This design comes from an exercise in tuning for small area, a short achievable clock period and few clock cycles per item on the open sky130 flow, not from production work. At most, simulation tests tie the RTL to the original design; equivalence was not proved. Some runs may be left out. An edit can pass the tests and still lose a function that they never use. No functional check of the RTL was part of runs 2 to 4. Power is estimated from default activity; no workload was simulated.

Fig. 1: run 1, clock distribution
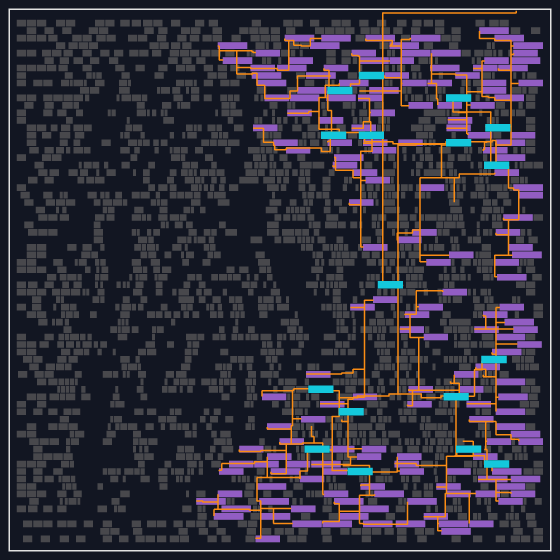
Fig. 2: run 1, the routed nets
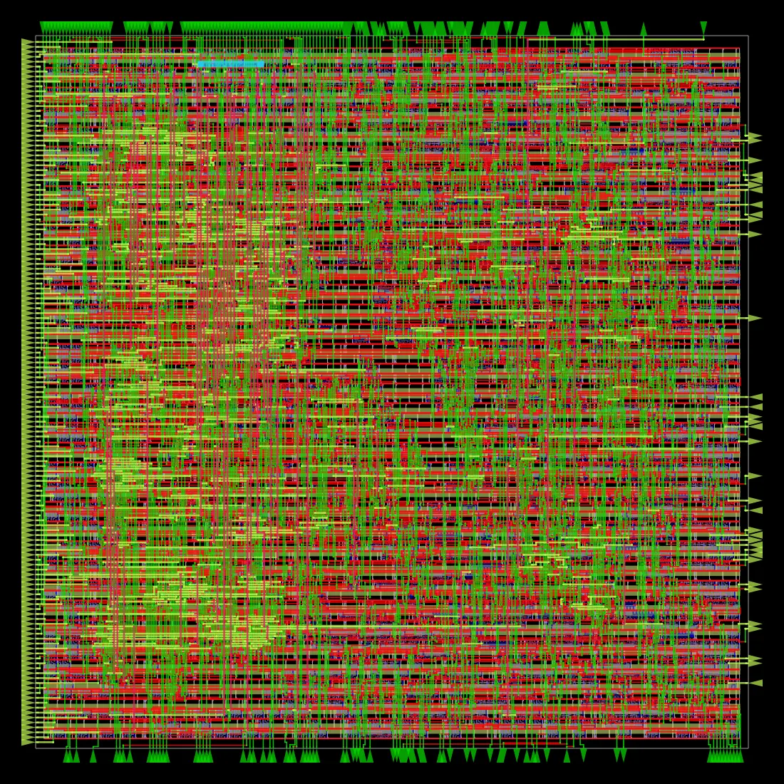
Fig. 3: run 1, wire density map
The die is cut into 39 by 39 equal tiles; white is low, dark blue is high, scaled to the fullest tile. Values are wire area over tile area, all layers added.
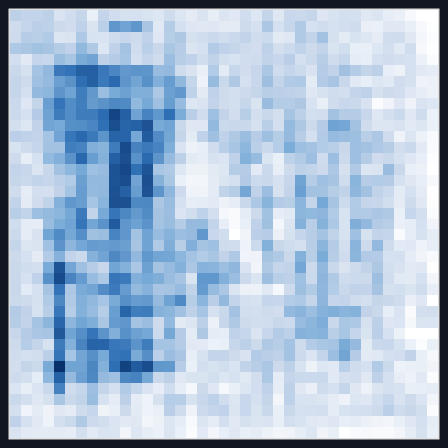
--- flow/constraint.sdc ---
create_clock -name core_clock -period 8.0 [get_ports {clk}]
set_input_delay 1.6000 -clock core_clock [delete_from_list [all_inputs] [get_ports {clk}]]
set_output_delay 1.6000 -clock core_clock [all_outputs]
set_load 0.01 [all_outputs]
--- flow/run.sh ---
#!/bin/bash
# synth_recipe.tcl (not shown) runs the flow's synth.tcl, then flattens the netlist and writes it again
# the make line also repeats each setting of config.mk as NAME=value (left out here)
make -C /OpenROAD-flow-scripts/flow DESIGN_CONFIG=/design/flow/config.mk WORK_HOME=/design/flow/orfs CLKGATE_MAP_FILE= SYNTH_SCRIPT=/design/flow/synth_recipe.tcl finish
--- flow/design.v ---
module magma (
    input wire          clk,           
    input wire          reset_,        
    input wire          start,          
    input wire [63:0]   data_in,        
    input wire [255:0]  key,            
    input wire          encr_decr,      
    output reg [63:0]   data_out,       
    output reg          done            
);
    reg  [31:0] left, right;            
    wire [31:0] round_keys [0:31];      
    reg  [5:0]  round;                  
    reg  [31:0] temp;                   
    reg  [1:0] cntrl;                   
    reg done_r, done_rr;                
    reg work;                           
    reg en_de;              
    always @(posedge clk or negedge reset_)
        if (~reset_)
            en_de <= 1'b1;  
        else
            en_de <= (start)? encr_decr : en_de;
        wire [0:3] T [7 : 0];
         genvar j;
         generate
         for (j = 0; j < 8; j = j + 1) begin : T_block                     
             assign T[j] = temp[4 * j + 3 : 4 * j];
         end
         endgenerate
    wire [3:0] SBOX [0:7][0:15];
    assign  {SBOX[0][0],SBOX[0][1],SBOX[0][2],SBOX[0][3],SBOX[0][4],SBOX[0][5],SBOX[0][6],SBOX[0][7],
            SBOX[0][8],SBOX[0][9],SBOX[0][10],SBOX[0][11],SBOX[0][12],SBOX[0][13],SBOX[0][14],SBOX[0][15]}
        =   {4'd12, 4'd4, 4'd6, 4'd2, 4'd10, 4'd5, 4'd11, 4'd9, 4'd14, 4'd8, 4'd13, 4'd7, 4'd0, 4'd3, 4'd15, 4'd1};
    assign  {SBOX[1][0],SBOX[1][1],SBOX[1][2],SBOX[1][3],SBOX[1][4],SBOX[1][5],SBOX[1][6],SBOX[1][7],
            SBOX[1][8],SBOX[1][9],SBOX[1][10],SBOX[1][11],SBOX[1][12],SBOX[1][13],SBOX[1][14],SBOX[1][15]}
        =   {4'd6, 4'd8, 4'd2, 4'd3, 4'd9, 4'd10, 4'd5, 4'd12, 4'd1, 4'd14, 4'd4, 4'd7, 4'd11, 4'd13, 4'd0, 4'd15};
    assign  {SBOX[2][0],SBOX[2][1],SBOX[2][2],SBOX[2][3],SBOX[2][4],SBOX[2][5],SBOX[2][6],SBOX[2][7],
            SBOX[2][8],SBOX[2][9],SBOX[2][10],SBOX[2][11],SBOX[2][12],SBOX[2][13],SBOX[2][14],SBOX[2][15]}
        =   {4'd11, 4'd3, 4'd5, 4'd8, 4'd2, 4'd15, 4'd10, 4'd13, 4'd14, 4'd1, 4'd7, 4'd4, 4'd12, 4'd9, 4'd6, 4'd0};
    assign  {SBOX[3][0],SBOX[3][1],SBOX[3][2],SBOX[3][3],SBOX[3][4],SBOX[3][5],SBOX[3][6],SBOX[3][7],
            SBOX[3][8],SBOX[3][9],SBOX[3][10],SBOX[3][11],SBOX[3][12],SBOX[3][13],SBOX[3][14],SBOX[3][15]}
        =   {4'd12, 4'd8, 4'd2, 4'd1, 4'd13, 4'd4, 4'd15, 4'd6, 4'd7, 4'd0, 4'd10, 4'd5, 4'd3, 4'd14, 4'd9, 4'd11};
    assign  {SBOX[4][0],SBOX[4][1],SBOX[4][2],SBOX[4][3],SBOX[4][4],SBOX[4][5],SBOX[4][6],SBOX[4][7],
            SBOX[4][8],SBOX[4][9],SBOX[4][10],SBOX[4][11],SBOX[4][12],SBOX[4][13],SBOX[4][14],SBOX[4][15]}
        =   {4'd7, 4'd15, 4'd5, 4'd10, 4'd8, 4'd1, 4'd6, 4'd13, 4'd0, 4'd9, 4'd3, 4'd14, 4'd11, 4'd4, 4'd2, 4'd12};
    assign  {SBOX[5][0],SBOX[5][1],SBOX[5][2],SBOX[5][3],SBOX[5][4],SBOX[5][5],SBOX[5][6],SBOX[5][7],
            SBOX[5][8],SBOX[5][9],SBOX[5][10],SBOX[5][11],SBOX[5][12],SBOX[5][13],SBOX[5][14],SBOX[5][15]}
        =   {4'd5, 4'd13, 4'd15, 4'd6, 4'd9, 4'd2, 4'd12, 4'd10, 4'd11, 4'd7, 4'd8, 4'd1, 4'd4, 4'd3, 4'd14, 4'd0};
    assign  {SBOX[6][0],SBOX[6][1],SBOX[6][2],SBOX[6][3],SBOX[6][4],SBOX[6][5],SBOX[6][6],SBOX[6][7],
            SBOX[6][8],SBOX[6][9],SBOX[6][10],SBOX[6][11],SBOX[6][12],SBOX[6][13],SBOX[6][14],SBOX[6][15]}
        =   {4'd8, 4'd14, 4'd2, 4'd5, 4'd6, 4'd9, 4'd1, 4'd12, 4'd15, 4'd4, 4'd11, 4'd0, 4'd13, 4'd10, 4'd3, 4'd7};
    assign  {SBOX[7][0],SBOX[7][1],SBOX[7][2],SBOX[7][3],SBOX[7][4],SBOX[7][5],SBOX[7][6],SBOX[7][7],
            SBOX[7][8],SBOX[7][9],SBOX[7][10],SBOX[7][11],SBOX[7][12],SBOX[7][13],SBOX[7][14],SBOX[7][15]}
        =   {4'd1, 4'd7, 4'd14, 4'd13, 4'd0, 4'd5, 4'd8, 4'd3, 4'd4, 4'd15, 4'd10, 4'd6, 4'd9, 4'd12, 4'd11, 4'd2};
        genvar i;
        generate
            for (i = 0; i < 8; i = i + 1) begin : gen_round_keys_1                      
                    assign round_keys[i] = key[255 - (i % 8) * 32 -: 32];              
            end
        endgenerate
        generate
            for (i = 8; i < 24; i = i + 1) begin : gen_round_keys_23                    
                    assign round_keys[i] = (en_de)? key[255 - (i % 8) * 32 -: 32] :    
                                                    key[255 - (7 - i % 8) * 32 -: 32]; 
            end
        endgenerate
        generate
            for (i = 24; i < 32; i = i + 1) begin : gen_round_keys_4                    
                    assign round_keys[i] = key[255 - (7 - i % 8) * 32 -: 32];          
            end
        endgenerate
        always @(posedge clk or negedge reset_)
            if (~reset_)
                {done, done_r} <= 2'b0;
            else
                {done, done_r} <= (start)? 2'b0 : {done_r & done_rr, done_rr};
        always @(posedge clk or negedge reset_)
            if (~reset_)
                work <= 1'b0;
            else
                work <= (start  )? 1'b1 :
                        (done & done_r)? 1'b0 :
                        work;
        always @(posedge clk or negedge reset_) begin
            if (~reset_) begin
                left    <= 1'b0;
                right   <= 1'b0;
                done_rr <= 1'b0;
                temp    <= 64'b0;
                round <= 1'b0;
                cntrl <= 1'b0;
            end else
            if (work) begin
                if (round == 0) begin
                    left   <= data_in[63:32];
                    right  <= data_in[31:0];
                    done_rr <= 1'b0;
                    round  <= 1;
                    cntrl  <= 0;
                end else if (round <= 32) begin
                    cntrl  <= (cntrl < 3)? cntrl + 1 : 0;
                    if (cntrl == 0) begin
                        temp <= right + round_keys[round - 1];
                    end
                    else if (cntrl == 1) begin
                        temp <= {SBOX[7][T[7]], SBOX[6][T[6]],
                                 SBOX[5][T[5]], SBOX[4][T[4]],
                                 SBOX[3][T[3]], SBOX[2][T[2]],
                                 SBOX[1][T[1]], SBOX[0][T[0]]};
                    end
                    else if (cntrl == 2) begin
                        temp <= {temp[20:0], temp[31:21]};
                    end
                    else if (cntrl == 3) begin
                        right <= left ^ temp;
                        left  <= right;
                        round <= round + 1;
                    end
                end
                else begin
                    data_out <= {right, left};
                    done_rr <= 1'b1;
                end
            end 
            else
                round <= 0;
        end
endmodule
--- flow/config.mk ---
export PLATFORM = sky130hd
export DESIGN_NAME = magma
export DESIGN_NICKNAME = magma
export VERILOG_FILES = /design/flow/design.v
export SDC_FILE = /design/flow/constraint.sdc
export NUM_CORES = 4
export LEC_CHECK = 0
export CAP_MARGIN = 20
export CORE_MARGIN = 2
export CORE_UTILIZATION = 40
export SLEW_MARGIN = 20
==> out/metrics.csv, run 1 <==
metric,value,unit
outcome,"complete, no violations",
clock-root-buffer,clkbuf_16,
muxShareOfSynthArea,5.87,%
seq_share,23.8,%
diodes,2,
yosysSeqAreaShare,31.4,%
power_leader,combinational logic,
place_ws,0.966,ns
multi_input_area,0.00944,mm^2
placed_area,0.0190,mm^2
synth_compound_area_share,31.3,%
fillers,3424,
p_leak,0.00769,uW
hold-path-endpoint,done$_DFF_PN0_,
grt_overflow,0,
period_share,90.5,%
core_area,0.0365,mm^2
cts_setup_buffers,0,
synth-async-reset-ratio,63.0,%
power_density,456,mW/mm^2
grt_use_met1,44.0,%
holdWs,0.492,ns
hold_buffers,0,
reg2regPathDepth,19,
reg2reg_to,temp[29]$_DFFE_PN0P_,
start_util,40.6,%
vias_per_cell,6.45,
cts.clk_slew.worst_paths,0.07,ns
cts_made_buffers,17,
clock_sinks,173,
rows,70,
busiest_layer,met2,
nets,2454,
dr.max_layer_used,met5,
drive_gt1_share,5.32,%
nWellTaps,468,
antenna_found_initial,3,
drv_slew,0,
p_sw,4760,uW
grt_use_met3,4.72,%
worstPathMaxFanout,25,
place_inst,2502,
setup_ws,0.762,ns
tightestPinTransition,0.918,ns
synthesis.area,0.0148,mm^2
hold_class,flop to flop,
clk_path_buf_depth,2,
Testbench counts for the RTL of run 1, summed over its fixed seeds: cycles 51,456, items 384.
-- Fig. 1 (at the start) --
- flip-flops: purple (count 173)
- cells driving clock nets: cyan (count 17)
- clock wires: orange (length 2310 um)
- routed clock nets: 18

-- Fig. 2 (at the start) --
M1 WL: 27200 um
detailed-route via count: 16300
Post-Route WL: 67200 um
met3 routed WL: 5400 um

-- Fig. 3 (at the start) --
- tiles over half the peak: 15%
- fullest tile: 0.97
- mean over tiles: 0.29
- nearly empty tiles: 1.1%

-- run 1: cells in the mapped netlist, types with 35 or more instances --
library cell	count	share of area (%)
a22oi_1	35	1.8
nand2_1	185	4.7
dfrtp_1	108	18
inv_1	44	1.1
a21o_1	41	2.1
edfxtp_1	64	13
ha_1	76	6.4
mux2i_1	69	4.7
a21oi_1	149	5.0
nor2_1	120	3.0
o21ai_0	143	4.8
xnor2_1	44	2.6
clkbuf_1	112	2.8
nand3_1	35	1.2
a222oi_1	65	4.4
a221oi_1	52	3.1
-- run 1: critical path: stages, from the launching register on --
cell	delay, ns
dfrtp_1	0.55
inv_1	0.19
ha_1	0.70
nor2b_1	0.37
nand2_1	0.13
o21ai_0	0.41
a21o_1	0.42
nand4bb_1	0.29
or3_1	0.63
a211oi_1	0.13
a41oi_1	0.28
ha_1	0.33
and4_1	0.21
o311ai_0	0.66
o21ai_0	0.46
a31oi_1	0.48
a211oi_1	0.17
o311ai_0	0.40
mux2i_1	0.23
nand2_1	0.06
-- run 1: registers in the layout (all words and copies together), names as in the netlist --
signal and count:
done_r 1, data_out 64, temp 32, left 32, en_de 1, right 32
work 1, done 1, round 6, done_rr 1, cntrl 2
Fig. 4: run 1, cell classes on the final placement
Fill, decap, tap and diode cells in gray.
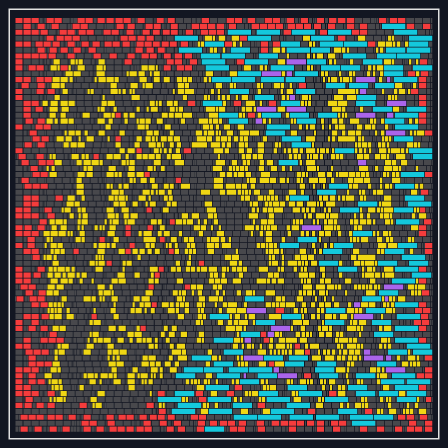

==> run 2: a larger rewrite; changed files in full <==
removed: flow/run.sh
==> flow/design.v <==
module magma (
    input  wire         clk,
    input  wire         reset_,
    input  wire         start,
    input  wire [63:0]  data_in,
    input  wire [255:0] key,
    input  wire         encr_decr,
    output wire [63:0]  data_out,
    output reg          done
);
    reg  [31:0] left, right;    
    reg  [31:0] rkey;           
    reg  [4:0]  round;          
    reg         busy;
    reg         en_de;          
    wire [31:0] sum = right + rkey;
    reg  [31:0] sub;
    always @* begin
        case (sum[3:0])
            4'h0: sub[3:0] = 4'hC; 4'h1: sub[3:0] = 4'h4; 4'h2: sub[3:0] = 4'h6; 4'h3: sub[3:0] = 4'h2;
            4'h4: sub[3:0] = 4'hA; 4'h5: sub[3:0] = 4'h5; 4'h6: sub[3:0] = 4'hB; 4'h7: sub[3:0] = 4'h9;
            4'h8: sub[3:0] = 4'hE; 4'h9: sub[3:0] = 4'h8; 4'hA: sub[3:0] = 4'hD; 4'hB: sub[3:0] = 4'h7;
            4'hC: sub[3:0] = 4'h0; 4'hD: sub[3:0] = 4'h3; 4'hE: sub[3:0] = 4'hF; default: sub[3:0] = 4'h1;
        endcase
        case (sum[7:4])
            4'h0: sub[7:4] = 4'h6; 4'h1: sub[7:4] = 4'h8; 4'h2: sub[7:4] = 4'h2; 4'h3: sub[7:4] = 4'h3;
            4'h4: sub[7:4] = 4'h9; 4'h5: sub[7:4] = 4'hA; 4'h6: sub[7:4] = 4'h5; 4'h7: sub[7:4] = 4'hC;
            4'h8: sub[7:4] = 4'h1; 4'h9: sub[7:4] = 4'hE; 4'hA: sub[7:4] = 4'h4; 4'hB: sub[7:4] = 4'h7;
            4'hC: sub[7:4] = 4'hB; 4'hD: sub[7:4] = 4'hD; 4'hE: sub[7:4] = 4'h0; default: sub[7:4] = 4'hF;
        endcase
        case (sum[11:8])
            4'h0: sub[11:8] = 4'hB; 4'h1: sub[11:8] = 4'h3; 4'h2: sub[11:8] = 4'h5; 4'h3: sub[11:8] = 4'h8;
            4'h4: sub[11:8] = 4'h2; 4'h5: sub[11:8] = 4'hF; 4'h6: sub[11:8] = 4'hA; 4'h7: sub[11:8] = 4'hD;
            4'h8: sub[11:8] = 4'hE; 4'h9: sub[11:8] = 4'h1; 4'hA: sub[11:8] = 4'h7; 4'hB: sub[11:8] = 4'h4;
            4'hC: sub[11:8] = 4'hC; 4'hD: sub[11:8] = 4'h9; 4'hE: sub[11:8] = 4'h6; default: sub[11:8] = 4'h0;
        endcase
        case (sum[15:12])
            4'h0: sub[15:12] = 4'hC; 4'h1: sub[15:12] = 4'h8; 4'h2: sub[15:12] = 4'h2; 4'h3: sub[15:12] = 4'h1;
            4'h4: sub[15:12] = 4'hD; 4'h5: sub[15:12] = 4'h4; 4'h6: sub[15:12] = 4'hF; 4'h7: sub[15:12] = 4'h6;
            4'h8: sub[15:12] = 4'h7; 4'h9: sub[15:12] = 4'h0; 4'hA: sub[15:12] = 4'hA; 4'hB: sub[15:12] = 4'h5;
            4'hC: sub[15:12] = 4'h3; 4'hD: sub[15:12] = 4'hE; 4'hE: sub[15:12] = 4'h9; default: sub[15:12] = 4'hB;
        endcase
        case (sum[19:16])
            4'h0: sub[19:16] = 4'h7; 4'h1: sub[19:16] = 4'hF; 4'h2: sub[19:16] = 4'h5; 4'h3: sub[19:16] = 4'hA;
            4'h4: sub[19:16] = 4'h8; 4'h5: sub[19:16] = 4'h1; 4'h6: sub[19:16] = 4'h6; 4'h7: sub[19:16] = 4'hD;
            4'h8: sub[19:16] = 4'h0; 4'h9: sub[19:16] = 4'h9; 4'hA: sub[19:16] = 4'h3; 4'hB: sub[19:16] = 4'hE;
            4'hC: sub[19:16] = 4'hB; 4'hD: sub[19:16] = 4'h4; 4'hE: sub[19:16] = 4'h2; default: sub[19:16] = 4'hC;
        endcase
        case (sum[23:20])
            4'h0: sub[23:20] = 4'h5; 4'h1: sub[23:20] = 4'hD; 4'h2: sub[23:20] = 4'hF; 4'h3: sub[23:20] = 4'h6;
            4'h4: sub[23:20] = 4'h9; 4'h5: sub[23:20] = 4'h2; 4'h6: sub[23:20] = 4'hC; 4'h7: sub[23:20] = 4'hA;
            4'h8: sub[23:20] = 4'hB; 4'h9: sub[23:20] = 4'h7; 4'hA: sub[23:20] = 4'h8; 4'hB: sub[23:20] = 4'h1;
            4'hC: sub[23:20] = 4'h4; 4'hD: sub[23:20] = 4'h3; 4'hE: sub[23:20] = 4'hE; default: sub[23:20] = 4'h0;
        endcase
        case (sum[27:24])
            4'h0: sub[27:24] = 4'h8; 4'h1: sub[27:24] = 4'hE; 4'h2: sub[27:24] = 4'h2; 4'h3: sub[27:24] = 4'h5;
            4'h4: sub[27:24] = 4'h6; 4'h5: sub[27:24] = 4'h9; 4'h6: sub[27:24] = 4'h1; 4'h7: sub[27:24] = 4'hC;
            4'h8: sub[27:24] = 4'hF; 4'h9: sub[27:24] = 4'h4; 4'hA: sub[27:24] = 4'hB; 4'hB: sub[27:24] = 4'h0;
            4'hC: sub[27:24] = 4'hD; 4'hD: sub[27:24] = 4'hA; 4'hE: sub[27:24] = 4'h3; default: sub[27:24] = 4'h7;
        endcase
        case (sum[31:28])
            4'h0: sub[31:28] = 4'h1; 4'h1: sub[31:28] = 4'h7; 4'h2: sub[31:28] = 4'hE; 4'h3: sub[31:28] = 4'hD;
            4'h4: sub[31:28] = 4'h0; 4'h5: sub[31:28] = 4'h5; 4'h6: sub[31:28] = 4'h8; 4'h7: sub[31:28] = 4'h3;
            4'h8: sub[31:28] = 4'h4; 4'h9: sub[31:28] = 4'hF; 4'hA: sub[31:28] = 4'hA; 4'hB: sub[31:28] = 4'h6;
            4'hC: sub[31:28] = 4'h9; 4'hD: sub[31:28] = 4'hC; 4'hE: sub[31:28] = 4'hB; default: sub[31:28] = 4'h2;
        endcase
    end
    wire [31:0] fout = {sub[20:0], sub[31:21]};    
    wire [4:0] nround = round + 5'd1;
    wire       rev    = en_de ? (nround[4:3] == 2'b11) : (nround[4:3] != 2'b00);
    wire [2:0] idx    = rev ? ~nround[2:0] : nround[2:0];
    always @(posedge clk)
        rkey <= start ? key[255:224] : key[255 - 32 * idx -: 32];
    always @(posedge clk)
        if (start) begin
            left  <= data_in[63:32];
            right <= data_in[31:0];
        end else if (busy) begin
            left  <= right;
            right <= left ^ fout;
        end
    assign data_out = {right, left};
    always @(posedge clk)
        if (start) begin
            round <= 5'd0;
            en_de <= encr_decr;
        end else if (busy)
            round <= round + 5'd1;
    always @(posedge clk or negedge reset_)
        if (~reset_) begin
            busy <= 1'b0;
            done <= 1'b0;
        end else if (start) begin
            busy <= 1'b1;
            done <= 1'b0;
        end else if (busy && round == 5'd31) begin
            busy <= 1'b0;
            done <= 1'b1;
        end
endmodule
==> flow/flow/run.sh <==
#!/bin/bash
# Standard ORFS layout, but with the smallest buffer on every port.
set -euo pipefail
export BUFFER_PORTS_ARGS="-buffer_cell sky130_fd_sc_hd__buf_1"
bash standard.sh > standard.log 2>&1
==> flow/standard.sh <==
#!/bin/bash
# synth_recipe.tcl (not shown) runs the flow's synth.tcl, then flattens the netlist and writes it again
# the make line also repeats each setting of config.mk as NAME=value (left out here)
make -C /OpenROAD-flow-scripts/flow DESIGN_CONFIG=/design/flow/config.mk WORK_HOME=/design/flow/orfs CLKGATE_MAP_FILE= SYNTH_SCRIPT=/design/flow/synth_recipe.tcl "${@:-finish}"
==> flow/config.mk <==
export PLATFORM = sky130hd
export DESIGN_NAME = magma
export DESIGN_NICKNAME = magma
export VERILOG_FILES = /design/flow/design.v
export SDC_FILE = /design/flow/constraint.sdc
export NUM_CORES = 4
export LEC_CHECK = 0
export CAP_MARGIN = 20
export CORE_MARGIN = 2
export CORE_UTILIZATION = 55
export SETUP_SLACK_MARGIN = 4.5
export SLEW_MARGIN = 20
Fig. 5: run 2, cell classes on the final placement
Fill, decap, tap and diode cells in gray.
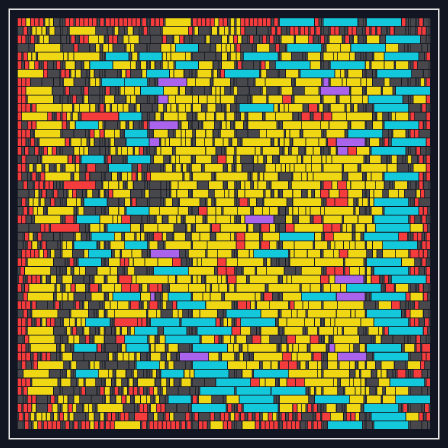
- other buffers and delay cells: red (cells 461; share of their area 17%)
- clock drivers and dummy loads: purple (cells 16; share of their area 2.3%)
- flops: cyan (cells 104; share of their area 22%)
- all other logic: yellow (cells 862; share of their area 59%)

Fig. 6: run 2, the routed nets
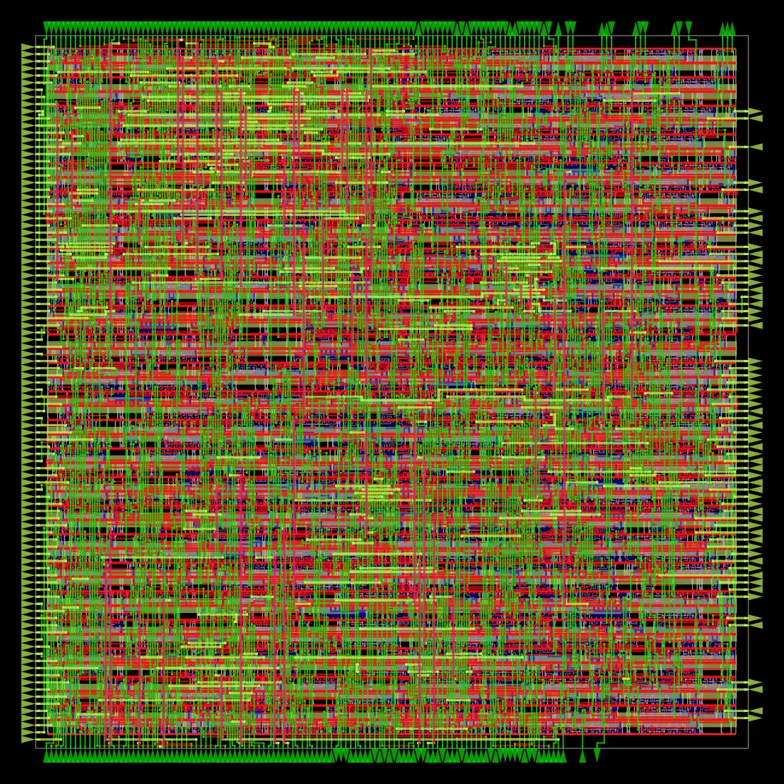
met2 routed WL: 16500 um
Post-Route WL: 34700 um
M1 WL: 14000 um
GRT Overall Usage: 35.2%
detailed-route via count: 10100

Fig. 7: run 2, routed metal, one color a layer
Scale bar: 50 um. Only two layers are drawn.
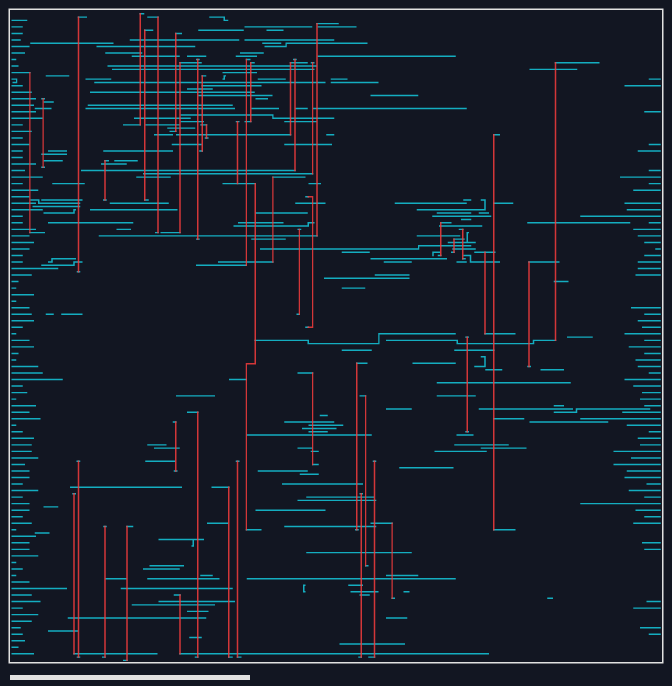
- met3: cyan (wire length 2830 um)
- met4: red (wire length 1310 um)

==> out/metrics.csv, run 2 <==
metric,value,unit
final_common_cell,buf_1,
worstPathRequired,8.09,ns
chipWidth,136,um
reg_top3,"left x32, right x32, rkey x32",
cp_slowest_cell,edfxtp_1,
p_total,6690,uW
clkLatencyLatePin,0.37,ns
synthMostInstantiatedCell,nand2_1,
yosysSeqAreaShare,28.7,%
grt_overflow,0,
drive_gt1_share,21.4,%
critical_path.max_stage_delay,0.47,ns
hold_buffers,0,
p_leak,0.00486,uW
cts_made_buffers,9,
period_share,45.3,%
startpoint_type,flop,
drt-pass1-iter-count,5,
holdWs,0.530,ns
synth-simple-area-share,13.5,%
synth_cells,1032,
outcome,"complete, no violations",
synth_area_leader_cell,edfxtp_1,
p_int,3560,uW
worstPathArrival,3.71,ns
ys_types,79,
wl_per_cell,20.7,um
clock_sinks,104,
fin_tns_setup,0,ns
maxSlewHeadroom,42.3,%
hold-path-endpoint,round[4]$_SDFFE_PP0P_,
muxShareOfSynthArea,17.6,%
syn_nets,1427,
r2r_setup_slack,4.38,ns
worstPathMaxFanout,5,
r2r_start,right[9]$_DFFE_PP_,
tightestPinTransition,0.865,ns
synth_flop_cell,edfxtp_1,
vias_per_cell,6.03,
synth_xor_area_share,6.44,%
cts_setup_buffers,36,
endpoint,right[7]$_DFFE_PP_,
hpwl,25400,um
rsz0062_at_grt,yes,
place_inst,1585,
drc,0,
crit_chain,ha_4 > buf_4 > a21oi_1 > o21a_2 > o2bb2ai_1 > or3_1 > a31oi_2 > xnor2_2 > inv_2 > ha_2 > nor2_1 > mux4_2 > xor2_1 > o21ai_1,
antenna_found_initial,2,
period_needed,3.62,ns
clk_path_buf_depth,2,
cts.clk_slew.worst_paths,0.08,ns
placed_area,0.0111,mm^2
rows,48,
core_area,0.0171,mm^2
synth_commonest_cells,"nand2_1, a21oi_1, ha_1",
share_comb_of_total_power,77.8,%
start_util,55.8,%
clock_skew,0.0154,ns
final_cell_area,0.0127,mm^2
worstSetupStartpoint,right[9]$_DFFE_PP_,
hold_class,flop to flop,
drtIter0Drc,1082,
port_buffers,388,
setup_viol,0,
nets,1833,
synth_area_leaders,"edfxtp_1, mux4_2, ha_1",
p_sw,3140,uW
drv_slew,0,
crit_type,flop to flop,
yosys_warnings,1,
dieHeight,136,um
final-hold-violation-count,0,
place_ws,3.73,ns
holdPathStages,2,
switching_share,46.9,%
synthesis.area,0.00955,mm^2
io_pins,389,
synth_edf_count,65,
synth-adder-area-share,9.50,%
reg2reg_to,right[7]$_DFFE_PP_,
cts_tree,done,
clock-root-buffer,clkbuf_16,
reg2regPathDepth,14,
htree_levels,3,
fmax,276,MHz
synth-async-reset-ratio,1.92,%
setup_ws,4.38,ns
power_density,527,mW/mm^2
synth_top_area_share,20.4,%
synth_compound_area_share,19.5,%
## run 2: worst max-delay path: cells and delay by family, from the launching register on
kind                       cells  cell delay, ns
buffers and inverters          2            0.31
muxes                          1            0.47
DFF                            1            0.47
adders and majority gates      2            0.52
AOI/OAI and AO/OA              5            0.79
and+or+nand+nor                2            0.47
xor gates and xnor gates       2            0.31
## run 2: metal layers
metal,vias to the layer above,GRT usage [%],wire length (um)
li1,4626,-,-
met1,4757,48.2,14000
met2,594,56.6,16500
met3,98,5.01,2830
met4,0,13.9,1310
met5,-,0,0
## run 2: area by class of cell
cell class / count / area (um^2)
antenna: 4 / 10.0
clock buffer: 11 / 254
clock inverter: 5 / 36.3
fill: 1334 / 4420
inverter: 44 / 165
multi-input combinational: 818 / 7110
sequential: 104 / 2750
tap: 225 / 282
timing repair buffer: 461 / 2090
## run 2: power groups by stage
stage / clock, uW / combinational [uW] / sequential, uW
floorplan: 0 / 3210 / 1000
global placement: 0 / 3980 / 1030
detailed placement: 0 / 4070 / 1030
CTS: 449 / 4540 / 1030
global route: 467 / 5630 / 1050
finish: 450 / 5210 / 1040
Fig. 8: run 2, clock distribution
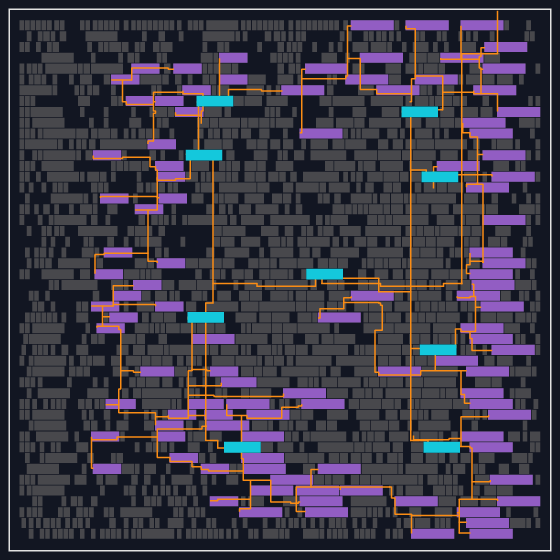

==> run 3, diff against run 2 <==
--- a/flow/config.mk
+++ b/flow/config.mk
@@ -8,5 +8,6 @@
 export CAP_MARGIN = 20
 export CORE_MARGIN = 2
 export CORE_UTILIZATION = 55
-export SETUP_SLACK_MARGIN = 4.5
+export CTS_BUF_LIST = sky130_fd_sc_hd__clkbuf_4 sky130_fd_sc_hd__clkbuf_8
+export SETUP_SLACK_MARGIN = 3.5
 export SLEW_MARGIN = 20
Fig. 9: run 3, clock distribution
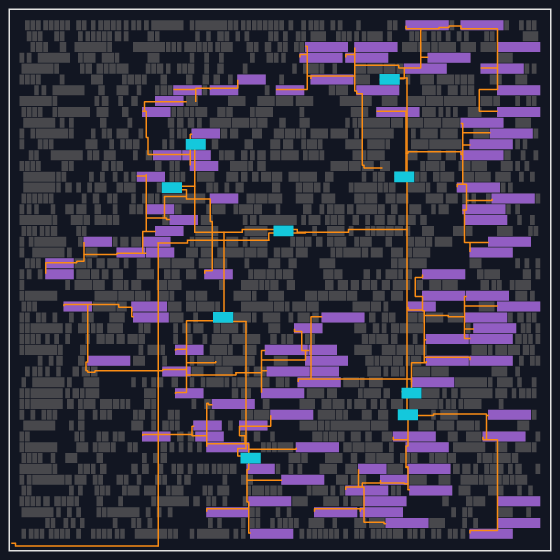
- clock wires: orange (length 1400 um)
- flip-flops: purple (count 104)
- cells driving clock nets: cyan (count 9)
- flops lie: spread over the die

Fig. 10: run 3, cell classes on the final placement
Fill, decap, tap and diode cells in gray.
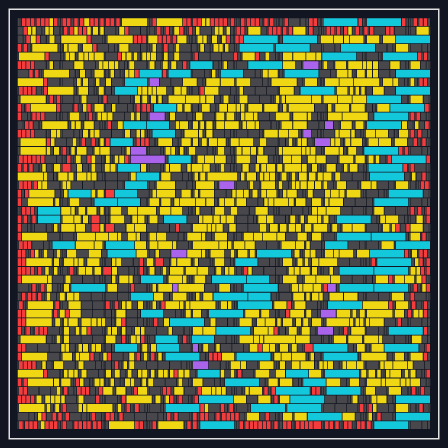
- all other logic: yellow (cells 862; share of their area 59%)
- clock drivers and dummy loads: purple (cells 16; share of their area 1.8%)
- flops: cyan (cells 104; share of their area 25%)
- other buffers and delay cells: red (cells 396; share of their area 14%)

Fig. 11: run 3, wire density map
The die is cut into 27 by 27 equal tiles; white is low, dark blue is high, scaled to the fullest tile. Values are wire area over tile area, all layers added.
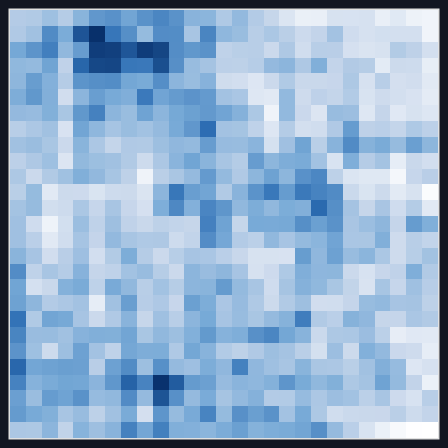
- nearly empty tiles: 0.30%
- tiles over half the peak: 21%
- mean over tiles: 0.28
- emptiest ninth of the die: top right
- densest ninth of the die: top left

==> out/metrics.csv, run 3 <==
metric,value,unit
outcome,"complete, no violations",
port_buffers,388,
rows,48,
synth_flop_cell,edfxtp_1,
chipWidth,136,um
vias_per_cell,5.86,
clock_sinks,104,
synth_edf_count,65,
routed_wl,32100,um
clock_skew,0.0189,ns
cts_setup_buffers,0,
synthMostInstantiatedCell,nand2_1,
crit_family,adder cells,
ys_types,79,
drtIter0Drc,688,
seqCellArea,0.00274,mm^2
share_comb_of_total_power,75.8,%
p_sw,2720,uW
period_share,49.9,%
place_ws,4.08,ns
p_int,2810,uW
synth_cells,1032,
cts.clk_slew.worst_paths,0.11,ns
multi_input_gates,818,
clock-root-buffer,clkbuf_8,
synth_commonest_cells,"nand2_1, a21oi_1, ha_1",
final_cell_area,0.0113,mm^2
r2r_start,right[0]$_DFFE_PP_,
fin_tns_setup,0,ns
clk_share,1.73,%
fillers,1582,
reg2reg_to,right[27]$_DFFE_PP_,
cp_slowest_cell,mux4_2,
start_util,55.8,%
reg2regPathDepth,14,
seq_share,24.3,%
tightestPinTransition,0.981,ns
drv_slew,0,
wl_per_cell,20.0,um
drt-pass1-iter-count,7,
crit_type,flop to flop,
p_total,5530,uW
crit_buf_inv,2,
nNonClkInverters,44,
dieHeight,136,um
critical_path.max_stage_delay,0.47,ns
setup_ws,4.01,ns
synth_compound_area_share,19.5,%
-- run 3: cell counts after synthesis --
Identical to the previous run, type by type.
-- run 3: power by group through the flow --
stage	sequential, uW	combinational [uW]	clock [uW]
2_1_floorplan	1000	3200	0
3_5_place_dp	1000	4150	0
3_3_place_gp	996	4080	0
5_1_grt	1010	4660	368
4_1_cts	992	4180	347
6_report	994	4190	345
-- run 3: metal layers --
metal / up-vias / routed length (um) / GRT usage [%]
met5: - / 0 / 0
met4: 0 / 555 / 9.03
met3: 34 / 2280 / 4.79
met2: 403 / 15400 / 56.4
met1: 4486 / 13900 / 47.9
li1: 4488 / - / -
-- run 3: worst reg2reg max path: cells and delay by family, from the launching register on --
family                   cells  cell delay (ns)
flip-flops                   1             0.39
adder cells (fa/ha/maj)      3             0.86
AO/OA/AOI/OAI                4             0.67
buffers and inverters        2             0.26
XOR/XNOR                     2             0.56
multiplexers                 2             0.72
AND/OR/NAND/NOR              1             0.27
Fig. 12: run 3, the routed nets
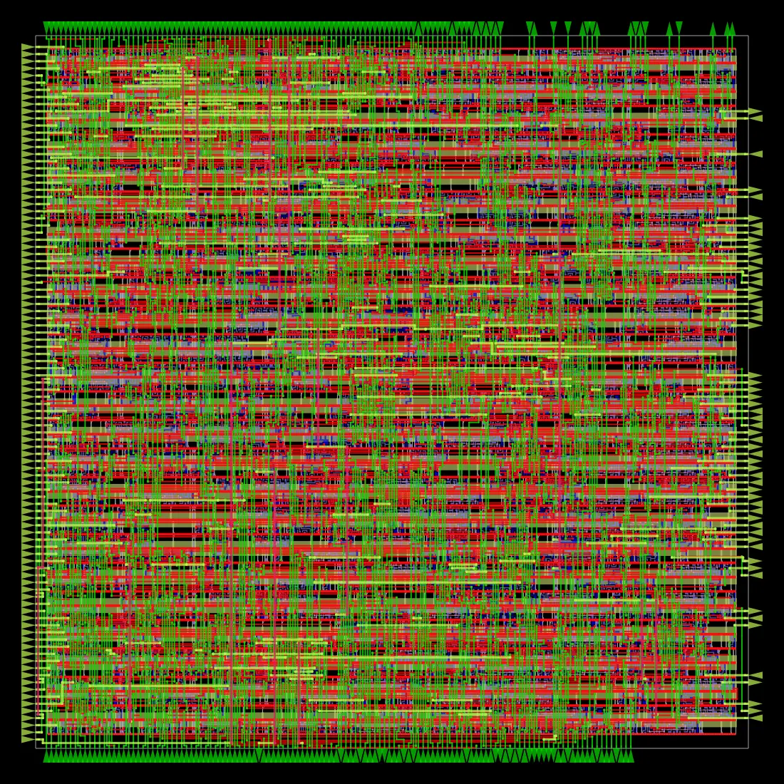

==> run 4, diff against run 3 <==
==> flow/flow/run.sh (replaced) <==
#!/bin/bash
# Standard ORFS layout, but with the smallest buffer on every port and
# no half/full-adder cell extraction in synthesis.
set -euo pipefail
export BUFFER_PORTS_ARGS="-buffer_cell sky130_fd_sc_hd__buf_1"
bash standard.sh ADDER_MAP_FILE= > standard.log 2>&1
--- a/flow/config.mk
+++ b/flow/config.mk
@@ -8,6 +8,5 @@
 export CAP_MARGIN = 20
 export CORE_MARGIN = 2
 export CORE_UTILIZATION = 55
-export CTS_BUF_LIST = sky130_fd_sc_hd__clkbuf_4 sky130_fd_sc_hd__clkbuf_8
-export SETUP_SLACK_MARGIN = 3.5
+export SETUP_SLACK_MARGIN = 4.5
 export SLEW_MARGIN = 20
Fig. 13: run 4, the routed nets
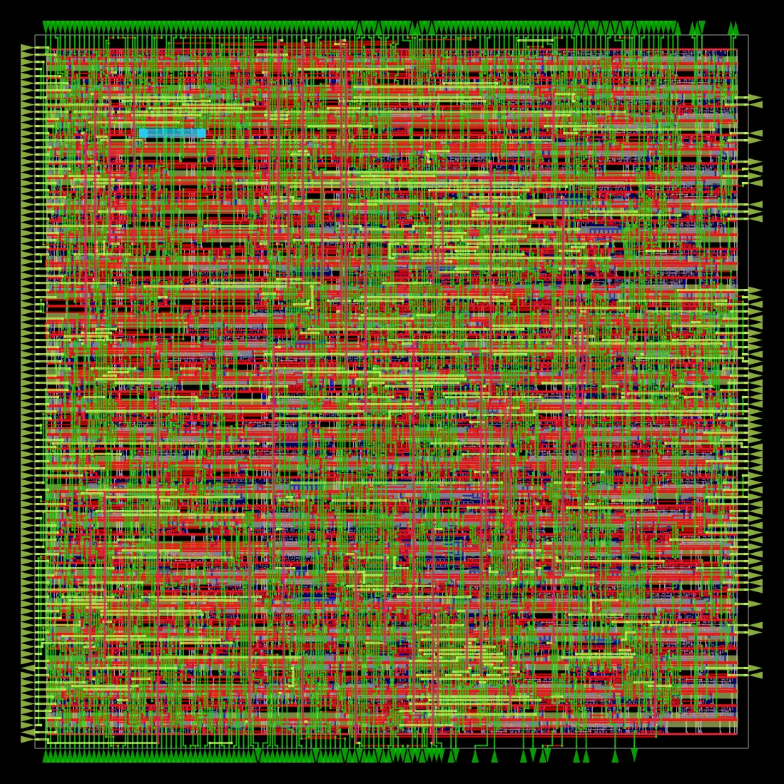
met3 routed WL: 3760 um
detailed-route via count: 11200
Top Layer Used: met5

Fig. 14: run 4, cell classes on the final placement
Fill, decap, tap and diode cells in gray.
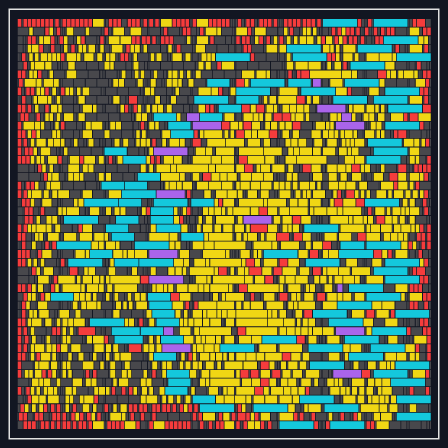
- flops: cyan (cells 104; share of their area 23%)
- clock drivers and dummy loads: purple (cells 16; share of their area 2.7%)
- all other logic: yellow (cells 1040; share of their area 59%)
- other buffers and delay cells: red (cells 455; share of their area 16%)

==> out/metrics.csv, run 4 <==
metric,value,unit
outcome,"complete, no violations",
fmax,263,MHz
multi_input_area_share,56.6,%
wl_met1,15300,um
crit_buf_inv,2,
startpoint_type,flop,
track_usage,37.7,%
drive_gt1_share,14.7,%
period_share,47.5,%
clk_share,2.61,%
cp_slowest_cell,edfxtp_1,
antenna_found_initial,3,
crit_cells,14,
period_needed,3.80,ns
crit_chain,buf_4 > xor2_2 > and2_2 > nand3_2 > a211o_1 > a21o_4 > o2111ai_2 > nand3_2 > a311oi_4 > buf_4 > o21a_1 > o221ai_1 > a311oi_1 > nor3_1,
start_util,55.8,%
p_clk,496,uW
drtIter0Drc,974,
reg2regPathDepth,14,
crit_type,flop to flop,
tightestPinTransition,0.883,ns
holdPathStages,2,
clockBufferCount,9,
synth_xor_area_share,9.58,%
synth_area_leaders,"edfxtp_1, nand2_1, dfxtp_1",
hold_class,flop to flop,
core_area,0.0172,mm^2
rsz0062_at_grt,yes,
dieHeight,136,um
placed_area,0.0111,mm^2
nets,1934,
seq_cells,104,
chipWidth,136,um
cts.clk_slew.worst_paths,0.08,ns
muxShareOfSynthArea,8.97,%
vias_per_cell,6.09,
synth-simple-area-share,24.2,%
synth_flop_cell,edfxtp_1,
worstPathRequired,8.12,ns
synthesis.area,0.00959,mm^2
port_buffers,388,
r2r_setup_slack,4.20,ns
p_sw,2920,uW
switching_share,49.3,%
grt_use_met3,7.01,%
setup_ws,4.20,ns
synth_compound_area_share,22.4,%
endpoint,right[10]$_DFFE_PP_,
rows,48,
io_pins,389,
yosysSeqAreaShare,28.6,%
htree_levels,3,
buf_share,15.9,%
drv_slew,0,
synth_area_leader_cell,edfxtp_1,
worstPathMaxFanout,6,
grt_overflow,0,
syn_nets,1546,
clkLatencyLatePin,0.37,ns
fin_tns_setup,0,ns
synth_edf_count,65,
reg_top3,"left x32, right x32, rkey x32",
seqCellArea,0.00275,mm^2
buffers_excl_clock,455,
synthMostInstantiatedCell,nand2_1,
wl_per_cell,20.5,um
busiest_layer,met2,
cts_made_buffers,9,
pg_comb,4330,uW
drc,0,
final_cell_area,0.0125,mm^2
synth_commonest_cells,"nand2_1, o21ai_0, a21oi_1",
grt.met2_usage,59.0,%
multi_input_gates,1022,
share_comb_of_total_power,73.1,%
cts_tree,done,
reg2reg_to,right[10]$_DFFE_PP_,
fillers,1400,
final_common_cell,buf_1,
power_density,474,mW/mm^2
crit_family,compound AO/OA/AOI/OAI gates,
hpwl,27700,um
clock-root-buffer,clkbuf_16,
p_leak,0.00468,uW
maxSlewHeadroom,40.7,%
ys_types,92,
multi_input_area,0.00707,mm^2
wl_met2,17200,um
drt-pass1-iter-count,6,
Fig. 15: run 4, wire density map
The die is cut into 27 by 27 equal tiles; white is low, dark blue is high, scaled to the fullest tile. Values are wire area over tile area, all layers added.
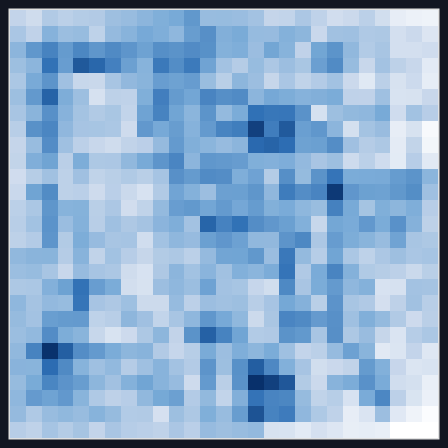
- nearly empty tiles: 0.50%
- tiles over half the peak: 28%
- mean over tiles: 0.35

-- run 4: cell count changes after synthesis, sizes merged, moves of 19 or more --
| cell | previous run | this run |
|---|---|---|
| inv | 44 | 18 |
| xor2 | 30 | 49 |
| mux4 | 43 | 0 |
| a31oi | 4 | 23 |
| clkbuf | 45 | 69 |
| a311oi | 2 | 37 |
| a21oi | 104 | 67 |
| nand2 | 144 | 262 |
| o21ai | 71 | 110 |
| and3 | 5 | 42 |
| ha | 70 | 0 |
| a221oi | 32 | 2 |
| mux2i | 21 | 42 |
-- run 4: what timing repair did --
action,4_1_cts,5_1_grt
buffers inserted,45,14
gates resized for setup,60,40
pin swaps,27,14
gates cloned,0,2
endpoints found under the setup margin,25,47
hold buffers,0,0
-- run 4: metrics by stage --
stage          total power, uW  std cells
2_1_floorplan             3670       1222
3_3_place_gp              4380       1763
3_5_place_dp              4460       1763
4_1_cts                   5500       1824
5_1_grt                   6260       1842
6_report                  5930       1843
-- run 4: cell families (layout without fill, tap and decap cells) --
kind of cell    Yosys count  after routing
simple gates            499            499
compound gates          321            323
other cells               0              3
fa+ha+maj                18             18
mux                      81             81
buf+inv                  98            489
flops                   104            104
xor+xnor                101            101
Fig. 16: run 4, clock distribution
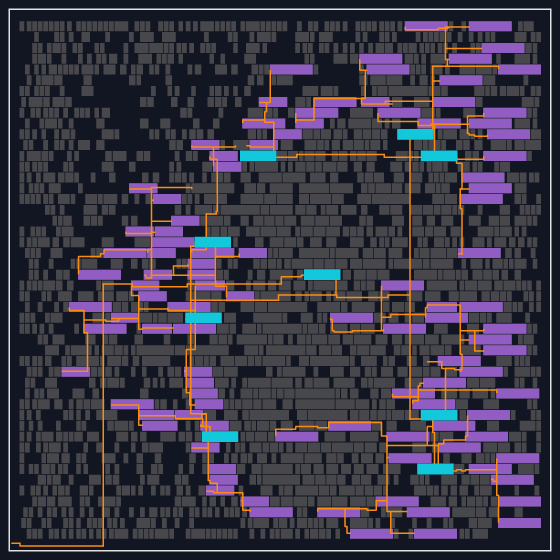

==> run 5, diff against run 4 <==
--- a/flow/design.v
+++ b/flow/design.v
@@ -66,11 +66,12 @@
         endcase
     end
     wire [31:0] fout = {sub[20:0], sub[31:21]};    
-    wire [4:0] nround = round + 5'd1;
-    wire       rev    = en_de ? (nround[4:3] == 2'b11) : (nround[4:3] != 2'b00);
+    wire [4:0] nround = start ? 5'd0 : round + 5'd1;
+    wire       nenc   = start ? encr_decr : en_de;
+    wire       rev    = nenc ? (nround[4:3] == 2'b11) : (nround[4:3] != 2'b00);
     wire [2:0] idx    = rev ? ~nround[2:0] : nround[2:0];
     always @(posedge clk)
-        rkey <= start ? key[255:224] : key[255 - 32 * idx -: 32];
+        rkey <= key[255 - 32 * idx -: 32];
     always @(posedge clk)
         if (start) begin
             left  <= data_in[63:32];
==> flow/run.sh (new file) <==
#!/bin/bash
# synth_recipe.tcl (not shown) runs the flow's synth.tcl, then flattens the netlist and writes it again
# the make line also repeats each setting of config.mk as NAME=value (left out here)
make -C /OpenROAD-flow-scripts/flow DESIGN_CONFIG=/design/flow/config.mk WORK_HOME=/design/flow/orfs CLKGATE_MAP_FILE= SYNTH_SCRIPT=/design/flow/synth_recipe.tcl finish
--- a/flow/config.mk
+++ b/flow/config.mk
@@ -7,6 +7,5 @@
 export LEC_CHECK = 0
 export CAP_MARGIN = 20
 export CORE_MARGIN = 2
-export CORE_UTILIZATION = 55
-export SETUP_SLACK_MARGIN = 4.5
+export CORE_UTILIZATION = 40
 export SLEW_MARGIN = 20
removed: flow/flow/run.sh
removed: flow/standard.sh
Fig. 17: run 5, clock distribution
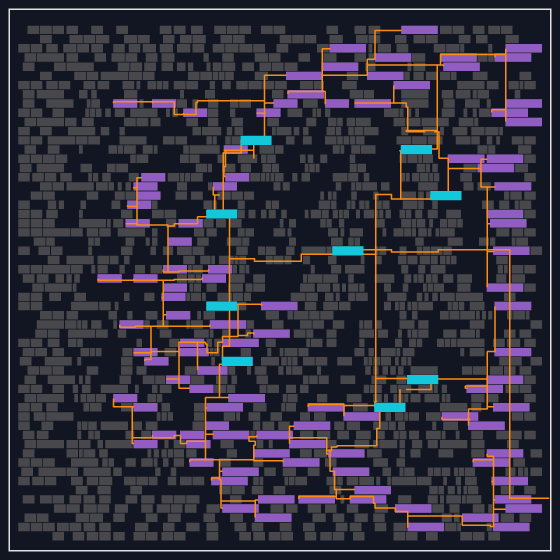
- cells driving clock nets: cyan (count 9)
- flip-flops: purple (count 104)
- clock wires: orange (length 1520 um)
- routed clock nets: 10
- flops lie: spread over the die

Fig. 18: run 5, cell classes on the final placement
Fill, decap, tap and diode cells in gray.
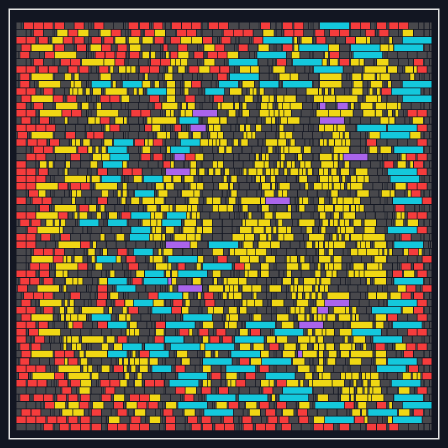
- other buffers and delay cells: red (cells 395; share of their area 29%)
- flops: cyan (cells 104; share of their area 20%)
- all other logic: yellow (cells 836; share of their area 49%)
- clock drivers and dummy loads: purple (cells 16; share of their area 2.1%)

==> out/metrics.csv, run 5 <==
metric,value,unit
place_inst,1654,
setup_viol,0,
yosysSeqAreaShare,28.2,%
fmax,205,MHz
fillers,2069,
io_pins,389,
r2r_setup_slack,3.43,ns
synthesis.area,0.00968,mm^2
reg2regPathDepth,17,
placed_area,0.0138,mm^2
p_leak,0.00556,uW
synth_area_leader_cell,edfxtp_1,
clock-root-buffer,clkbuf_16,
p_total,5710,uW
outcome,"complete, no violations",
place_ws,2.70,ns
chipWidth,160,um
crit_buf_inv,5,
worstPathMaxFanout,63,
clock_sinks,104,
setup_ws,3.12,ns
p_int,3100,uW
final-hold-violation-count,0,
vias_per_cell,5.44,
synth-simple-area-share,13.9,%
buf_share,27.9,%
clock_skew,0.0142,ns
seqCellArea,0.00273,mm^2
port_buffers,388,
yosys_warnings,1,
synth_compound_area_share,17.0,%
startpoint_type,primary input,
num_vias,9108,
clockBufferCount,10,
r2r_start,right[0]$_DFFE_PP_,
grt_overflow,0,
track_usage,26.6,%
final_cell_area,0.0141,mm^2
start_util,41.0,%
worstSetupStartpoint,start,
hold-path-endpoint,done$_DFFE_PN0P_,
Testbench counts for the RTL of run 5, summed over its fixed seeds: cycles 13,056, items 384.
Fig. 19: run 5, routed metal, one color a layer
Scale bar: 50 um. Only two layers are drawn.
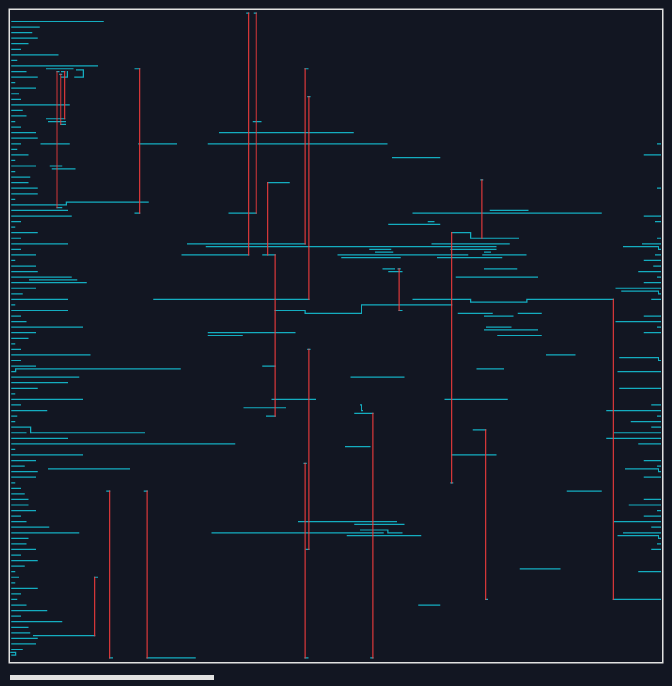
- met3: cyan (wire length 2060 um)
- met4: red (wire length 803 um)

[run 5: cell count changes in the layout (fill, tap and decap cells not counted), sizes merged, moves of 44 or more]
| cell | change |
|---|---|
| ha | +71 |
| o21ai | -66 |
| buf | -446 |
| nand2 | -199 |
| clkdlybuf4s50 | +387 |
| mux2 | +44 |
[run 5: power by group through the flow]
stage	sequential [uW]	clock, uW	combinational (uW)
final	1040	451	4220
after global routing	1060	483	4680
after CTS	1040	459	4240
after detailed placement	1050	0	4210
after global placement	1050	0	4130
after floorplan	1010	0	3040
[run 5: tightest hold or removal path: cells and delay by family (launching register included)]
kind             cells  cell delay, ns
AO/OA/AOI/OAI        1            0.04
flip-flops           1            0.36
AND/OR/NAND/NOR      1            0.08
[run 5: layer usage]
| metal | track usage [%] | routed length [um] | vias to the layer above |
|---|---|---|---|
| met4 | 7.52 | 803 | 0 |
| met2 | 47.3 | 17500 | 329 |
| met5 | 0 | 0 | - |
| met1 | 33.0 | 14300 | 4273 |
| met3 | 4.48 | 2060 | 46 |
| li1 | - | - | 4460 |
Fig. 20: run 5, wire density map
The die is cut into 32 by 32 equal tiles; white is low, dark blue is high, scaled to the fullest tile. Values are wire area over tile area, all layers added.
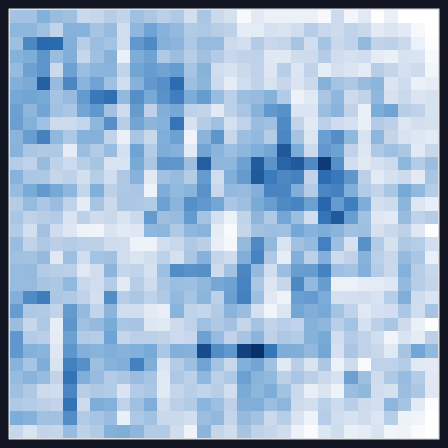

## Run 6: files that changed since run 5, shown whole
removed: flow/run.sh
==> flow/design.v <==
module magma (
    input  wire         clk,
    input  wire         reset_,
    input  wire         start,
    input  wire [63:0]  data_in,
    input  wire [255:0] key,
    input  wire         encr_decr,
    output wire [63:0]  data_out,
    output reg          done
);
    reg  [31:0] left, right;    
    reg  [31:0] rkey;           
    reg  [4:0]  round;          
    reg         busy;
    reg         en_de;          
    wire [31:0] sum = right + rkey;
    reg  [31:0] sub;
    always @* begin
        case (sum[3:0])
            4'h0: sub[3:0] = 4'hC;
            4'h1: sub[3:0] = 4'h4;
            4'h2: sub[3:0] = 4'h6;
            4'h3: sub[3:0] = 4'h2;
            4'h4: sub[3:0] = 4'hA;
            4'h5: sub[3:0] = 4'h5;
            4'h6: sub[3:0] = 4'hB;
            4'h7: sub[3:0] = 4'h9;
            4'h8: sub[3:0] = 4'hE;
            4'h9: sub[3:0] = 4'h8;
            4'hA: sub[3:0] = 4'hD;
            4'hB: sub[3:0] = 4'h7;
            4'hC: sub[3:0] = 4'h0;
            4'hD: sub[3:0] = 4'h3;
            4'hE: sub[3:0] = 4'hF;
            default: sub[3:0] = 4'h1;
        endcase
        case (sum[7:4])
            4'h0: sub[7:4] = 4'h6;
            4'h1: sub[7:4] = 4'h8;
            4'h2: sub[7:4] = 4'h2;
            4'h3: sub[7:4] = 4'h3;
            4'h4: sub[7:4] = 4'h9;
            4'h5: sub[7:4] = 4'hA;
            4'h6: sub[7:4] = 4'h5;
            4'h7: sub[7:4] = 4'hC;
            4'h8: sub[7:4] = 4'h1;
            4'h9: sub[7:4] = 4'hE;
            4'hA: sub[7:4] = 4'h4;
            4'hB: sub[7:4] = 4'h7;
            4'hC: sub[7:4] = 4'hB;
            4'hD: sub[7:4] = 4'hD;
            4'hE: sub[7:4] = 4'h0;
            default: sub[7:4] = 4'hF;
        endcase
        case (sum[11:8])
            4'h0: sub[11:8] = 4'hB;
            4'h1: sub[11:8] = 4'h3;
            4'h2: sub[11:8] = 4'h5;
            4'h3: sub[11:8] = 4'h8;
            4'h4: sub[11:8] = 4'h2;
            4'h5: sub[11:8] = 4'hF;
            4'h6: sub[11:8] = 4'hA;
            4'h7: sub[11:8] = 4'hD;
            4'h8: sub[11:8] = 4'hE;
            4'h9: sub[11:8] = 4'h1;
            4'hA: sub[11:8] = 4'h7;
            4'hB: sub[11:8] = 4'h4;
            4'hC: sub[11:8] = 4'hC;
            4'hD: sub[11:8] = 4'h9;
            4'hE: sub[11:8] = 4'h6;
            default: sub[11:8] = 4'h0;
        endcase
        case (sum[15:12])
            4'h0: sub[15:12] = 4'hC;
            4'h1: sub[15:12] = 4'h8;
            4'h2: sub[15:12] = 4'h2;
            4'h3: sub[15:12] = 4'h1;
            4'h4: sub[15:12] = 4'hD;
            4'h5: sub[15:12] = 4'h4;
            4'h6: sub[15:12] = 4'hF;
            4'h7: sub[15:12] = 4'h6;
            4'h8: sub[15:12] = 4'h7;
            4'h9: sub[15:12] = 4'h0;
            4'hA: sub[15:12] = 4'hA;
            4'hB: sub[15:12] = 4'h5;
            4'hC: sub[15:12] = 4'h3;
            4'hD: sub[15:12] = 4'hE;
            4'hE: sub[15:12] = 4'h9;
            default: sub[15:12] = 4'hB;
        endcase
        case (sum[19:16])
            4'h0: sub[19:16] = 4'h7;
            4'h1: sub[19:16] = 4'hF;
            4'h2: sub[19:16] = 4'h5;
            4'h3: sub[19:16] = 4'hA;
            4'h4: sub[19:16] = 4'h8;
            4'h5: sub[19:16] = 4'h1;
            4'h6: sub[19:16] = 4'h6;
            4'h7: sub[19:16] = 4'hD;
            4'h8: sub[19:16] = 4'h0;
            4'h9: sub[19:16] = 4'h9;
            4'hA: sub[19:16] = 4'h3;
            4'hB: sub[19:16] = 4'hE;
            4'hC: sub[19:16] = 4'hB;
            4'hD: sub[19:16] = 4'h4;
            4'hE: sub[19:16] = 4'h2;
            default: sub[19:16] = 4'hC;
        endcase
        case (sum[23:20])
            4'h0: sub[23:20] = 4'h5;
            4'h1: sub[23:20] = 4'hD;
            4'h2: sub[23:20] = 4'hF;
            4'h3: sub[23:20] = 4'h6;
            4'h4: sub[23:20] = 4'h9;
            4'h5: sub[23:20] = 4'h2;
            4'h6: sub[23:20] = 4'hC;
            4'h7: sub[23:20] = 4'hA;
            4'h8: sub[23:20] = 4'hB;
            4'h9: sub[23:20] = 4'h7;
            4'hA: sub[23:20] = 4'h8;
            4'hB: sub[23:20] = 4'h1;
            4'hC: sub[23:20] = 4'h4;
            4'hD: sub[23:20] = 4'h3;
            4'hE: sub[23:20] = 4'hE;
            default: sub[23:20] = 4'h0;
        endcase
        case (sum[27:24])
            4'h0: sub[27:24] = 4'h8;
            4'h1: sub[27:24] = 4'hE;
            4'h2: sub[27:24] = 4'h2;
            4'h3: sub[27:24] = 4'h5;
            4'h4: sub[27:24] = 4'h6;
            4'h5: sub[27:24] = 4'h9;
            4'h6: sub[27:24] = 4'h1;
            4'h7: sub[27:24] = 4'hC;
            4'h8: sub[27:24] = 4'hF;
            4'h9: sub[27:24] = 4'h4;
            4'hA: sub[27:24] = 4'hB;
            4'hB: sub[27:24] = 4'h0;
            4'hC: sub[27:24] = 4'hD;
            4'hD: sub[27:24] = 4'hA;
            4'hE: sub[27:24] = 4'h3;
            default: sub[27:24] = 4'h7;
        endcase
        case (sum[31:28])
            4'h0: sub[31:28] = 4'h1;
            4'h1: sub[31:28] = 4'h7;
            4'h2: sub[31:28] = 4'hE;
            4'h3: sub[31:28] = 4'hD;
            4'h4: sub[31:28] = 4'h0;
            4'h5: sub[31:28] = 4'h5;
            4'h6: sub[31:28] = 4'h8;
            4'h7: sub[31:28] = 4'h3;
            4'h8: sub[31:28] = 4'h4;
            4'h9: sub[31:28] = 4'hF;
            4'hA: sub[31:28] = 4'hA;
            4'hB: sub[31:28] = 4'h6;
            4'hC: sub[31:28] = 4'h9;
            4'hD: sub[31:28] = 4'hC;
            4'hE: sub[31:28] = 4'hB;
            default: sub[31:28] = 4'h2;
        endcase
    end
    wire [31:0] fout = {sub[20:0], sub[31:21]};    
    reg  [7:0] ksel;
    wire [4:0] r2   = round + 5'd2;
    wire       rev  = en_de ? (r2[4:3] == 2'b11) : (r2[4:3] != 2'b00);
    wire [2:0] idx  = rev ? ~r2[2:0] : r2[2:0];
    always @(posedge clk or negedge reset_)
        if (~reset_)
            ksel <= 8'b0000_0001;
        else if (start)
            ksel <= 8'b0000_0010;
        else if (busy && round != 5'd31)
            ksel <= 8'b1 << idx;
        else
            ksel <= 8'b0000_0001;
    reg  [31:0] kmux;
    integer k;
    always @* begin
        kmux = 32'b0;
        for (k = 0; k < 8; k = k + 1)
            kmux = kmux | (key[255 - 32 * k -: 32] & {32{ksel[k]}});
    end
    always @(posedge clk)
        rkey <= kmux;
    always @(posedge clk)
        if (start) begin
            left  <= data_in[63:32];
            right <= data_in[31:0];
        end else if (busy) begin
            left  <= right;
            right <= left ^ fout;
        end
    assign data_out = {right, left};
    always @(posedge clk)
        if (start) begin
            round <= 5'd0;
            en_de <= encr_decr;
        end else if (busy)
            round <= round + 5'd1;
    always @(posedge clk or negedge reset_)
        if (~reset_) begin
            busy <= 1'b0;
            done <= 1'b0;
        end else if (start) begin
            busy <= 1'b1;
            done <= 1'b0;
        end else if (busy && round == 5'd31) begin
            busy <= 1'b0;
            done <= 1'b1;
        end
endmodule
==> flow/flow/run.sh <==
#!/bin/bash
# Standard ORFS layout, but with the smallest buffer on every port and
# no half/full-adder cell extraction in synthesis.
set -euo pipefail
export BUFFER_PORTS_ARGS="-buffer_cell sky130_fd_sc_hd__buf_1"
bash standard.sh ADDER_MAP_FILE= > standard.log 2>&1
==> flow/standard.sh <==
#!/bin/bash
# synth_recipe.tcl (not shown) runs the flow's synth.tcl, then flattens the netlist and writes it again
# the make line also repeats each setting of config.mk as NAME=value (left out here)
make -C /OpenROAD-flow-scripts/flow DESIGN_CONFIG=/design/flow/config.mk WORK_HOME=/design/flow/orfs CLKGATE_MAP_FILE= SYNTH_SCRIPT=/design/flow/synth_recipe.tcl "${@:-finish}"
==> flow/config.mk <==
export PLATFORM = sky130hd
export DESIGN_NAME = magma
export DESIGN_NICKNAME = magma
export VERILOG_FILES = /design/flow/design.v
export SDC_FILE = /design/flow/constraint.sdc
export NUM_CORES = 4
export LEC_CHECK = 0
export CAP_MARGIN = 20
export CORE_MARGIN = 2
export CORE_UTILIZATION = 55
export CTS_BUF_LIST = sky130_fd_sc_hd__clkbuf_4 sky130_fd_sc_hd__clkbuf_8
export SETUP_SLACK_MARGIN = 4.5
export SLEW_MARGIN = 20
Fig. 21: run 6, wire density map
The die is cut into 26 by 26 equal tiles; white is low, dark blue is high, scaled to the fullest tile. Values are wire area over tile area, all layers added.
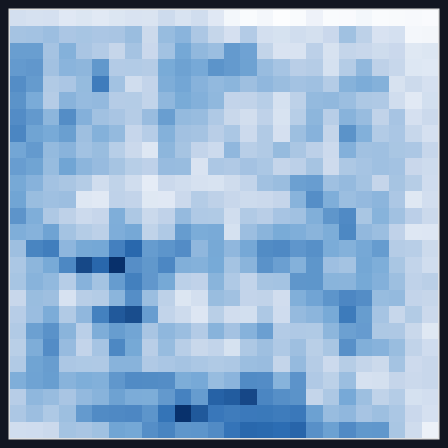
- tiles over half the peak: 23%
- emptiest ninth of the die: top right
- nearly empty tiles: 0.10%

Fig. 22: run 6, the routed nets
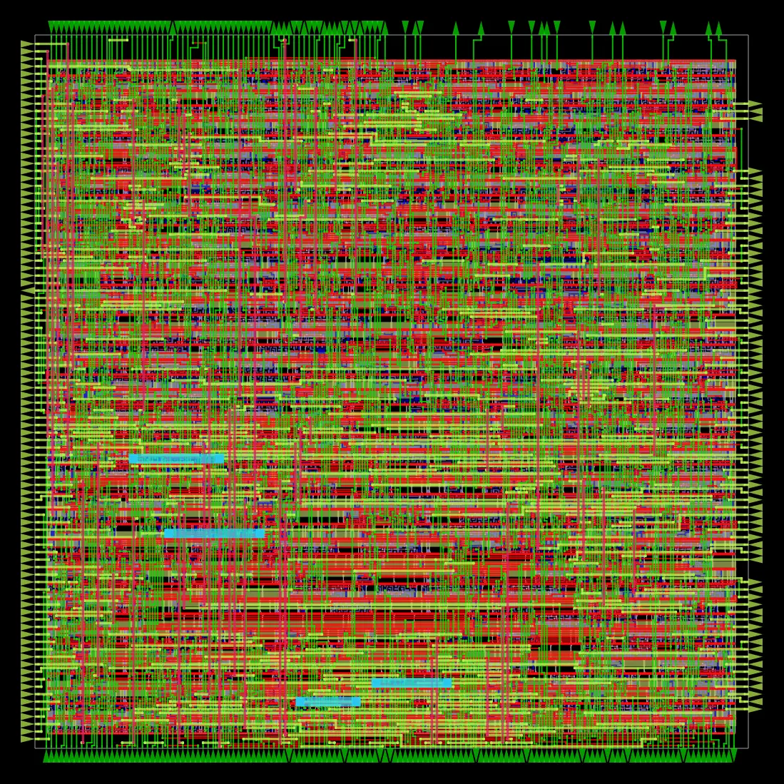
M1 WL: 14100 um
met3 routed WL: 5070 um

==> out/metrics.csv, run 6 <==
metric,value,unit
outcome,"complete, no violations",
power_leader,combinational logic,
final_common_cell,buf_1,
share_comb_of_total_power,72.7,%
drtIter0Drc,1049,
wl_per_cell,23.7,um
worstPathMaxFanout,5,
setup_ws,4.30,ns
worstPathArrival,3.83,ns
worstSetupStartpoint,right[2]$_DFFE_PP_,
startpoint_type,flop,
dieHeight,130,um
synth_compound_area_share,27.7,%
place_inst,1512,
maxSlewHeadroom,39.4,%
synth_area_leader_cell,edfxtp_1,
muxShareOfSynthArea,6.40,%
r2r_start,right[2]$_DFFE_PP_,
setup_viol,0,
clock_sinks,112,
num_vias,10200,
fin_tns_setup,0,ns
final-hold-violation-count,0,
hold-path-endpoint,done$_DFFE_PN0P_,
p_clk,349,uW
tightestPinTransition,0.909,ns
peakVddDrop,0.000252,V
period_needed,3.70,ns
cts_tree,done,
place_ws,4.19,ns
p_leak,0.00383,uW
synth-async-reset-ratio,8.93,%
synth-simple-area-share,15.6,%
synth_edf_count,65,
clkLatencyLatePin,0.41,ns
drt-pass1-iter-count,6,
dieArea,0.0168,mm^2
synth_top_area_share,22.4,%
avgSynthCellArea,8.98,um^2
ys_types,86,
holdPathStages,2,
endpoint,right[4]$_DFFE_PP_,
antenna_found_initial,13,
cts.clk_slew.worst_paths,0.12,ns
power_density,496,mW/mm^2
p_sw,2790,uW
synth_flop_cell,edfxtp_1,
clock_skew,0.0131,ns
final_cell_area,0.0111,mm^2
hpwl,28900,um
drv_slew,0,
vias_per_cell,6.46,
reg2reg_to,right[4]$_DFFE_PP_,
track_usage,42.1,%
grt_overflow,0,
period_share,46.2,%
reg_top3,"left x32, right x32, rkey x32",
synth_area_leaders,"edfxtp_1, a22oi_1, dfxtp_1",
synth_commonest_cells,"a22oi_1, nor2_1, edfxtp_1",
p_total,5520,uW
fin_cells,1574,
pg_comb,4020,uW
worstPathRequired,8.13,ns
r2r_setup_slack,4.30,ns
p_int,2740,uW
min_from,done$_DFFE_PN0P_,
crit_type,flop to flop,
routed_wl,37400,um
rsz0062_at_grt,yes,
rows,45,
pg_seq,1160,uW
synth_xor_area_share,11.2,%
fillers,1207,
core_area,0.0153,mm^2
reg2regPathDepth,13,
drc,0,
hold_buffers,0,
chipWidth,130,um
port_buffers,388,
yosys_warnings,1,
holdWs,0.526,ns
drive_gt1_share,14.0,%
clock-root-buffer,clkbuf_8,
io_pins,389,
clk_path_buf_depth,2,
synthMostInstantiatedCell,a22oi_1,
synth_cells,969,
hold_class,flop to flop,
nets,1670,
syn_nets,1293,
synthesis.area,0.00870,mm^2
switching_share,50.5,%
crit_path_end_kind,flop,
yosysSeqAreaShare,33.8,%
cts_made_buffers,9,
placed_area,0.0102,mm^2
start_util,56.8,%
synth-adder-area-share,1.67,%
htree_levels,3,
fmax,271,MHz
Testbench counts for the RTL of run 6, summed over its fixed seeds: cycles 13,056, items 384.
Fig. 23: run 6, clock distribution
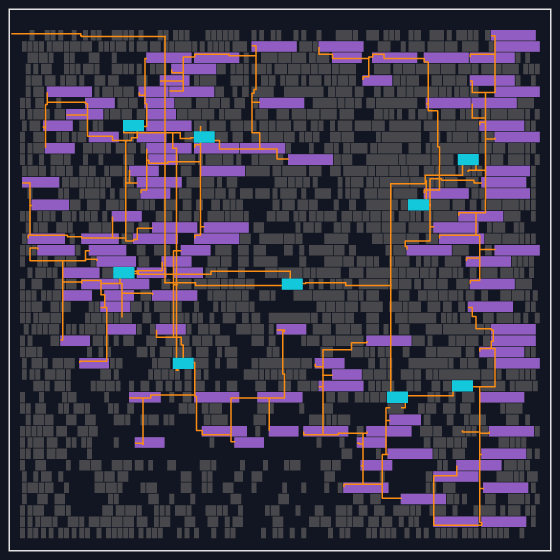
- cells driving clock nets: cyan (count 9)
- flip-flops: purple (count 112)
- clock wires: orange (length 1420 um)
- routed clock nets: 10

[run 6: layer usage]
| metal | track usage [%] | wire length (um) |
|---|---|---|
| met5 | 0 | 55 |
| met4 | 18.0 | 1680 |
| met3 | 13.9 | 5070 |
| met2 | 63.8 | 16500 |
| met1 | 55.5 | 14100 |
[run 6: what timing repair did]
item / CTS / global route
gates cloned: 0 / 0
gates resized for setup: 36 / 37
buffers inserted: 18 / 16
endpoints found under the setup margin: 23 / 26
pin swaps: 6 / 21
[run 6: final cells by class]
type,instances,area (um^2),share of cell area (%)
multi-input cells,784,5870,52.8
repair buffers,431,1790,16.1
flip-flops and latches,112,2950,26.5
well taps,211,264,2.37
diodes,12,30.0,0.270
clock buffers,9,124,1.11
clock inverters,7,73.8,0.664
inverters,8,30.0,0.270
[run 6: worst max-delay path, stage by stage (launching register included)]
cell and delay (ns):
edfxtp_1 0.48, or2_2 0.38, and3_1 0.17, a21o_1 0.24
o2111ai_2 0.30, nand4_4 0.18, a31oi_4 0.32, o31ai_4 0.10
xor2_2 0.20, buf_4 0.18, or4b_4 0.55, o31ai_4 0.08
xnor2_1 0.16, o21ai_1 0.09
Fig. 24: run 6, cell classes on the final placement
Fill, decap, tap and diode cells in gray.
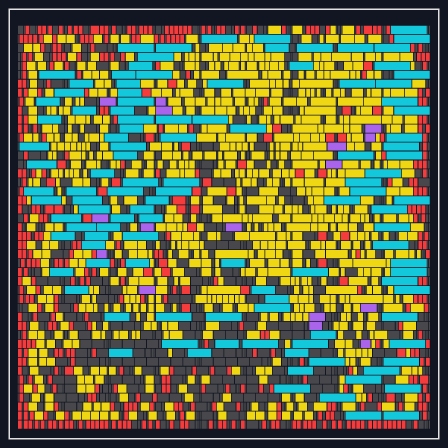

==> run 7: a larger rewrite; changed files in full <==
==> flow/design.v <==
module magma (
    input  wire         clk,
    input  wire         reset_,
    input  wire         start,
    input  wire [63:0]  data_in,
    input  wire [255:0] key,
    input  wire         encr_decr,
    output wire [63:0]  data_out,
    output reg          done
);
    reg  [31:0] left, right;    
    reg  [31:0] rkey;           
    reg  [4:0]  round;          
    reg         busy;
    reg         en_de;          
    wire [7:0]  ng, np;
    wire [31:0] s0, s1;
    wire [4:0] ns0 = right[3:0] + rkey[3:0];
    assign s0[3:0] = ns0[3:0];
    assign s1[3:0] = right[3:0] + rkey[3:0] + 4'd1;
    assign ng[0] = ns0[4];
    assign np[0] = &(right[3:0] ^ rkey[3:0]);
    wire [4:0] ns1 = right[7:4] + rkey[7:4];
    assign s0[7:4] = ns1[3:0];
    assign s1[7:4] = right[7:4] + rkey[7:4] + 4'd1;
    assign ng[1] = ns1[4];
    assign np[1] = &(right[7:4] ^ rkey[7:4]);
    wire [4:0] ns2 = right[11:8] + rkey[11:8];
    assign s0[11:8] = ns2[3:0];
    assign s1[11:8] = right[11:8] + rkey[11:8] + 4'd1;
    assign ng[2] = ns2[4];
    assign np[2] = &(right[11:8] ^ rkey[11:8]);
    wire [4:0] ns3 = right[15:12] + rkey[15:12];
    assign s0[15:12] = ns3[3:0];
    assign s1[15:12] = right[15:12] + rkey[15:12] + 4'd1;
    assign ng[3] = ns3[4];
    assign np[3] = &(right[15:12] ^ rkey[15:12]);
    wire [4:0] ns4 = right[19:16] + rkey[19:16];
    assign s0[19:16] = ns4[3:0];
    assign s1[19:16] = right[19:16] + rkey[19:16] + 4'd1;
    assign ng[4] = ns4[4];
    assign np[4] = &(right[19:16] ^ rkey[19:16]);
    wire [4:0] ns5 = right[23:20] + rkey[23:20];
    assign s0[23:20] = ns5[3:0];
    assign s1[23:20] = right[23:20] + rkey[23:20] + 4'd1;
    assign ng[5] = ns5[4];
    assign np[5] = &(right[23:20] ^ rkey[23:20]);
    wire [4:0] ns6 = right[27:24] + rkey[27:24];
    assign s0[27:24] = ns6[3:0];
    assign s1[27:24] = right[27:24] + rkey[27:24] + 4'd1;
    assign ng[6] = ns6[4];
    assign np[6] = &(right[27:24] ^ rkey[27:24]);
    wire [4:0] ns7 = right[31:28] + rkey[31:28];
    assign s0[31:28] = ns7[3:0];
    assign s1[31:28] = right[31:28] + rkey[31:28] + 4'd1;
    assign ng[7] = ns7[4];
    assign np[7] = &(right[31:28] ^ rkey[31:28]);
    wire g10 = ng[1] | np[1] & ng[0];
    wire g32 = ng[3] | np[3] & ng[2];
    wire p32 = np[3] & np[2];
    wire g54 = ng[5] | np[5] & ng[4];
    wire p54 = np[5] & np[4];
    wire g30 = g32 | p32 & g10;
    wire g20 = ng[2] | np[2] & g10;
    wire g40 = ng[4] | np[4] & g30;
    wire g50 = g54 | p54 & g30;
    wire g60 = ng[6] | np[6] & g50;
    wire [7:0] cin = {g60, g50, g40, g30, g20, g10, ng[0], 1'b0};
    reg  [31:0] sub0, sub1;
    wire [31:0] sub0_w;
    magma_sbox0 u_sub00 (.x(s0[3:0]), .y(sub0_w[3:0]));
    magma_sbox1 u_sub01 (.x(s0[7:4]), .y(sub0_w[7:4]));
    magma_sbox2 u_sub02 (.x(s0[11:8]), .y(sub0_w[11:8]));
    magma_sbox3 u_sub03 (.x(s0[15:12]), .y(sub0_w[15:12]));
    magma_sbox4 u_sub04 (.x(s0[19:16]), .y(sub0_w[19:16]));
    magma_sbox5 u_sub05 (.x(s0[23:20]), .y(sub0_w[23:20]));
    magma_sbox6 u_sub06 (.x(s0[27:24]), .y(sub0_w[27:24]));
    magma_sbox7 u_sub07 (.x(s0[31:28]), .y(sub0_w[31:28]));
    always @* sub0 = sub0_w;
    wire [31:0] sub1_w;
    magma_sbox0 u_sub10 (.x(s1[3:0]), .y(sub1_w[3:0]));
    magma_sbox1 u_sub11 (.x(s1[7:4]), .y(sub1_w[7:4]));
    magma_sbox2 u_sub12 (.x(s1[11:8]), .y(sub1_w[11:8]));
    magma_sbox3 u_sub13 (.x(s1[15:12]), .y(sub1_w[15:12]));
    magma_sbox4 u_sub14 (.x(s1[19:16]), .y(sub1_w[19:16]));
    magma_sbox5 u_sub15 (.x(s1[23:20]), .y(sub1_w[23:20]));
    magma_sbox6 u_sub16 (.x(s1[27:24]), .y(sub1_w[27:24]));
    magma_sbox7 u_sub17 (.x(s1[31:28]), .y(sub1_w[31:28]));
    always @* sub1 = sub1_w;
    reg  [31:0] sub;
    integer b;
    always @* begin
        for (b = 0; b < 32; b = b + 1)
            sub[b] = cin[b / 4] ? sub1[b] : sub0[b];
    end
    wire [31:0] fout = {sub[20:0], sub[31:21]};    
    reg  [7:0] ksel;
    wire [4:0] r2   = round + 5'd2;
    wire       rev  = en_de ? (r2[4:3] == 2'b11) : (r2[4:3] != 2'b00);
    wire [2:0] idx  = rev ? ~r2[2:0] : r2[2:0];
    always @(posedge clk or negedge reset_)
        if (~reset_)
            ksel <= 8'b0000_0001;
        else if (start)
            ksel <= 8'b0000_0010;
        else if (busy && round != 5'd31)
            ksel <= 8'b1 << idx;
        else
            ksel <= 8'b0000_0001;
    reg  [31:0] kmux;
    integer k;
    always @* begin
        kmux = 32'b0;
        for (k = 0; k < 8; k = k + 1)
            kmux = kmux | (key[255 - 32 * k -: 32] & {32{ksel[k]}});
    end
    always @(posedge clk)
        rkey <= kmux;
    always @(posedge clk)
        if (start) begin
            left  <= data_in[63:32];
            right <= data_in[31:0];
        end else if (busy) begin
            left  <= right;
            right <= left ^ fout;
        end
    assign data_out = {right, left};
    always @(posedge clk)
        if (start) begin
            round <= 5'd0;
            en_de <= encr_decr;
        end else if (busy)
            round <= round + 5'd1;
    always @(posedge clk or negedge reset_)
        if (~reset_) begin
            busy <= 1'b0;
            done <= 1'b0;
        end else if (start) begin
            busy <= 1'b1;
            done <= 1'b0;
        end else if (busy && round == 5'd31) begin
            busy <= 1'b0;
            done <= 1'b1;
        end
endmodule
module magma_sbox0 (input wire [3:0] x, output reg [3:0] y);
    always @*
        case (x)
            4'h0: y = 4'hC;
            4'h1: y = 4'h4;
            4'h2: y = 4'h6;
            4'h3: y = 4'h2;
            4'h4: y = 4'hA;
            4'h5: y = 4'h5;
            4'h6: y = 4'hB;
            4'h7: y = 4'h9;
            4'h8: y = 4'hE;
            4'h9: y = 4'h8;
            4'hA: y = 4'hD;
            4'hB: y = 4'h7;
            4'hC: y = 4'h0;
            4'hD: y = 4'h3;
            4'hE: y = 4'hF;
            default: y = 4'h1;
        endcase
endmodule
module magma_sbox1 (input wire [3:0] x, output reg [3:0] y);
    always @*
        case (x)
            4'h0: y = 4'h6;
            4'h1: y = 4'h8;
            4'h2: y = 4'h2;
            4'h3: y = 4'h3;
            4'h4: y = 4'h9;
            4'h5: y = 4'hA;
            4'h6: y = 4'h5;
            4'h7: y = 4'hC;
            4'h8: y = 4'h1;
            4'h9: y = 4'hE;
            4'hA: y = 4'h4;
            4'hB: y = 4'h7;
            4'hC: y = 4'hB;
            4'hD: y = 4'hD;
            4'hE: y = 4'h0;
            default: y = 4'hF;
        endcase
endmodule
module magma_sbox2 (input wire [3:0] x, output reg [3:0] y);
    always @*
        case (x)
            4'h0: y = 4'hB;
            4'h1: y = 4'h3;
            4'h2: y = 4'h5;
            4'h3: y = 4'h8;
            4'h4: y = 4'h2;
            4'h5: y = 4'hF;
            4'h6: y = 4'hA;
            4'h7: y = 4'hD;
            4'h8: y = 4'hE;
            4'h9: y = 4'h1;
            4'hA: y = 4'h7;
            4'hB: y = 4'h4;
            4'hC: y = 4'hC;
            4'hD: y = 4'h9;
            4'hE: y = 4'h6;
            default: y = 4'h0;
        endcase
endmodule
module magma_sbox3 (input wire [3:0] x, output reg [3:0] y);
    always @*
        case (x)
            4'h0: y = 4'hC;
            4'h1: y = 4'h8;
            4'h2: y = 4'h2;
            4'h3: y = 4'h1;
            4'h4: y = 4'hD;
            4'h5: y = 4'h4;
            4'h6: y = 4'hF;
            4'h7: y = 4'h6;
            4'h8: y = 4'h7;
            4'h9: y = 4'h0;
            4'hA: y = 4'hA;
            4'hB: y = 4'h5;
            4'hC: y = 4'h3;
            4'hD: y = 4'hE;
            4'hE: y = 4'h9;
            default: y = 4'hB;
        endcase
endmodule
module magma_sbox4 (input wire [3:0] x, output reg [3:0] y);
    always @*
        case (x)
            4'h0: y = 4'h7;
            4'h1: y = 4'hF;
            4'h2: y = 4'h5;
            4'h3: y = 4'hA;
            4'h4: y = 4'h8;
            4'h5: y = 4'h1;
            4'h6: y = 4'h6;
            4'h7: y = 4'hD;
            4'h8: y = 4'h0;
            4'h9: y = 4'h9;
            4'hA: y = 4'h3;
            4'hB: y = 4'hE;
            4'hC: y = 4'hB;
            4'hD: y = 4'h4;
            4'hE: y = 4'h2;
            default: y = 4'hC;
        endcase
endmodule
module magma_sbox5 (input wire [3:0] x, output reg [3:0] y);
    always @*
        case (x)
            4'h0: y = 4'h5;
            4'h1: y = 4'hD;
            4'h2: y = 4'hF;
            4'h3: y = 4'h6;
            4'h4: y = 4'h9;
            4'h5: y = 4'h2;
            4'h6: y = 4'hC;
            4'h7: y = 4'hA;
            4'h8: y = 4'hB;
            4'h9: y = 4'h7;
            4'hA: y = 4'h8;
            4'hB: y = 4'h1;
            4'hC: y = 4'h4;
            4'hD: y = 4'h3;
            4'hE: y = 4'hE;
            default: y = 4'h0;
        endcase
endmodule
module magma_sbox6 (input wire [3:0] x, output reg [3:0] y);
    always @*
        case (x)
            4'h0: y = 4'h8;
            4'h1: y = 4'hE;
            4'h2: y = 4'h2;
            4'h3: y = 4'h5;
            4'h4: y = 4'h6;
            4'h5: y = 4'h9;
            4'h6: y = 4'h1;
            4'h7: y = 4'hC;
            4'h8: y = 4'hF;
            4'h9: y = 4'h4;
            4'hA: y = 4'hB;
            4'hB: y = 4'h0;
            4'hC: y = 4'hD;
            4'hD: y = 4'hA;
            4'hE: y = 4'h3;
            default: y = 4'h7;
        endcase
endmodule
module magma_sbox7 (input wire [3:0] x, output reg [3:0] y);
    always @*
        case (x)
            4'h0: y = 4'h1;
            4'h1: y = 4'h7;
            4'h2: y = 4'hE;
            4'h3: y = 4'hD;
            4'h4: y = 4'h0;
            4'h5: y = 4'h5;
            4'h6: y = 4'h8;
            4'h7: y = 4'h3;
            4'h8: y = 4'h4;
            4'h9: y = 4'hF;
            4'hA: y = 4'hA;
            4'hB: y = 4'h6;
            4'hC: y = 4'h9;
            4'hD: y = 4'hC;
            4'hE: y = 4'hB;
            default: y = 4'h2;
        endcase
endmodule
==> flow/flow/run.sh <==
#!/bin/bash
# Standard ORFS layout (standard.sh), with two changes:
#  - every port gets the smallest buffer (buf_1) instead of the default choice;
#  - synthesis does not extract half/full-adder cells (ADDER_MAP_FILE empty), so
#    ABC maps the adder and S-box logic itself.
set -euo pipefail
export BUFFER_PORTS_ARGS="-buffer_cell sky130_fd_sc_hd__buf_1"
bash standard.sh ADDER_MAP_FILE= > standard.log 2>&1
==> flow/config.mk <==
export PLATFORM = sky130hd
export DESIGN_NAME = magma
export DESIGN_NICKNAME = magma
export VERILOG_FILES = /design/flow/design.v
export SDC_FILE = /design/flow/constraint.sdc
export NUM_CORES = 4
export LEC_CHECK = 0
export CAP_MARGIN = 20
export CORE_MARGIN = 2
export CORE_UTILIZATION = 55
export SETUP_SLACK_MARGIN = 5
export SLEW_MARGIN = 20
export SYNTH_HIERARCHICAL = 1
Fig. 25: run 7, cell classes on the final placement
Fill, decap, tap and diode cells in gray.
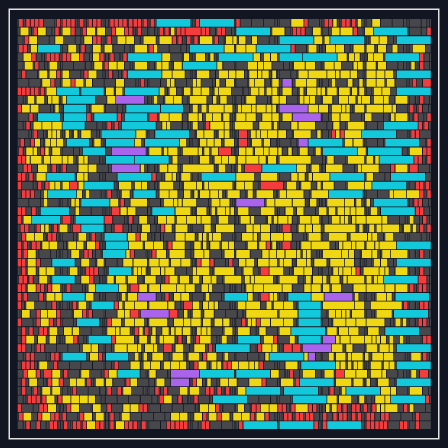
- other buffers and delay cells: red (cells 417; share of their area 15%)
- clock drivers and dummy loads: purple (cells 16; share of their area 2.8%)
- flops: cyan (cells 112; share of their area 25%)
- all other logic: yellow (cells 896; share of their area 57%)

Fig. 26: run 7, clock distribution
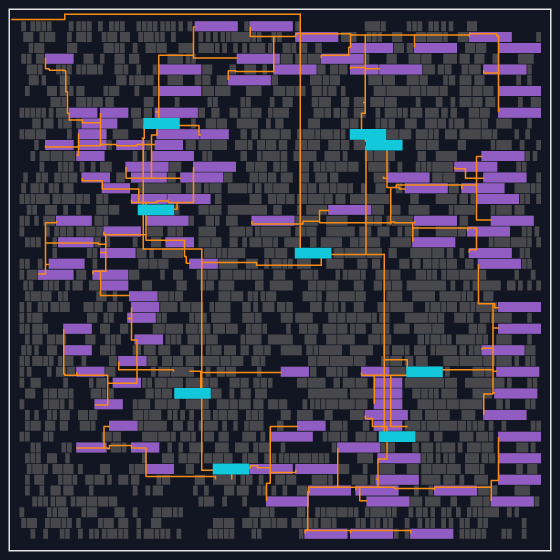
- flip-flops: purple (count 112)
- clock wires: orange (length 1490 um)
- cells driving clock nets: cyan (count 9)
- routed clock nets: 10

==> out/metrics.csv, run 7 <==
metric,value,unit
dieHeight,136,um
start_util,55.8,%
drv_slew,0,
grt_use_met1,58.7,%
critical_path.max_stage_delay,0.48,ns
share_comb_of_total_power,72.9,%
nWellTaps,225,
crit_buf_inv,0,
final-hold-violation-count,0,
synth_top_area_share,20.4,%
worstPathMaxFanout,7,
cts_tree,done,
hpwl,30900,um
seq_cells,112,
fillers,1466,
crit_chain,or2_4 > maj3_2 > maj3_2 > xnor2_4 > nand2b_4 > a21oi_1 > a22oi_2 > or3b_4 > a211o_1 > nand3_1,
cp_slowest_cell,edfxtp_1,
placed_area,0.0111,mm^2
synthesis.area,0.00959,mm^2
holdPathStages,2,
routed_wl,39700,um
crit_family,simple AND/OR/NAND/NOR gates,
hold-path-endpoint,done$_DFFE_PN0P_,
area_dominant_class,multi-input gates,
drc,0,
fmax,318,MHz
nNonClkInverters,52,
pg_comb,4380,uW
synth_area_leaders,"edfxtp_1, a22oi_1, dfxtp_1",
yosys_warnings,15,
min_from,done$_DFFE_PN0P_,
syn_nets,1394,
worstPathArrival,3.38,ns
power_leader,combinational logic,
chipWidth,136,um
place_ws,4.26,ns
busiest_layer,met2,
setup_viol,0,
cts_made_buffers,9,
synth_commonest_cells,"a22oi_1, xnor2_1, nand2_1",
switching_share,49.4,%
maxSlewHeadroom,34.3,%
clock-root-buffer,clkbuf_16,
synth_flop_cell,edfxtp_1,
multi_input_area_share,54.3,%
nets,1760,
pg_seq,1130,uW
clk_path_buf_depth,2,
drive_gt1_share,12.9,%
worstSetupStartpoint,right[24]$_DFFE_PP_,
multi_input_area,0.00652,mm^2
crit_type,flop to flop,
reg2regPathDepth,10,
seqCellArea,0.00295,mm^2
rsz0062_at_grt,yes,
p_sw,2970,uW
io_pins,389,
drt-pass1-iter-count,6,
clk_share,2.69,%
outcome,"complete, no violations",
hold_class,flop to flop,
startpoint_type,flop,
cts_setup_buffers,13,
htree_levels,3,
final_cell_area,0.0120,mm^2
r2r_setup_slack,4.86,ns
crit_cells,10,
path_common_cell,maj3_2,
grt_use_met3,9.10,%
crit_path_end_kind,flop,
Testbench counts for the RTL of run 7, summed over its fixed seeds: cycles 13,056, items 384.
Fig. 27: run 7, wire density map
The die is cut into 27 by 27 equal tiles; white is low, dark blue is high, scaled to the fullest tile. Values are wire area over tile area, all layers added.
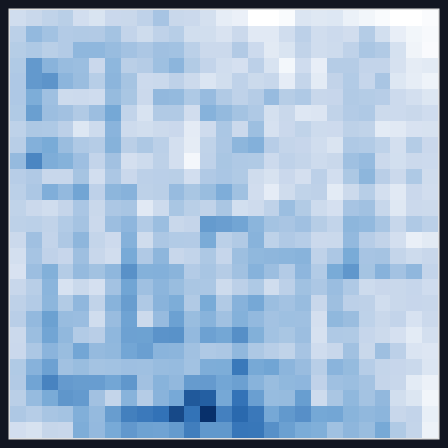
- mean over tiles: 0.37
- tiles over half the peak: 11%
- nearly empty tiles: 0.50%

[run 7: per-stage QoR]
stage / instances / hold slack, ns / power [uW] / util (%)
floorplan: 1070 / 0.529 / 4250 / -
CTS: 1658 / 0.518 / 5690 / 68.0
global route: 1671 / 0.535 / 6420 / 69.8
detailed placement: 1629 / 0.501 / 5010 / 64.9
finish: 1682 / 0.522 / 6010 / 70.0
global placement: 1629 / 0.492 / 4920 / 64.9
[run 7: kinds of logic after synthesis]
logic type / after synthesis / synth area share (%)
adders and majority gates: 21 / 2.28
AOI/OAI and AO/OA: 354 / 28.1
and+or+nand+nor: 311 / 18.3
DFF: 112 / 30.7
xor gates and xnor gates: 115 / 10.5
muxes: 43 / 4.89
buffers and inverters: 114 / 5.21
[run 7: modules after synthesis (local to each module, per instance), excerpt]
module       flops+latches  cell area, um^2  copies in the design
magma                  112             7840                     1
magma_sbox1              0              100                     2
magma_sbox2              0              101                     2
magma_sbox3              0              129                     2
magma_sbox5              0              113                     2
magma_sbox6              0              140                     2
[run 7: per-layer routing]
metal,wire length (um),share of wire [%]
met5,42,0.11
met4,1110,2.8
met3,4970,13
met2,17800,45
met1,15800,40
Fig. 28: run 7, the routed nets
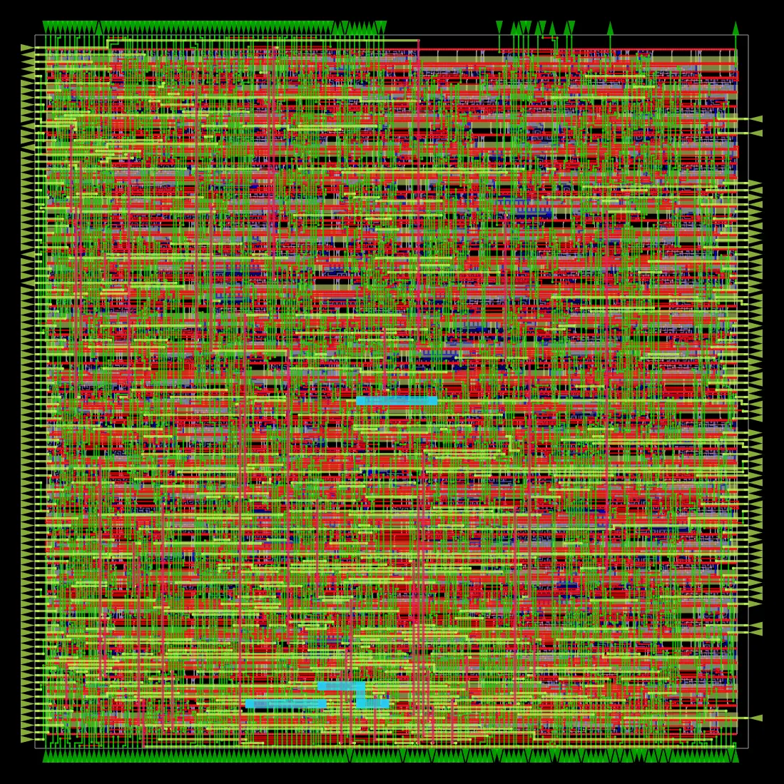

--- run 8 (changed files replaced; the others as in run 7) ---
==> flow/design.v <==
module magma (
    input  wire         clk,
    input  wire         reset_,
    input  wire         start,
    input  wire [63:0]  data_in,
    input  wire [255:0] key,
    input  wire         encr_decr,
    output wire [63:0]  data_out,
    output reg          done
);
    reg  [31:0] left, right;    
    reg  [31:0] rkey;           
    reg  [4:0]  round;          
    reg         busy;
    reg         en_de;          
    wire [7:0]  ng, np;
    wire [31:0] sub0, sub1;
    wire [3:0] s0_0, s1_0;
    magma_nadd u_nadd0 (.a(right[3:0]), .b(rkey[3:0]), .s0(s0_0), .s1(s1_0), .g(ng[0]), .p(np[0]));
    magma_sbox0 u_sb0_0 (.x(s0_0), .y(sub0[3:0]));
    magma_sbox0 u_sb1_0 (.x(s1_0), .y(sub1[3:0]));
    wire [3:0] s0_1, s1_1;
    magma_nadd u_nadd1 (.a(right[7:4]), .b(rkey[7:4]), .s0(s0_1), .s1(s1_1), .g(ng[1]), .p(np[1]));
    magma_sbox1 u_sb0_1 (.x(s0_1), .y(sub0[7:4]));
    magma_sbox1 u_sb1_1 (.x(s1_1), .y(sub1[7:4]));
    wire [3:0] s0_2, s1_2;
    magma_nadd u_nadd2 (.a(right[11:8]), .b(rkey[11:8]), .s0(s0_2), .s1(s1_2), .g(ng[2]), .p(np[2]));
    magma_sbox2 u_sb0_2 (.x(s0_2), .y(sub0[11:8]));
    magma_sbox2 u_sb1_2 (.x(s1_2), .y(sub1[11:8]));
    wire [3:0] s0_3, s1_3;
    magma_nadd u_nadd3 (.a(right[15:12]), .b(rkey[15:12]), .s0(s0_3), .s1(s1_3), .g(ng[3]), .p(np[3]));
    magma_sbox3 u_sb0_3 (.x(s0_3), .y(sub0[15:12]));
    magma_sbox3 u_sb1_3 (.x(s1_3), .y(sub1[15:12]));
    wire [3:0] s0_4, s1_4;
    magma_nadd u_nadd4 (.a(right[19:16]), .b(rkey[19:16]), .s0(s0_4), .s1(s1_4), .g(ng[4]), .p(np[4]));
    magma_sbox4 u_sb0_4 (.x(s0_4), .y(sub0[19:16]));
    magma_sbox4 u_sb1_4 (.x(s1_4), .y(sub1[19:16]));
    wire [3:0] s0_5, s1_5;
    magma_nadd u_nadd5 (.a(right[23:20]), .b(rkey[23:20]), .s0(s0_5), .s1(s1_5), .g(ng[5]), .p(np[5]));
    magma_sbox5 u_sb0_5 (.x(s0_5), .y(sub0[23:20]));
    magma_sbox5 u_sb1_5 (.x(s1_5), .y(sub1[23:20]));
    wire [3:0] s0_6, s1_6;
    magma_nadd u_nadd6 (.a(right[27:24]), .b(rkey[27:24]), .s0(s0_6), .s1(s1_6), .g(ng[6]), .p(np[6]));
    magma_sbox6 u_sb0_6 (.x(s0_6), .y(sub0[27:24]));
    magma_sbox6 u_sb1_6 (.x(s1_6), .y(sub1[27:24]));
    wire [3:0] s0_7, s1_7;
    magma_nadd u_nadd7 (.a(right[31:28]), .b(rkey[31:28]), .s0(s0_7), .s1(s1_7), .g(ng[7]), .p(np[7]));
    magma_sbox7 u_sb0_7 (.x(s0_7), .y(sub0[31:28]));
    magma_sbox7 u_sb1_7 (.x(s1_7), .y(sub1[31:28]));
    wire g10 = ng[1] | np[1] & ng[0];
    wire g32 = ng[3] | np[3] & ng[2];
    wire p32 = np[3] & np[2];
    wire g54 = ng[5] | np[5] & ng[4];
    wire p54 = np[5] & np[4];
    wire g30 = g32 | p32 & g10;
    wire g20 = ng[2] | np[2] & g10;
    wire g40 = ng[4] | np[4] & g30;
    wire g50 = g54 | p54 & g30;
    wire g60 = ng[6] | np[6] & g50;
    wire [7:0] cin = {g60, g50, g40, g30, g20, g10, ng[0], 1'b0};
    reg  [31:0] sub;
    integer b;
    always @* begin
        for (b = 0; b < 32; b = b + 1)
            sub[b] = cin[b / 4] ? sub1[b] : sub0[b];
    end
    wire [31:0] fout = {sub[20:0], sub[31:21]};    
    reg  [7:0] ksel;
    wire [4:0] r2   = round + 5'd2;
    wire       rev  = en_de ? (r2[4:3] == 2'b11) : (r2[4:3] != 2'b00);
    wire [2:0] idx  = rev ? ~r2[2:0] : r2[2:0];
    always @(posedge clk or negedge reset_)
        if (~reset_)
            ksel <= 8'b0000_0001;
        else if (start)
            ksel <= 8'b0000_0010;
        else if (busy && round != 5'd31)
            ksel <= 8'b1 << idx;
        else
            ksel <= 8'b0000_0001;
    reg  [31:0] kmux;
    integer k;
    always @* begin
        kmux = 32'b0;
        for (k = 0; k < 8; k = k + 1)
            kmux = kmux | (key[255 - 32 * k -: 32] & {32{ksel[k]}});
    end
    always @(posedge clk)
        rkey <= kmux;
    always @(posedge clk)
        if (start) begin
            left  <= data_in[63:32];
            right <= data_in[31:0];
        end else if (busy) begin
            left  <= right;
            right <= left ^ fout;
        end
    assign data_out = {right, left};
    always @(posedge clk)
        if (start) begin
            round <= 5'd0;
            en_de <= encr_decr;
        end else if (busy)
            round <= round + 5'd1;
    always @(posedge clk or negedge reset_)
        if (~reset_) begin
            busy <= 1'b0;
            done <= 1'b0;
        end else if (start) begin
            busy <= 1'b1;
            done <= 1'b0;
        end else if (busy && round == 5'd31) begin
            busy <= 1'b0;
            done <= 1'b1;
        end
endmodule
module magma_sbox0 (input wire [3:0] x, output reg [3:0] y);
    always @*
        case (x)
            4'h0: y = 4'hC;
            4'h1: y = 4'h4;
            4'h2: y = 4'h6;
            4'h3: y = 4'h2;
            4'h4: y = 4'hA;
            4'h5: y = 4'h5;
            4'h6: y = 4'hB;
            4'h7: y = 4'h9;
            4'h8: y = 4'hE;
            4'h9: y = 4'h8;
            4'hA: y = 4'hD;
            4'hB: y = 4'h7;
            4'hC: y = 4'h0;
            4'hD: y = 4'h3;
            4'hE: y = 4'hF;
            default: y = 4'h1;
        endcase
endmodule
module magma_sbox1 (input wire [3:0] x, output reg [3:0] y);
    always @*
        case (x)
            4'h0: y = 4'h6;
            4'h1: y = 4'h8;
            4'h2: y = 4'h2;
            4'h3: y = 4'h3;
            4'h4: y = 4'h9;
            4'h5: y = 4'hA;
            4'h6: y = 4'h5;
            4'h7: y = 4'hC;
            4'h8: y = 4'h1;
            4'h9: y = 4'hE;
            4'hA: y = 4'h4;
            4'hB: y = 4'h7;
            4'hC: y = 4'hB;
            4'hD: y = 4'hD;
            4'hE: y = 4'h0;
            default: y = 4'hF;
        endcase
endmodule
module magma_sbox2 (input wire [3:0] x, output reg [3:0] y);
    always @*
        case (x)
            4'h0: y = 4'hB;
            4'h1: y = 4'h3;
            4'h2: y = 4'h5;
            4'h3: y = 4'h8;
            4'h4: y = 4'h2;
            4'h5: y = 4'hF;
            4'h6: y = 4'hA;
            4'h7: y = 4'hD;
            4'h8: y = 4'hE;
            4'h9: y = 4'h1;
            4'hA: y = 4'h7;
            4'hB: y = 4'h4;
            4'hC: y = 4'hC;
            4'hD: y = 4'h9;
            4'hE: y = 4'h6;
            default: y = 4'h0;
        endcase
endmodule
module magma_sbox3 (input wire [3:0] x, output reg [3:0] y);
    always @*
        case (x)
            4'h0: y = 4'hC;
            4'h1: y = 4'h8;
            4'h2: y = 4'h2;
            4'h3: y = 4'h1;
            4'h4: y = 4'hD;
            4'h5: y = 4'h4;
            4'h6: y = 4'hF;
            4'h7: y = 4'h6;
            4'h8: y = 4'h7;
            4'h9: y = 4'h0;
            4'hA: y = 4'hA;
            4'hB: y = 4'h5;
            4'hC: y = 4'h3;
            4'hD: y = 4'hE;
            4'hE: y = 4'h9;
            default: y = 4'hB;
        endcase
endmodule
module magma_sbox4 (input wire [3:0] x, output reg [3:0] y);
    always @*
        case (x)
            4'h0: y = 4'h7;
            4'h1: y = 4'hF;
            4'h2: y = 4'h5;
            4'h3: y = 4'hA;
            4'h4: y = 4'h8;
            4'h5: y = 4'h1;
            4'h6: y = 4'h6;
            4'h7: y = 4'hD;
            4'h8: y = 4'h0;
            4'h9: y = 4'h9;
            4'hA: y = 4'h3;
            4'hB: y = 4'hE;
            4'hC: y = 4'hB;
            4'hD: y = 4'h4;
            4'hE: y = 4'h2;
            default: y = 4'hC;
        endcase
endmodule
module magma_sbox5 (input wire [3:0] x, output reg [3:0] y);
    always @*
        case (x)
            4'h0: y = 4'h5;
            4'h1: y = 4'hD;
            4'h2: y = 4'hF;
            4'h3: y = 4'h6;
            4'h4: y = 4'h9;
            4'h5: y = 4'h2;
            4'h6: y = 4'hC;
            4'h7: y = 4'hA;
            4'h8: y = 4'hB;
            4'h9: y = 4'h7;
            4'hA: y = 4'h8;
            4'hB: y = 4'h1;
            4'hC: y = 4'h4;
            4'hD: y = 4'h3;
            4'hE: y = 4'hE;
            default: y = 4'h0;
        endcase
endmodule
module magma_sbox6 (input wire [3:0] x, output reg [3:0] y);
    always @*
        case (x)
            4'h0: y = 4'h8;
            4'h1: y = 4'hE;
            4'h2: y = 4'h2;
            4'h3: y = 4'h5;
            4'h4: y = 4'h6;
            4'h5: y = 4'h9;
            4'h6: y = 4'h1;
            4'h7: y = 4'hC;
            4'h8: y = 4'hF;
            4'h9: y = 4'h4;
            4'hA: y = 4'hB;
            4'hB: y = 4'h0;
            4'hC: y = 4'hD;
            4'hD: y = 4'hA;
            4'hE: y = 4'h3;
            default: y = 4'h7;
        endcase
endmodule
module magma_sbox7 (input wire [3:0] x, output reg [3:0] y);
    always @*
        case (x)
            4'h0: y = 4'h1;
            4'h1: y = 4'h7;
            4'h2: y = 4'hE;
            4'h3: y = 4'hD;
            4'h4: y = 4'h0;
            4'h5: y = 4'h5;
            4'h6: y = 4'h8;
            4'h7: y = 4'h3;
            4'h8: y = 4'h4;
            4'h9: y = 4'hF;
            4'hA: y = 4'hA;
            4'hB: y = 4'h6;
            4'hC: y = 4'h9;
            4'hD: y = 4'hC;
            4'hE: y = 4'hB;
            default: y = 4'h2;
        endcase
endmodule
module magma_nadd (input wire [3:0] a, input wire [3:0] b,
                   output wire [3:0] s0, output wire [3:0] s1, output wire g, output wire p);
    wire [3:0] gk = a & b;
    wire [3:0] pk = a ^ b;
    wire c1 = gk[0];
    wire c2 = gk[1] | pk[1] & gk[0];
    wire c3 = gk[2] | pk[2] & gk[1] | pk[2] & pk[1] & gk[0];
    wire d0 = gk[0] | pk[0];
    wire d1 = gk[1] | pk[1] & d0;
    wire d2 = gk[2] | pk[2] & gk[1] | pk[2] & pk[1] & d0;
    assign s0 = pk ^ {c3, c2, c1, 1'b0};
    assign s1 = pk ^ {d2, d1, d0, 1'b1};
    assign g  = gk[3] | pk[3] & c3;
    assign p  = &pk;
endmodule
Fig. 29: run 8, the routed nets
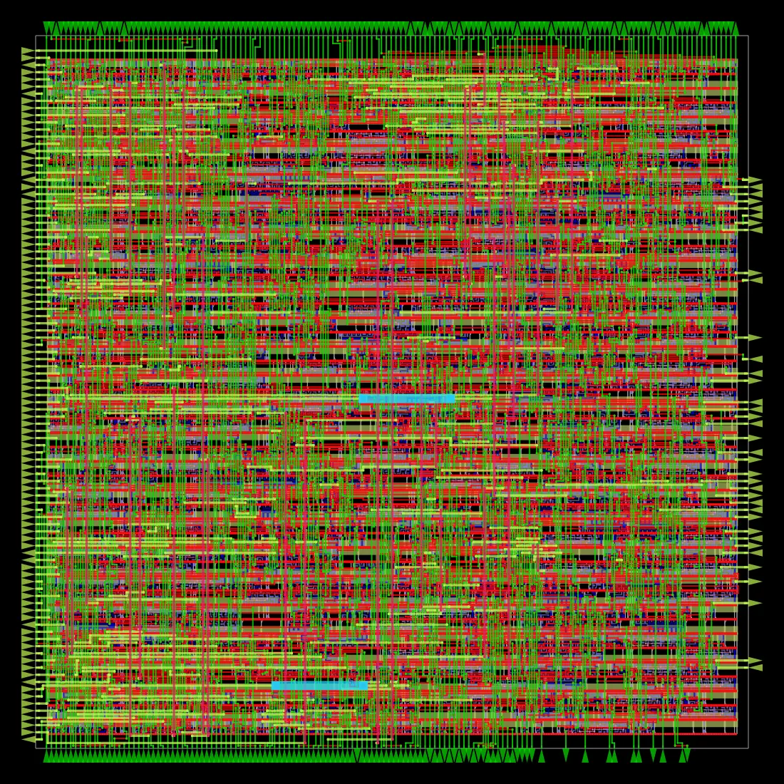
M1 WL: 14200 um
met3 routed WL: 2980 um
GRT Overall Usage: 37.0%
detailed-route via count: 10000
wire per inst: 21.7 um

Fig. 30: run 8, routed metal, one color a layer
Scale bar: 50 um. Only two layers are drawn.
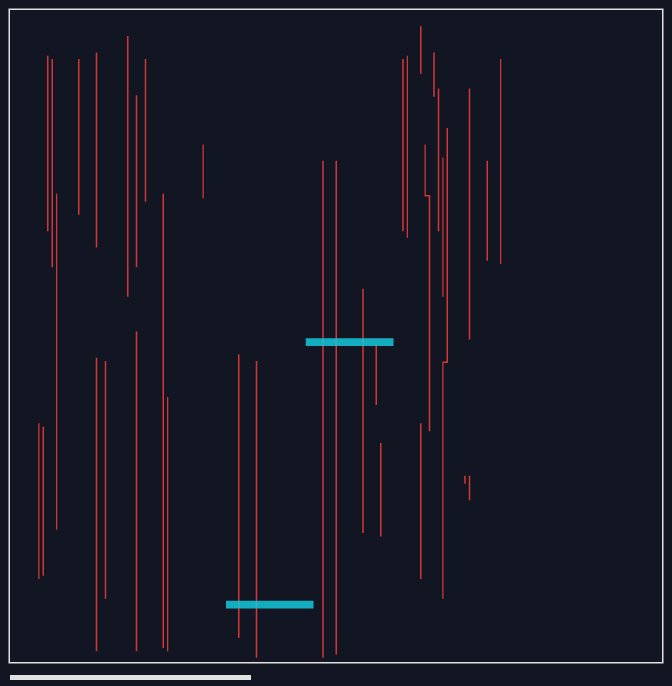
- met4: red (wire length 1600 um)
- met5: cyan (wire length 33.1 um)

Fig. 31: run 8, cell classes on the final placement
Fill, decap, tap and diode cells in gray.
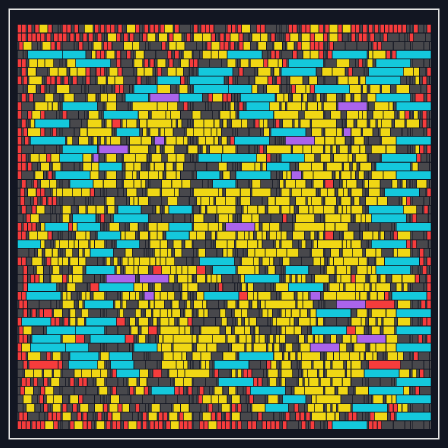
- other buffers and delay cells: red (cells 405; share of their area 15%)
- clock drivers and dummy loads: purple (cells 16; share of their area 2.6%)
- all other logic: yellow (cells 878; share of their area 57%)
- flops: cyan (cells 112; share of their area 26%)

==> out/metrics.csv, run 8 <==
metric,value,unit
outcome,"complete, no violations",
reg2reg_to,right[2]$_DFFE_PP_,
worstSetupStartpoint,right[9]$_DFFE_PP_,
hold_class,flop to flop,
p_clk,472,uW
setup_ws,5.04,ns
hold-path-endpoint,done$_DFFE_PN0P_,
cts_made_buffers,9,
worstPathRequired,8.11,ns
drtIter0Drc,889,
worstPathMaxFanout,11,
vias_per_cell,6.10,
power_leader,combinational logic,
cts.clk_slew.worst_paths,0.08,ns
worstPathArrival,3.08,ns
drc,0,
r2r_start,right[9]$_DFFE_PP_,
post-route-util,69.1,%
antenna_found_initial,10,
min_from,done$_DFFE_PN0P_,
start_util,56.6,%
grt_overflow,0,
holdPathStages,2,
holdWs,0.518,ns
fin_tns_setup,0,ns
reg2regPathDepth,9,
p_total,5750,uW
drive_gt1_share,11.0,%
drv_slew,0,
chipWidth,135,um
cts_tree,done,
port_buffers,388,
tightestPinTransition,1.02,ns
drt-pass1-iter-count,5,
place_inst,1604,
synth_cells,1056,
setup_viol,0,
r2r_setup_slack,5.04,ns
grt_use_met3,8.90,%
hpwl,27400,um
period_share,37.0,%
grt_use_met1,47.2,%
placed_area,0.0109,mm^2
wl_met2,16800,um
share_comb_of_total_power,71.9,%
synthesis.area,0.00945,mm^2
p_sw,2910,uW
fin_cells,1640,
dr.max_layer_used,met5,
crit_path_end_kind,flop,
crit_type,flop to flop,
startpoint_type,flop,
clock-root-buffer,clkbuf_16,
p_int,2830,uW
period_needed,2.96,ns
clock_skew,0.0104,ns
rows,47,
dieArea,0.0183,mm^2
nets,1730,
busiest_layer,met2,
power_density,498,mW/mm^2
final_cell_area,0.0115,mm^2
p_leak,0.00405,uW
clock_sinks,112,
yosys_warnings,15,
multi_input_area,0.00621,mm^2
maxSlewHeadroom,31.9,%
pg_seq,1140,uW
rsz0062_at_grt,yes,
avgSynthCellArea,8.95,um^2
syn_nets,1380,
core_area,0.0167,mm^2
reg_top3,"left x32, right x32, rkey x32",
final_common_cell,buf_1,
routed_wl,35500,um
Testbench counts for the RTL of run 8, summed over its fixed seeds: cycles 13,056, items 384.
[run 8: how the worst max path moves through the flow]
stage	depth (start not counted)	slack, ns	end
2_1_floorplan	4	5.01	left[0]$_DFFE_PP_
3_3_place_gp	7	3.92	right[9]$_DFFE_PP_
3_5_place_dp	7	3.91	right[7]$_DFFE_PP_
4_1_cts	7	5.01	right[7]$_DFFE_PP_
5_1_grt	8	4.87	right[10]$_DFFE_PP_
6_report	9	5.04	right[2]$_DFFE_PP_
[run 8: repair_timing]
item | 4_1_cts | 5_1_grt
gates resized for setup | 10 | 19
pin swaps | 2 | 3
gates cloned | 1 | 2
endpoints found under the setup margin | 96 | 19
setup buffers | 2 | 6
[run 8: final cells by class]
type,count,area share [%]
multi-input combinational,838,53.8
tap,220,2.38
clock inverter,6,0.401
clock buffer,10,2.17
inverter,40,1.30
timing repair buffer,405,14.2
antenna,9,0.195
sequential,112,25.5
[run 8: worst max-delay path, stage by stage (launching register included)]
cell and delay (ns):
edfxtp_1 0.52, xor2_1 0.34, inv_2 0.06, nor4_2 0.41, nand3_2 0.27, o221ai_4 0.40, buf_4 0.22, mux2i_1 0.24
xor2_1 0.16, o21ai_0 0.08
Fig. 32: run 8, wire density map
The die is cut into 27 by 27 equal tiles; white is low, dark blue is high, scaled to the fullest tile. Values are wire area over tile area, all layers added.
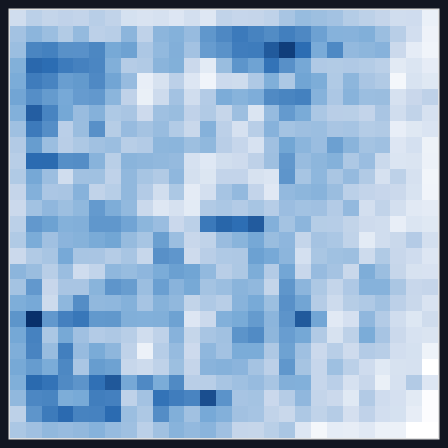

--- run 9: outline of the changes from run 8 ---
flow/design.v: 299 -> 284 lines; modules unchanged: 1
  magma: edited, 116 -> 109 lines
  magma_nadd: edited, 15 -> 7 lines
  magma_sboxd1: new, 21 lines
  magma_sboxd2: new, 21 lines
  magma_sboxd3: new, 21 lines
  magma_sboxd4: new, 21 lines
  magma_sboxd5: new, 21 lines
  magma_sboxd6: new, 21 lines
  magma_sboxd7: new, 21 lines
  removed: magma_sbox1, magma_sbox2, magma_sbox3, magma_sbox4, magma_sbox5, magma_sbox6, magma_sbox7
==> module magma_sboxd6 as of run 9 <==
module magma_sboxd6 (input wire [3:0] x, output reg [3:0] y0, output reg [3:0] y1);
    always @*
        case (x)
            4'h0: begin y0 = 4'h8; y1 = 4'hE; end
            4'h1: begin y0 = 4'hE; y1 = 4'h2; end
            4'h2: begin y0 = 4'h2; y1 = 4'h5; end
            4'h3: begin y0 = 4'h5; y1 = 4'h6; end
            4'h4: begin y0 = 4'h6; y1 = 4'h9; end
            4'h5: begin y0 = 4'h9; y1 = 4'h1; end
            4'h6: begin y0 = 4'h1; y1 = 4'hC; end
            4'h7: begin y0 = 4'hC; y1 = 4'hF; end
            4'h8: begin y0 = 4'hF; y1 = 4'h4; end
            4'h9: begin y0 = 4'h4; y1 = 4'hB; end
            4'hA: begin y0 = 4'hB; y1 = 4'h0; end
            4'hB: begin y0 = 4'h0; y1 = 4'hD; end
            4'hC: begin y0 = 4'hD; y1 = 4'hA; end
            4'hD: begin y0 = 4'hA; y1 = 4'h3; end
            4'hE: begin y0 = 4'h3; y1 = 4'h7; end
            default: begin y0 = 4'h7; y1 = 4'h8; end
        endcase
endmodule
==> module magma_sboxd3 as of run 9 <==
module magma_sboxd3 (input wire [3:0] x, output reg [3:0] y0, output reg [3:0] y1);
    always @*
        case (x)
            4'h0: begin y0 = 4'hC; y1 = 4'h8; end
            4'h1: begin y0 = 4'h8; y1 = 4'h2; end
            4'h2: begin y0 = 4'h2; y1 = 4'h1; end
            4'h3: begin y0 = 4'h1; y1 = 4'hD; end
            4'h4: begin y0 = 4'hD; y1 = 4'h4; end
            4'h5: begin y0 = 4'h4; y1 = 4'hF; end
            4'h6: begin y0 = 4'hF; y1 = 4'h6; end
            4'h7: begin y0 = 4'h6; y1 = 4'h7; end
            4'h8: begin y0 = 4'h7; y1 = 4'h0; end
            4'h9: begin y0 = 4'h0; y1 = 4'hA; end
            4'hA: begin y0 = 4'hA; y1 = 4'h5; end
            4'hB: begin y0 = 4'h5; y1 = 4'h3; end
            4'hC: begin y0 = 4'h3; y1 = 4'hE; end
            4'hD: begin y0 = 4'hE; y1 = 4'h9; end
            4'hE: begin y0 = 4'h9; y1 = 4'hB; end
            default: begin y0 = 4'hB; y1 = 4'hC; end
        endcase
endmodule
==> module magma_sboxd7 as of run 9 <==
module magma_sboxd7 (input wire [3:0] x, output reg [3:0] y0, output reg [3:0] y1);
    always @*
        case (x)
            4'h0: begin y0 = 4'h1; y1 = 4'h7; end
            4'h1: begin y0 = 4'h7; y1 = 4'hE; end
            4'h2: begin y0 = 4'hE; y1 = 4'hD; end
            4'h3: begin y0 = 4'hD; y1 = 4'h0; end
            4'h4: begin y0 = 4'h0; y1 = 4'h5; end
            4'h5: begin y0 = 4'h5; y1 = 4'h8; end
            4'h6: begin y0 = 4'h8; y1 = 4'h3; end
            4'h7: begin y0 = 4'h3; y1 = 4'h4; end
            4'h8: begin y0 = 4'h4; y1 = 4'hF; end
            4'h9: begin y0 = 4'hF; y1 = 4'hA; end
            4'hA: begin y0 = 4'hA; y1 = 4'h6; end
            4'hB: begin y0 = 4'h6; y1 = 4'h9; end
            4'hC: begin y0 = 4'h9; y1 = 4'hC; end
            4'hD: begin y0 = 4'hC; y1 = 4'hB; end
            4'hE: begin y0 = 4'hB; y1 = 4'h2; end
            default: begin y0 = 4'h2; y1 = 4'h1; end
        endcase
endmodule
Fig. 33: run 9, wire density map
The die is cut into 26 by 26 equal tiles; white is low, dark blue is high, scaled to the fullest tile. Values are wire area over tile area, all layers added.
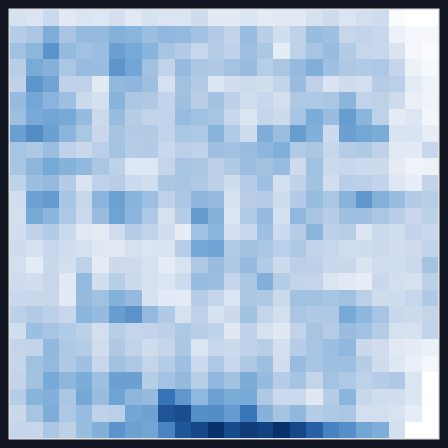
- nearly empty tiles: 1.0%
- mean over tiles: 0.36
- tiles over half the peak: 9.0%
- fullest tile: 1.1
- densest ninth of the die: bottom middle

Fig. 34: run 9, routed metal, one color a layer
Scale bar: 50 um. Only two layers are drawn.
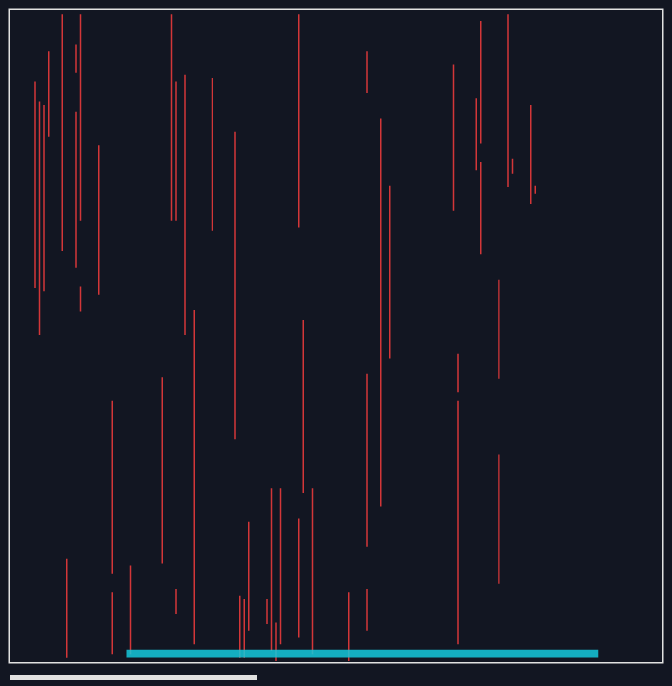
- met4: red (wire length 1390 um)
- met5: cyan (wire length 93.8 um)

==> out/metrics.csv, run 9 <==
metric,value,unit
routed_wl,35800,um
clkLatencyLatePin,0.37,ns
p_sw,2710,uW
peakVddDrop,0.000228,V
r2r_start,right[0]$_DFFE_PP_,
hold-path-endpoint,done$_DFFE_PN0P_,
clock_skew,0.00770,ns
final_common_cell,buf_1,
core_area,0.0159,mm^2
place_ws,4.02,ns
crit_type,flop to output port,
cts.clk_slew.worst_paths,0.08,ns
cts_made_buffers,9,
hpwl,27100,um
track_usage,39.1,%
chipWidth,132,um
p_clk,451,uW
drtIter0Drc,1041,
synth_cells,987,
worstPathArrival,1.34,ns
reg2reg_to,right[10]$_DFFE_PP_,
final-hold-violation-count,0,
crit_path_end_kind,output port,
nets,1669,
cts_tree,done,
avgSynthCellArea,9.12,um^2
reg2regPathDepth,10,
drt-pass1-iter-count,6,
maxSlewHeadroom,34.2,%
grt_pass1_vias,9121,
period_share,36.7,%
io_pins,389,
share_comb_of_total_power,71.1,%
p_int,2730,uW
vias_per_cell,6.33,
clk_path_buf_depth,2,
drv_slew,0,
drc,0,
grt_max_degree,65,
hold_class,flop to flop,
worstPathMaxFanout,4,
reg_top3,"left x32, right x32, rkey x32",
worstPathRequired,6.40,ns
start_util,56.4,%
clock-root-buffer,clkbuf_16,
r2r_setup_slack,5.16,ns
wl_per_cell,22.8,um
clock_sinks,112,
grt_overflow,0,
outcome,"complete, no violations",
fin_tns_setup,0,ns
power_leader,combinational logic,
hold_buffers,0,
fillers,1350,
tightestPinTransition,0.987,ns
place_inst,1525,
pg_seq,1120,uW
num_vias,9950,
dieArea,0.0174,mm^2
period_needed,2.94,ns
setup_viol,0,
rsz0062_at_grt,yes,
antenna_found_initial,4,
fmax,340,MHz
holdPathStages,2,
p_leak,0.00392,uW
switching_share,49.9,%
port_buffers,388,
synthesis.area,0.00900,mm^2
syn_nets,1311,
endpoint,data_out[33],
dieHeight,132,um
yosys_warnings,15,
fin_cells,1573,
drive_gt1_share,12.3,%
min_from,done$_DFFE_PN0P_,
worstSetupStartpoint,right[1]$_DFFE_PP_,
power_density,483,mW/mm^2
rows,46,
htree_levels,3,
Testbench counts for the RTL of run 9, summed over its fixed seeds: cycles 13,056, items 384.
Fig. 35: run 9, cell classes on the final placement
Fill, decap, tap and diode cells in gray.
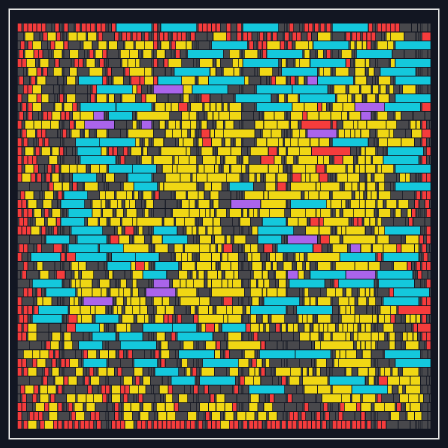
- flops: cyan (cells 112; share of their area 27%)
- all other logic: yellow (cells 800; share of their area 54%)
- other buffers and delay cells: red (cells 422; share of their area 16%)
- clock drivers and dummy loads: purple (cells 16; share of their area 2.7%)

==> run 9: cell type report <==
type	count	area, um^2	area share (%)
multi-input cells	780	5880	52.2
flip-flops and latches	112	2950	26.1
repair buffers	422	1790	15.8
well taps	216	270	2.40
clock buffers	10	239	2.12
inverters	20	75.1	0.666
clock inverters	6	52.6	0.466
diodes	7	17.5	0.155
==> run 9: per-layer routing <==
layer	part of all wire, %	global-route usage (%)	vias up
met4	3.9	17.0	2
met1	39	51.6	4691
met2	45	59.5	660
li1	-	-	4489
met3	11	11.0	108
met5	0.26	3.89	-
==> run 9: through the flow <==
stage / power [uW] / instance area, um^2 / hold WS [ns] / util [%]
floorplan: 3940 / 9010 / 0.529 / -
global placement: 4500 / 10400 / 0.478 / 65.1
detailed placement: 4570 / 10400 / 0.492 / 65.2
CTS: 5140 / 11000 / 0.510 / 68.7
global route: 5830 / 11300 / 0.584 / 70.6
finish: 5440 / 11300 / 0.528 / 70.7
==> run 9: critical path, stage by stage, from the launching register on <==
cell      delay (ns)
edfxtp_1        0.57
buf_4           0.20
buf_1           0.20
==> run 9: what timing repair did <==
action	CTS	global route
gates cloned	1	1
setup buffers	6	17
setup endpoints to repair	47	22
gates resized for setup	25	18
pin swaps	1	6

==> screenshots <==
Routed metal, one color a layer.
Scale bar: 50 um. Only two layers are drawn.
panel A
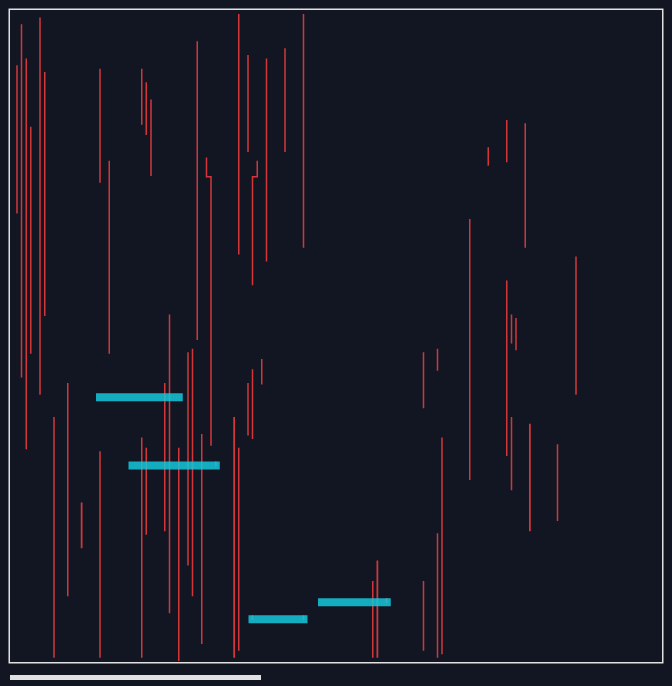
panel B
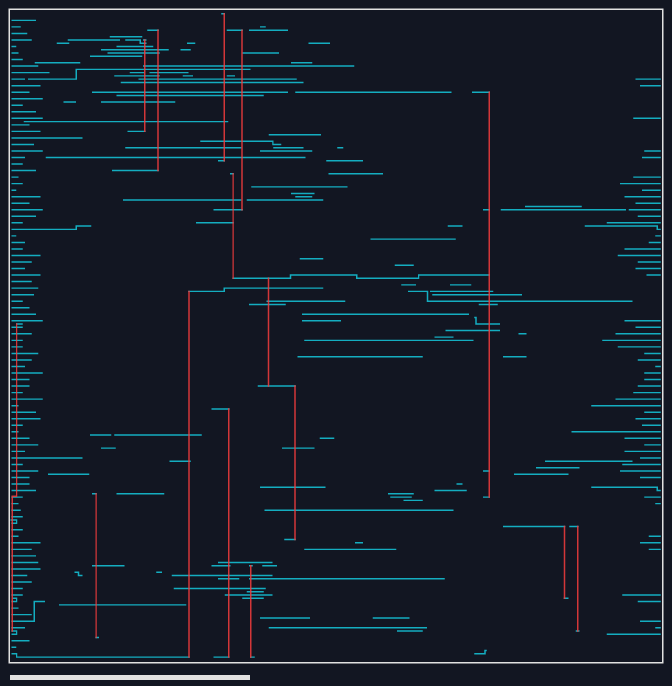
panel C
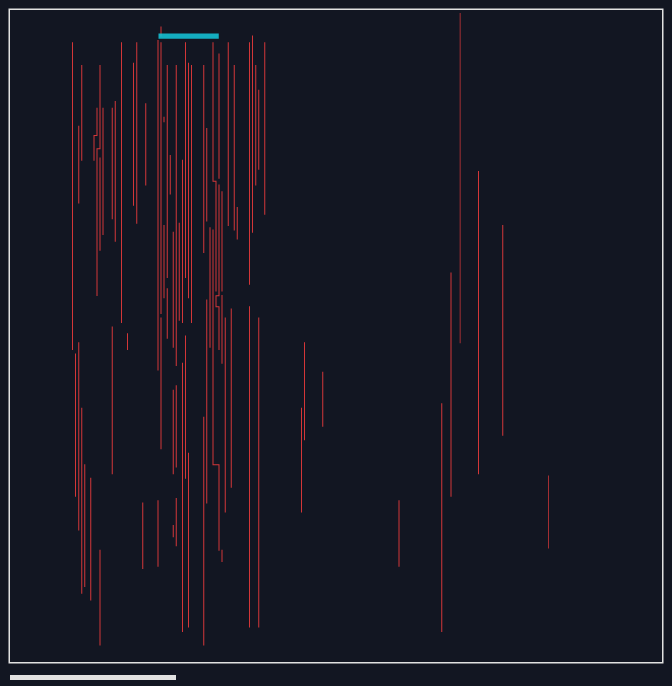
panel D
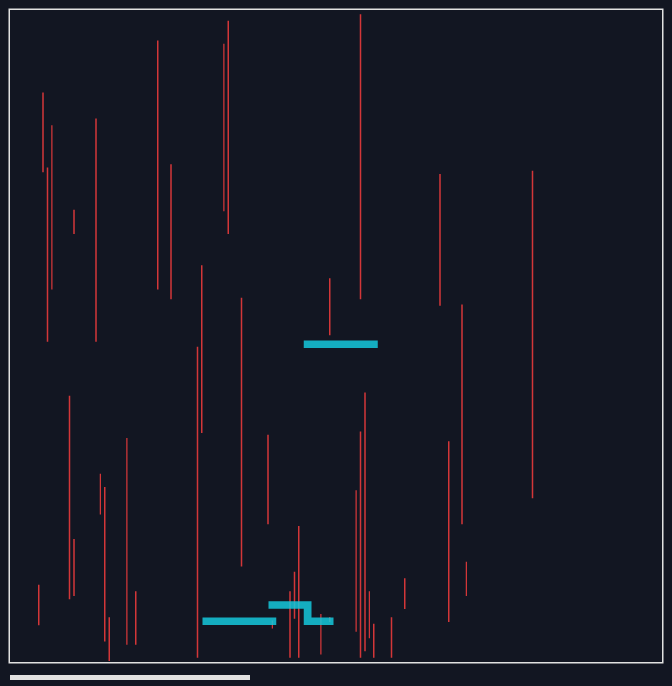
panel E
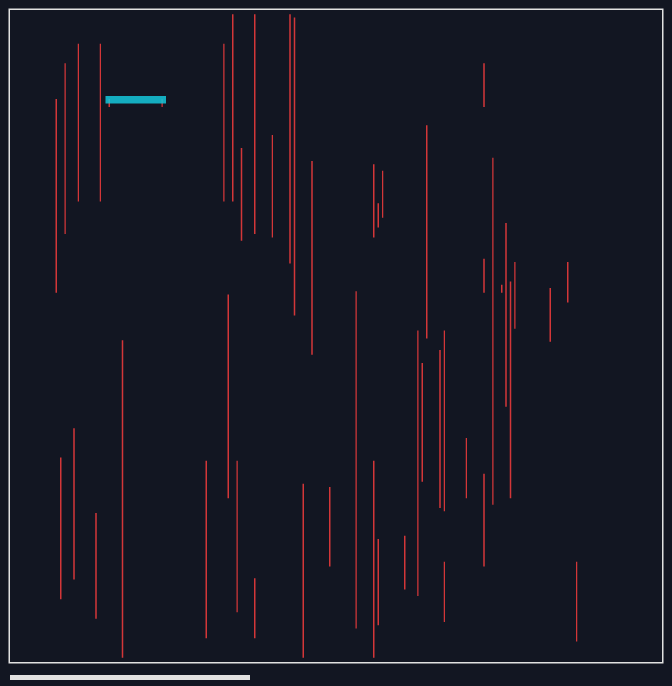
- most wire: panel C
- run 1 = panel C
- run 4 = panel E
- run 7 = panel D
- run 3 = panel B
- run 6 = panel A

-- re-timing with driven ports --
Ports are ideal in the flow. The routed layouts listed here were re-timed in OpenROAD.
Step 1 sets driving cells, clkbuf_16 on the clock port and buf_2 on the other inputs (assumed; they add their load-dependent delay and slew).
Step 2 also shifts input and output timing later by t, the mid clock arrival at the registers, as if the neighbouring blocks saw the same clock.
a / b / c = ideal ports / drivers / drivers and shift; a / b = the first two.
| run | t (ns) | slack for setup (ns) | worst setup path at the end | worst register clock-pin slew, ns | pins driven straight from the clock port |
|---|---|---|---|---|---|
| run 1 | 0.486 | 0.762 / 0.762 / 0.762 | register to register | 0.07 / 0.07 | 1 |
| run 2 | 0.408 | 4.378 / 4.378 / 4.362 | input to register | 0.08 / 0.08 | 1 |
| run 3 | 0.438 | 4.010 / 4.010 / 4.010 | register to register | 0.11 / 0.11 | 1 |
| run 4 | 0.412 | 4.199 / 4.199 / 4.186 | input to register | 0.08 / 0.08 | 1 |
| run 5 | 0.406 | 3.124 / 3.143 / 2.737 | input to register | 0.09 / 0.09 | 1 |
| run 6 | 0.444 | 4.303 / 4.303 / 4.303 | register to register | 0.12 / 0.12 | 1 |
| run 7 | 0.411 | 4.860 / 4.860 / 4.674 | input to register | 0.09 / 0.09 | 1 |
| run 8 | 0.411 | 5.038 / 5.023 / 4.686 | input to register | 0.08 / 0.08 | 1 |
| run 9 | 0.412 | 5.062 / 5.012 / 4.825 | input to register | 0.08 / 0.08 | 1 |
After both steps setup and hold are still met in every run listed. The setup slack of run 5, which loses most, moves by +0.019 ns with the drivers and by -0.387 ns with both steps.
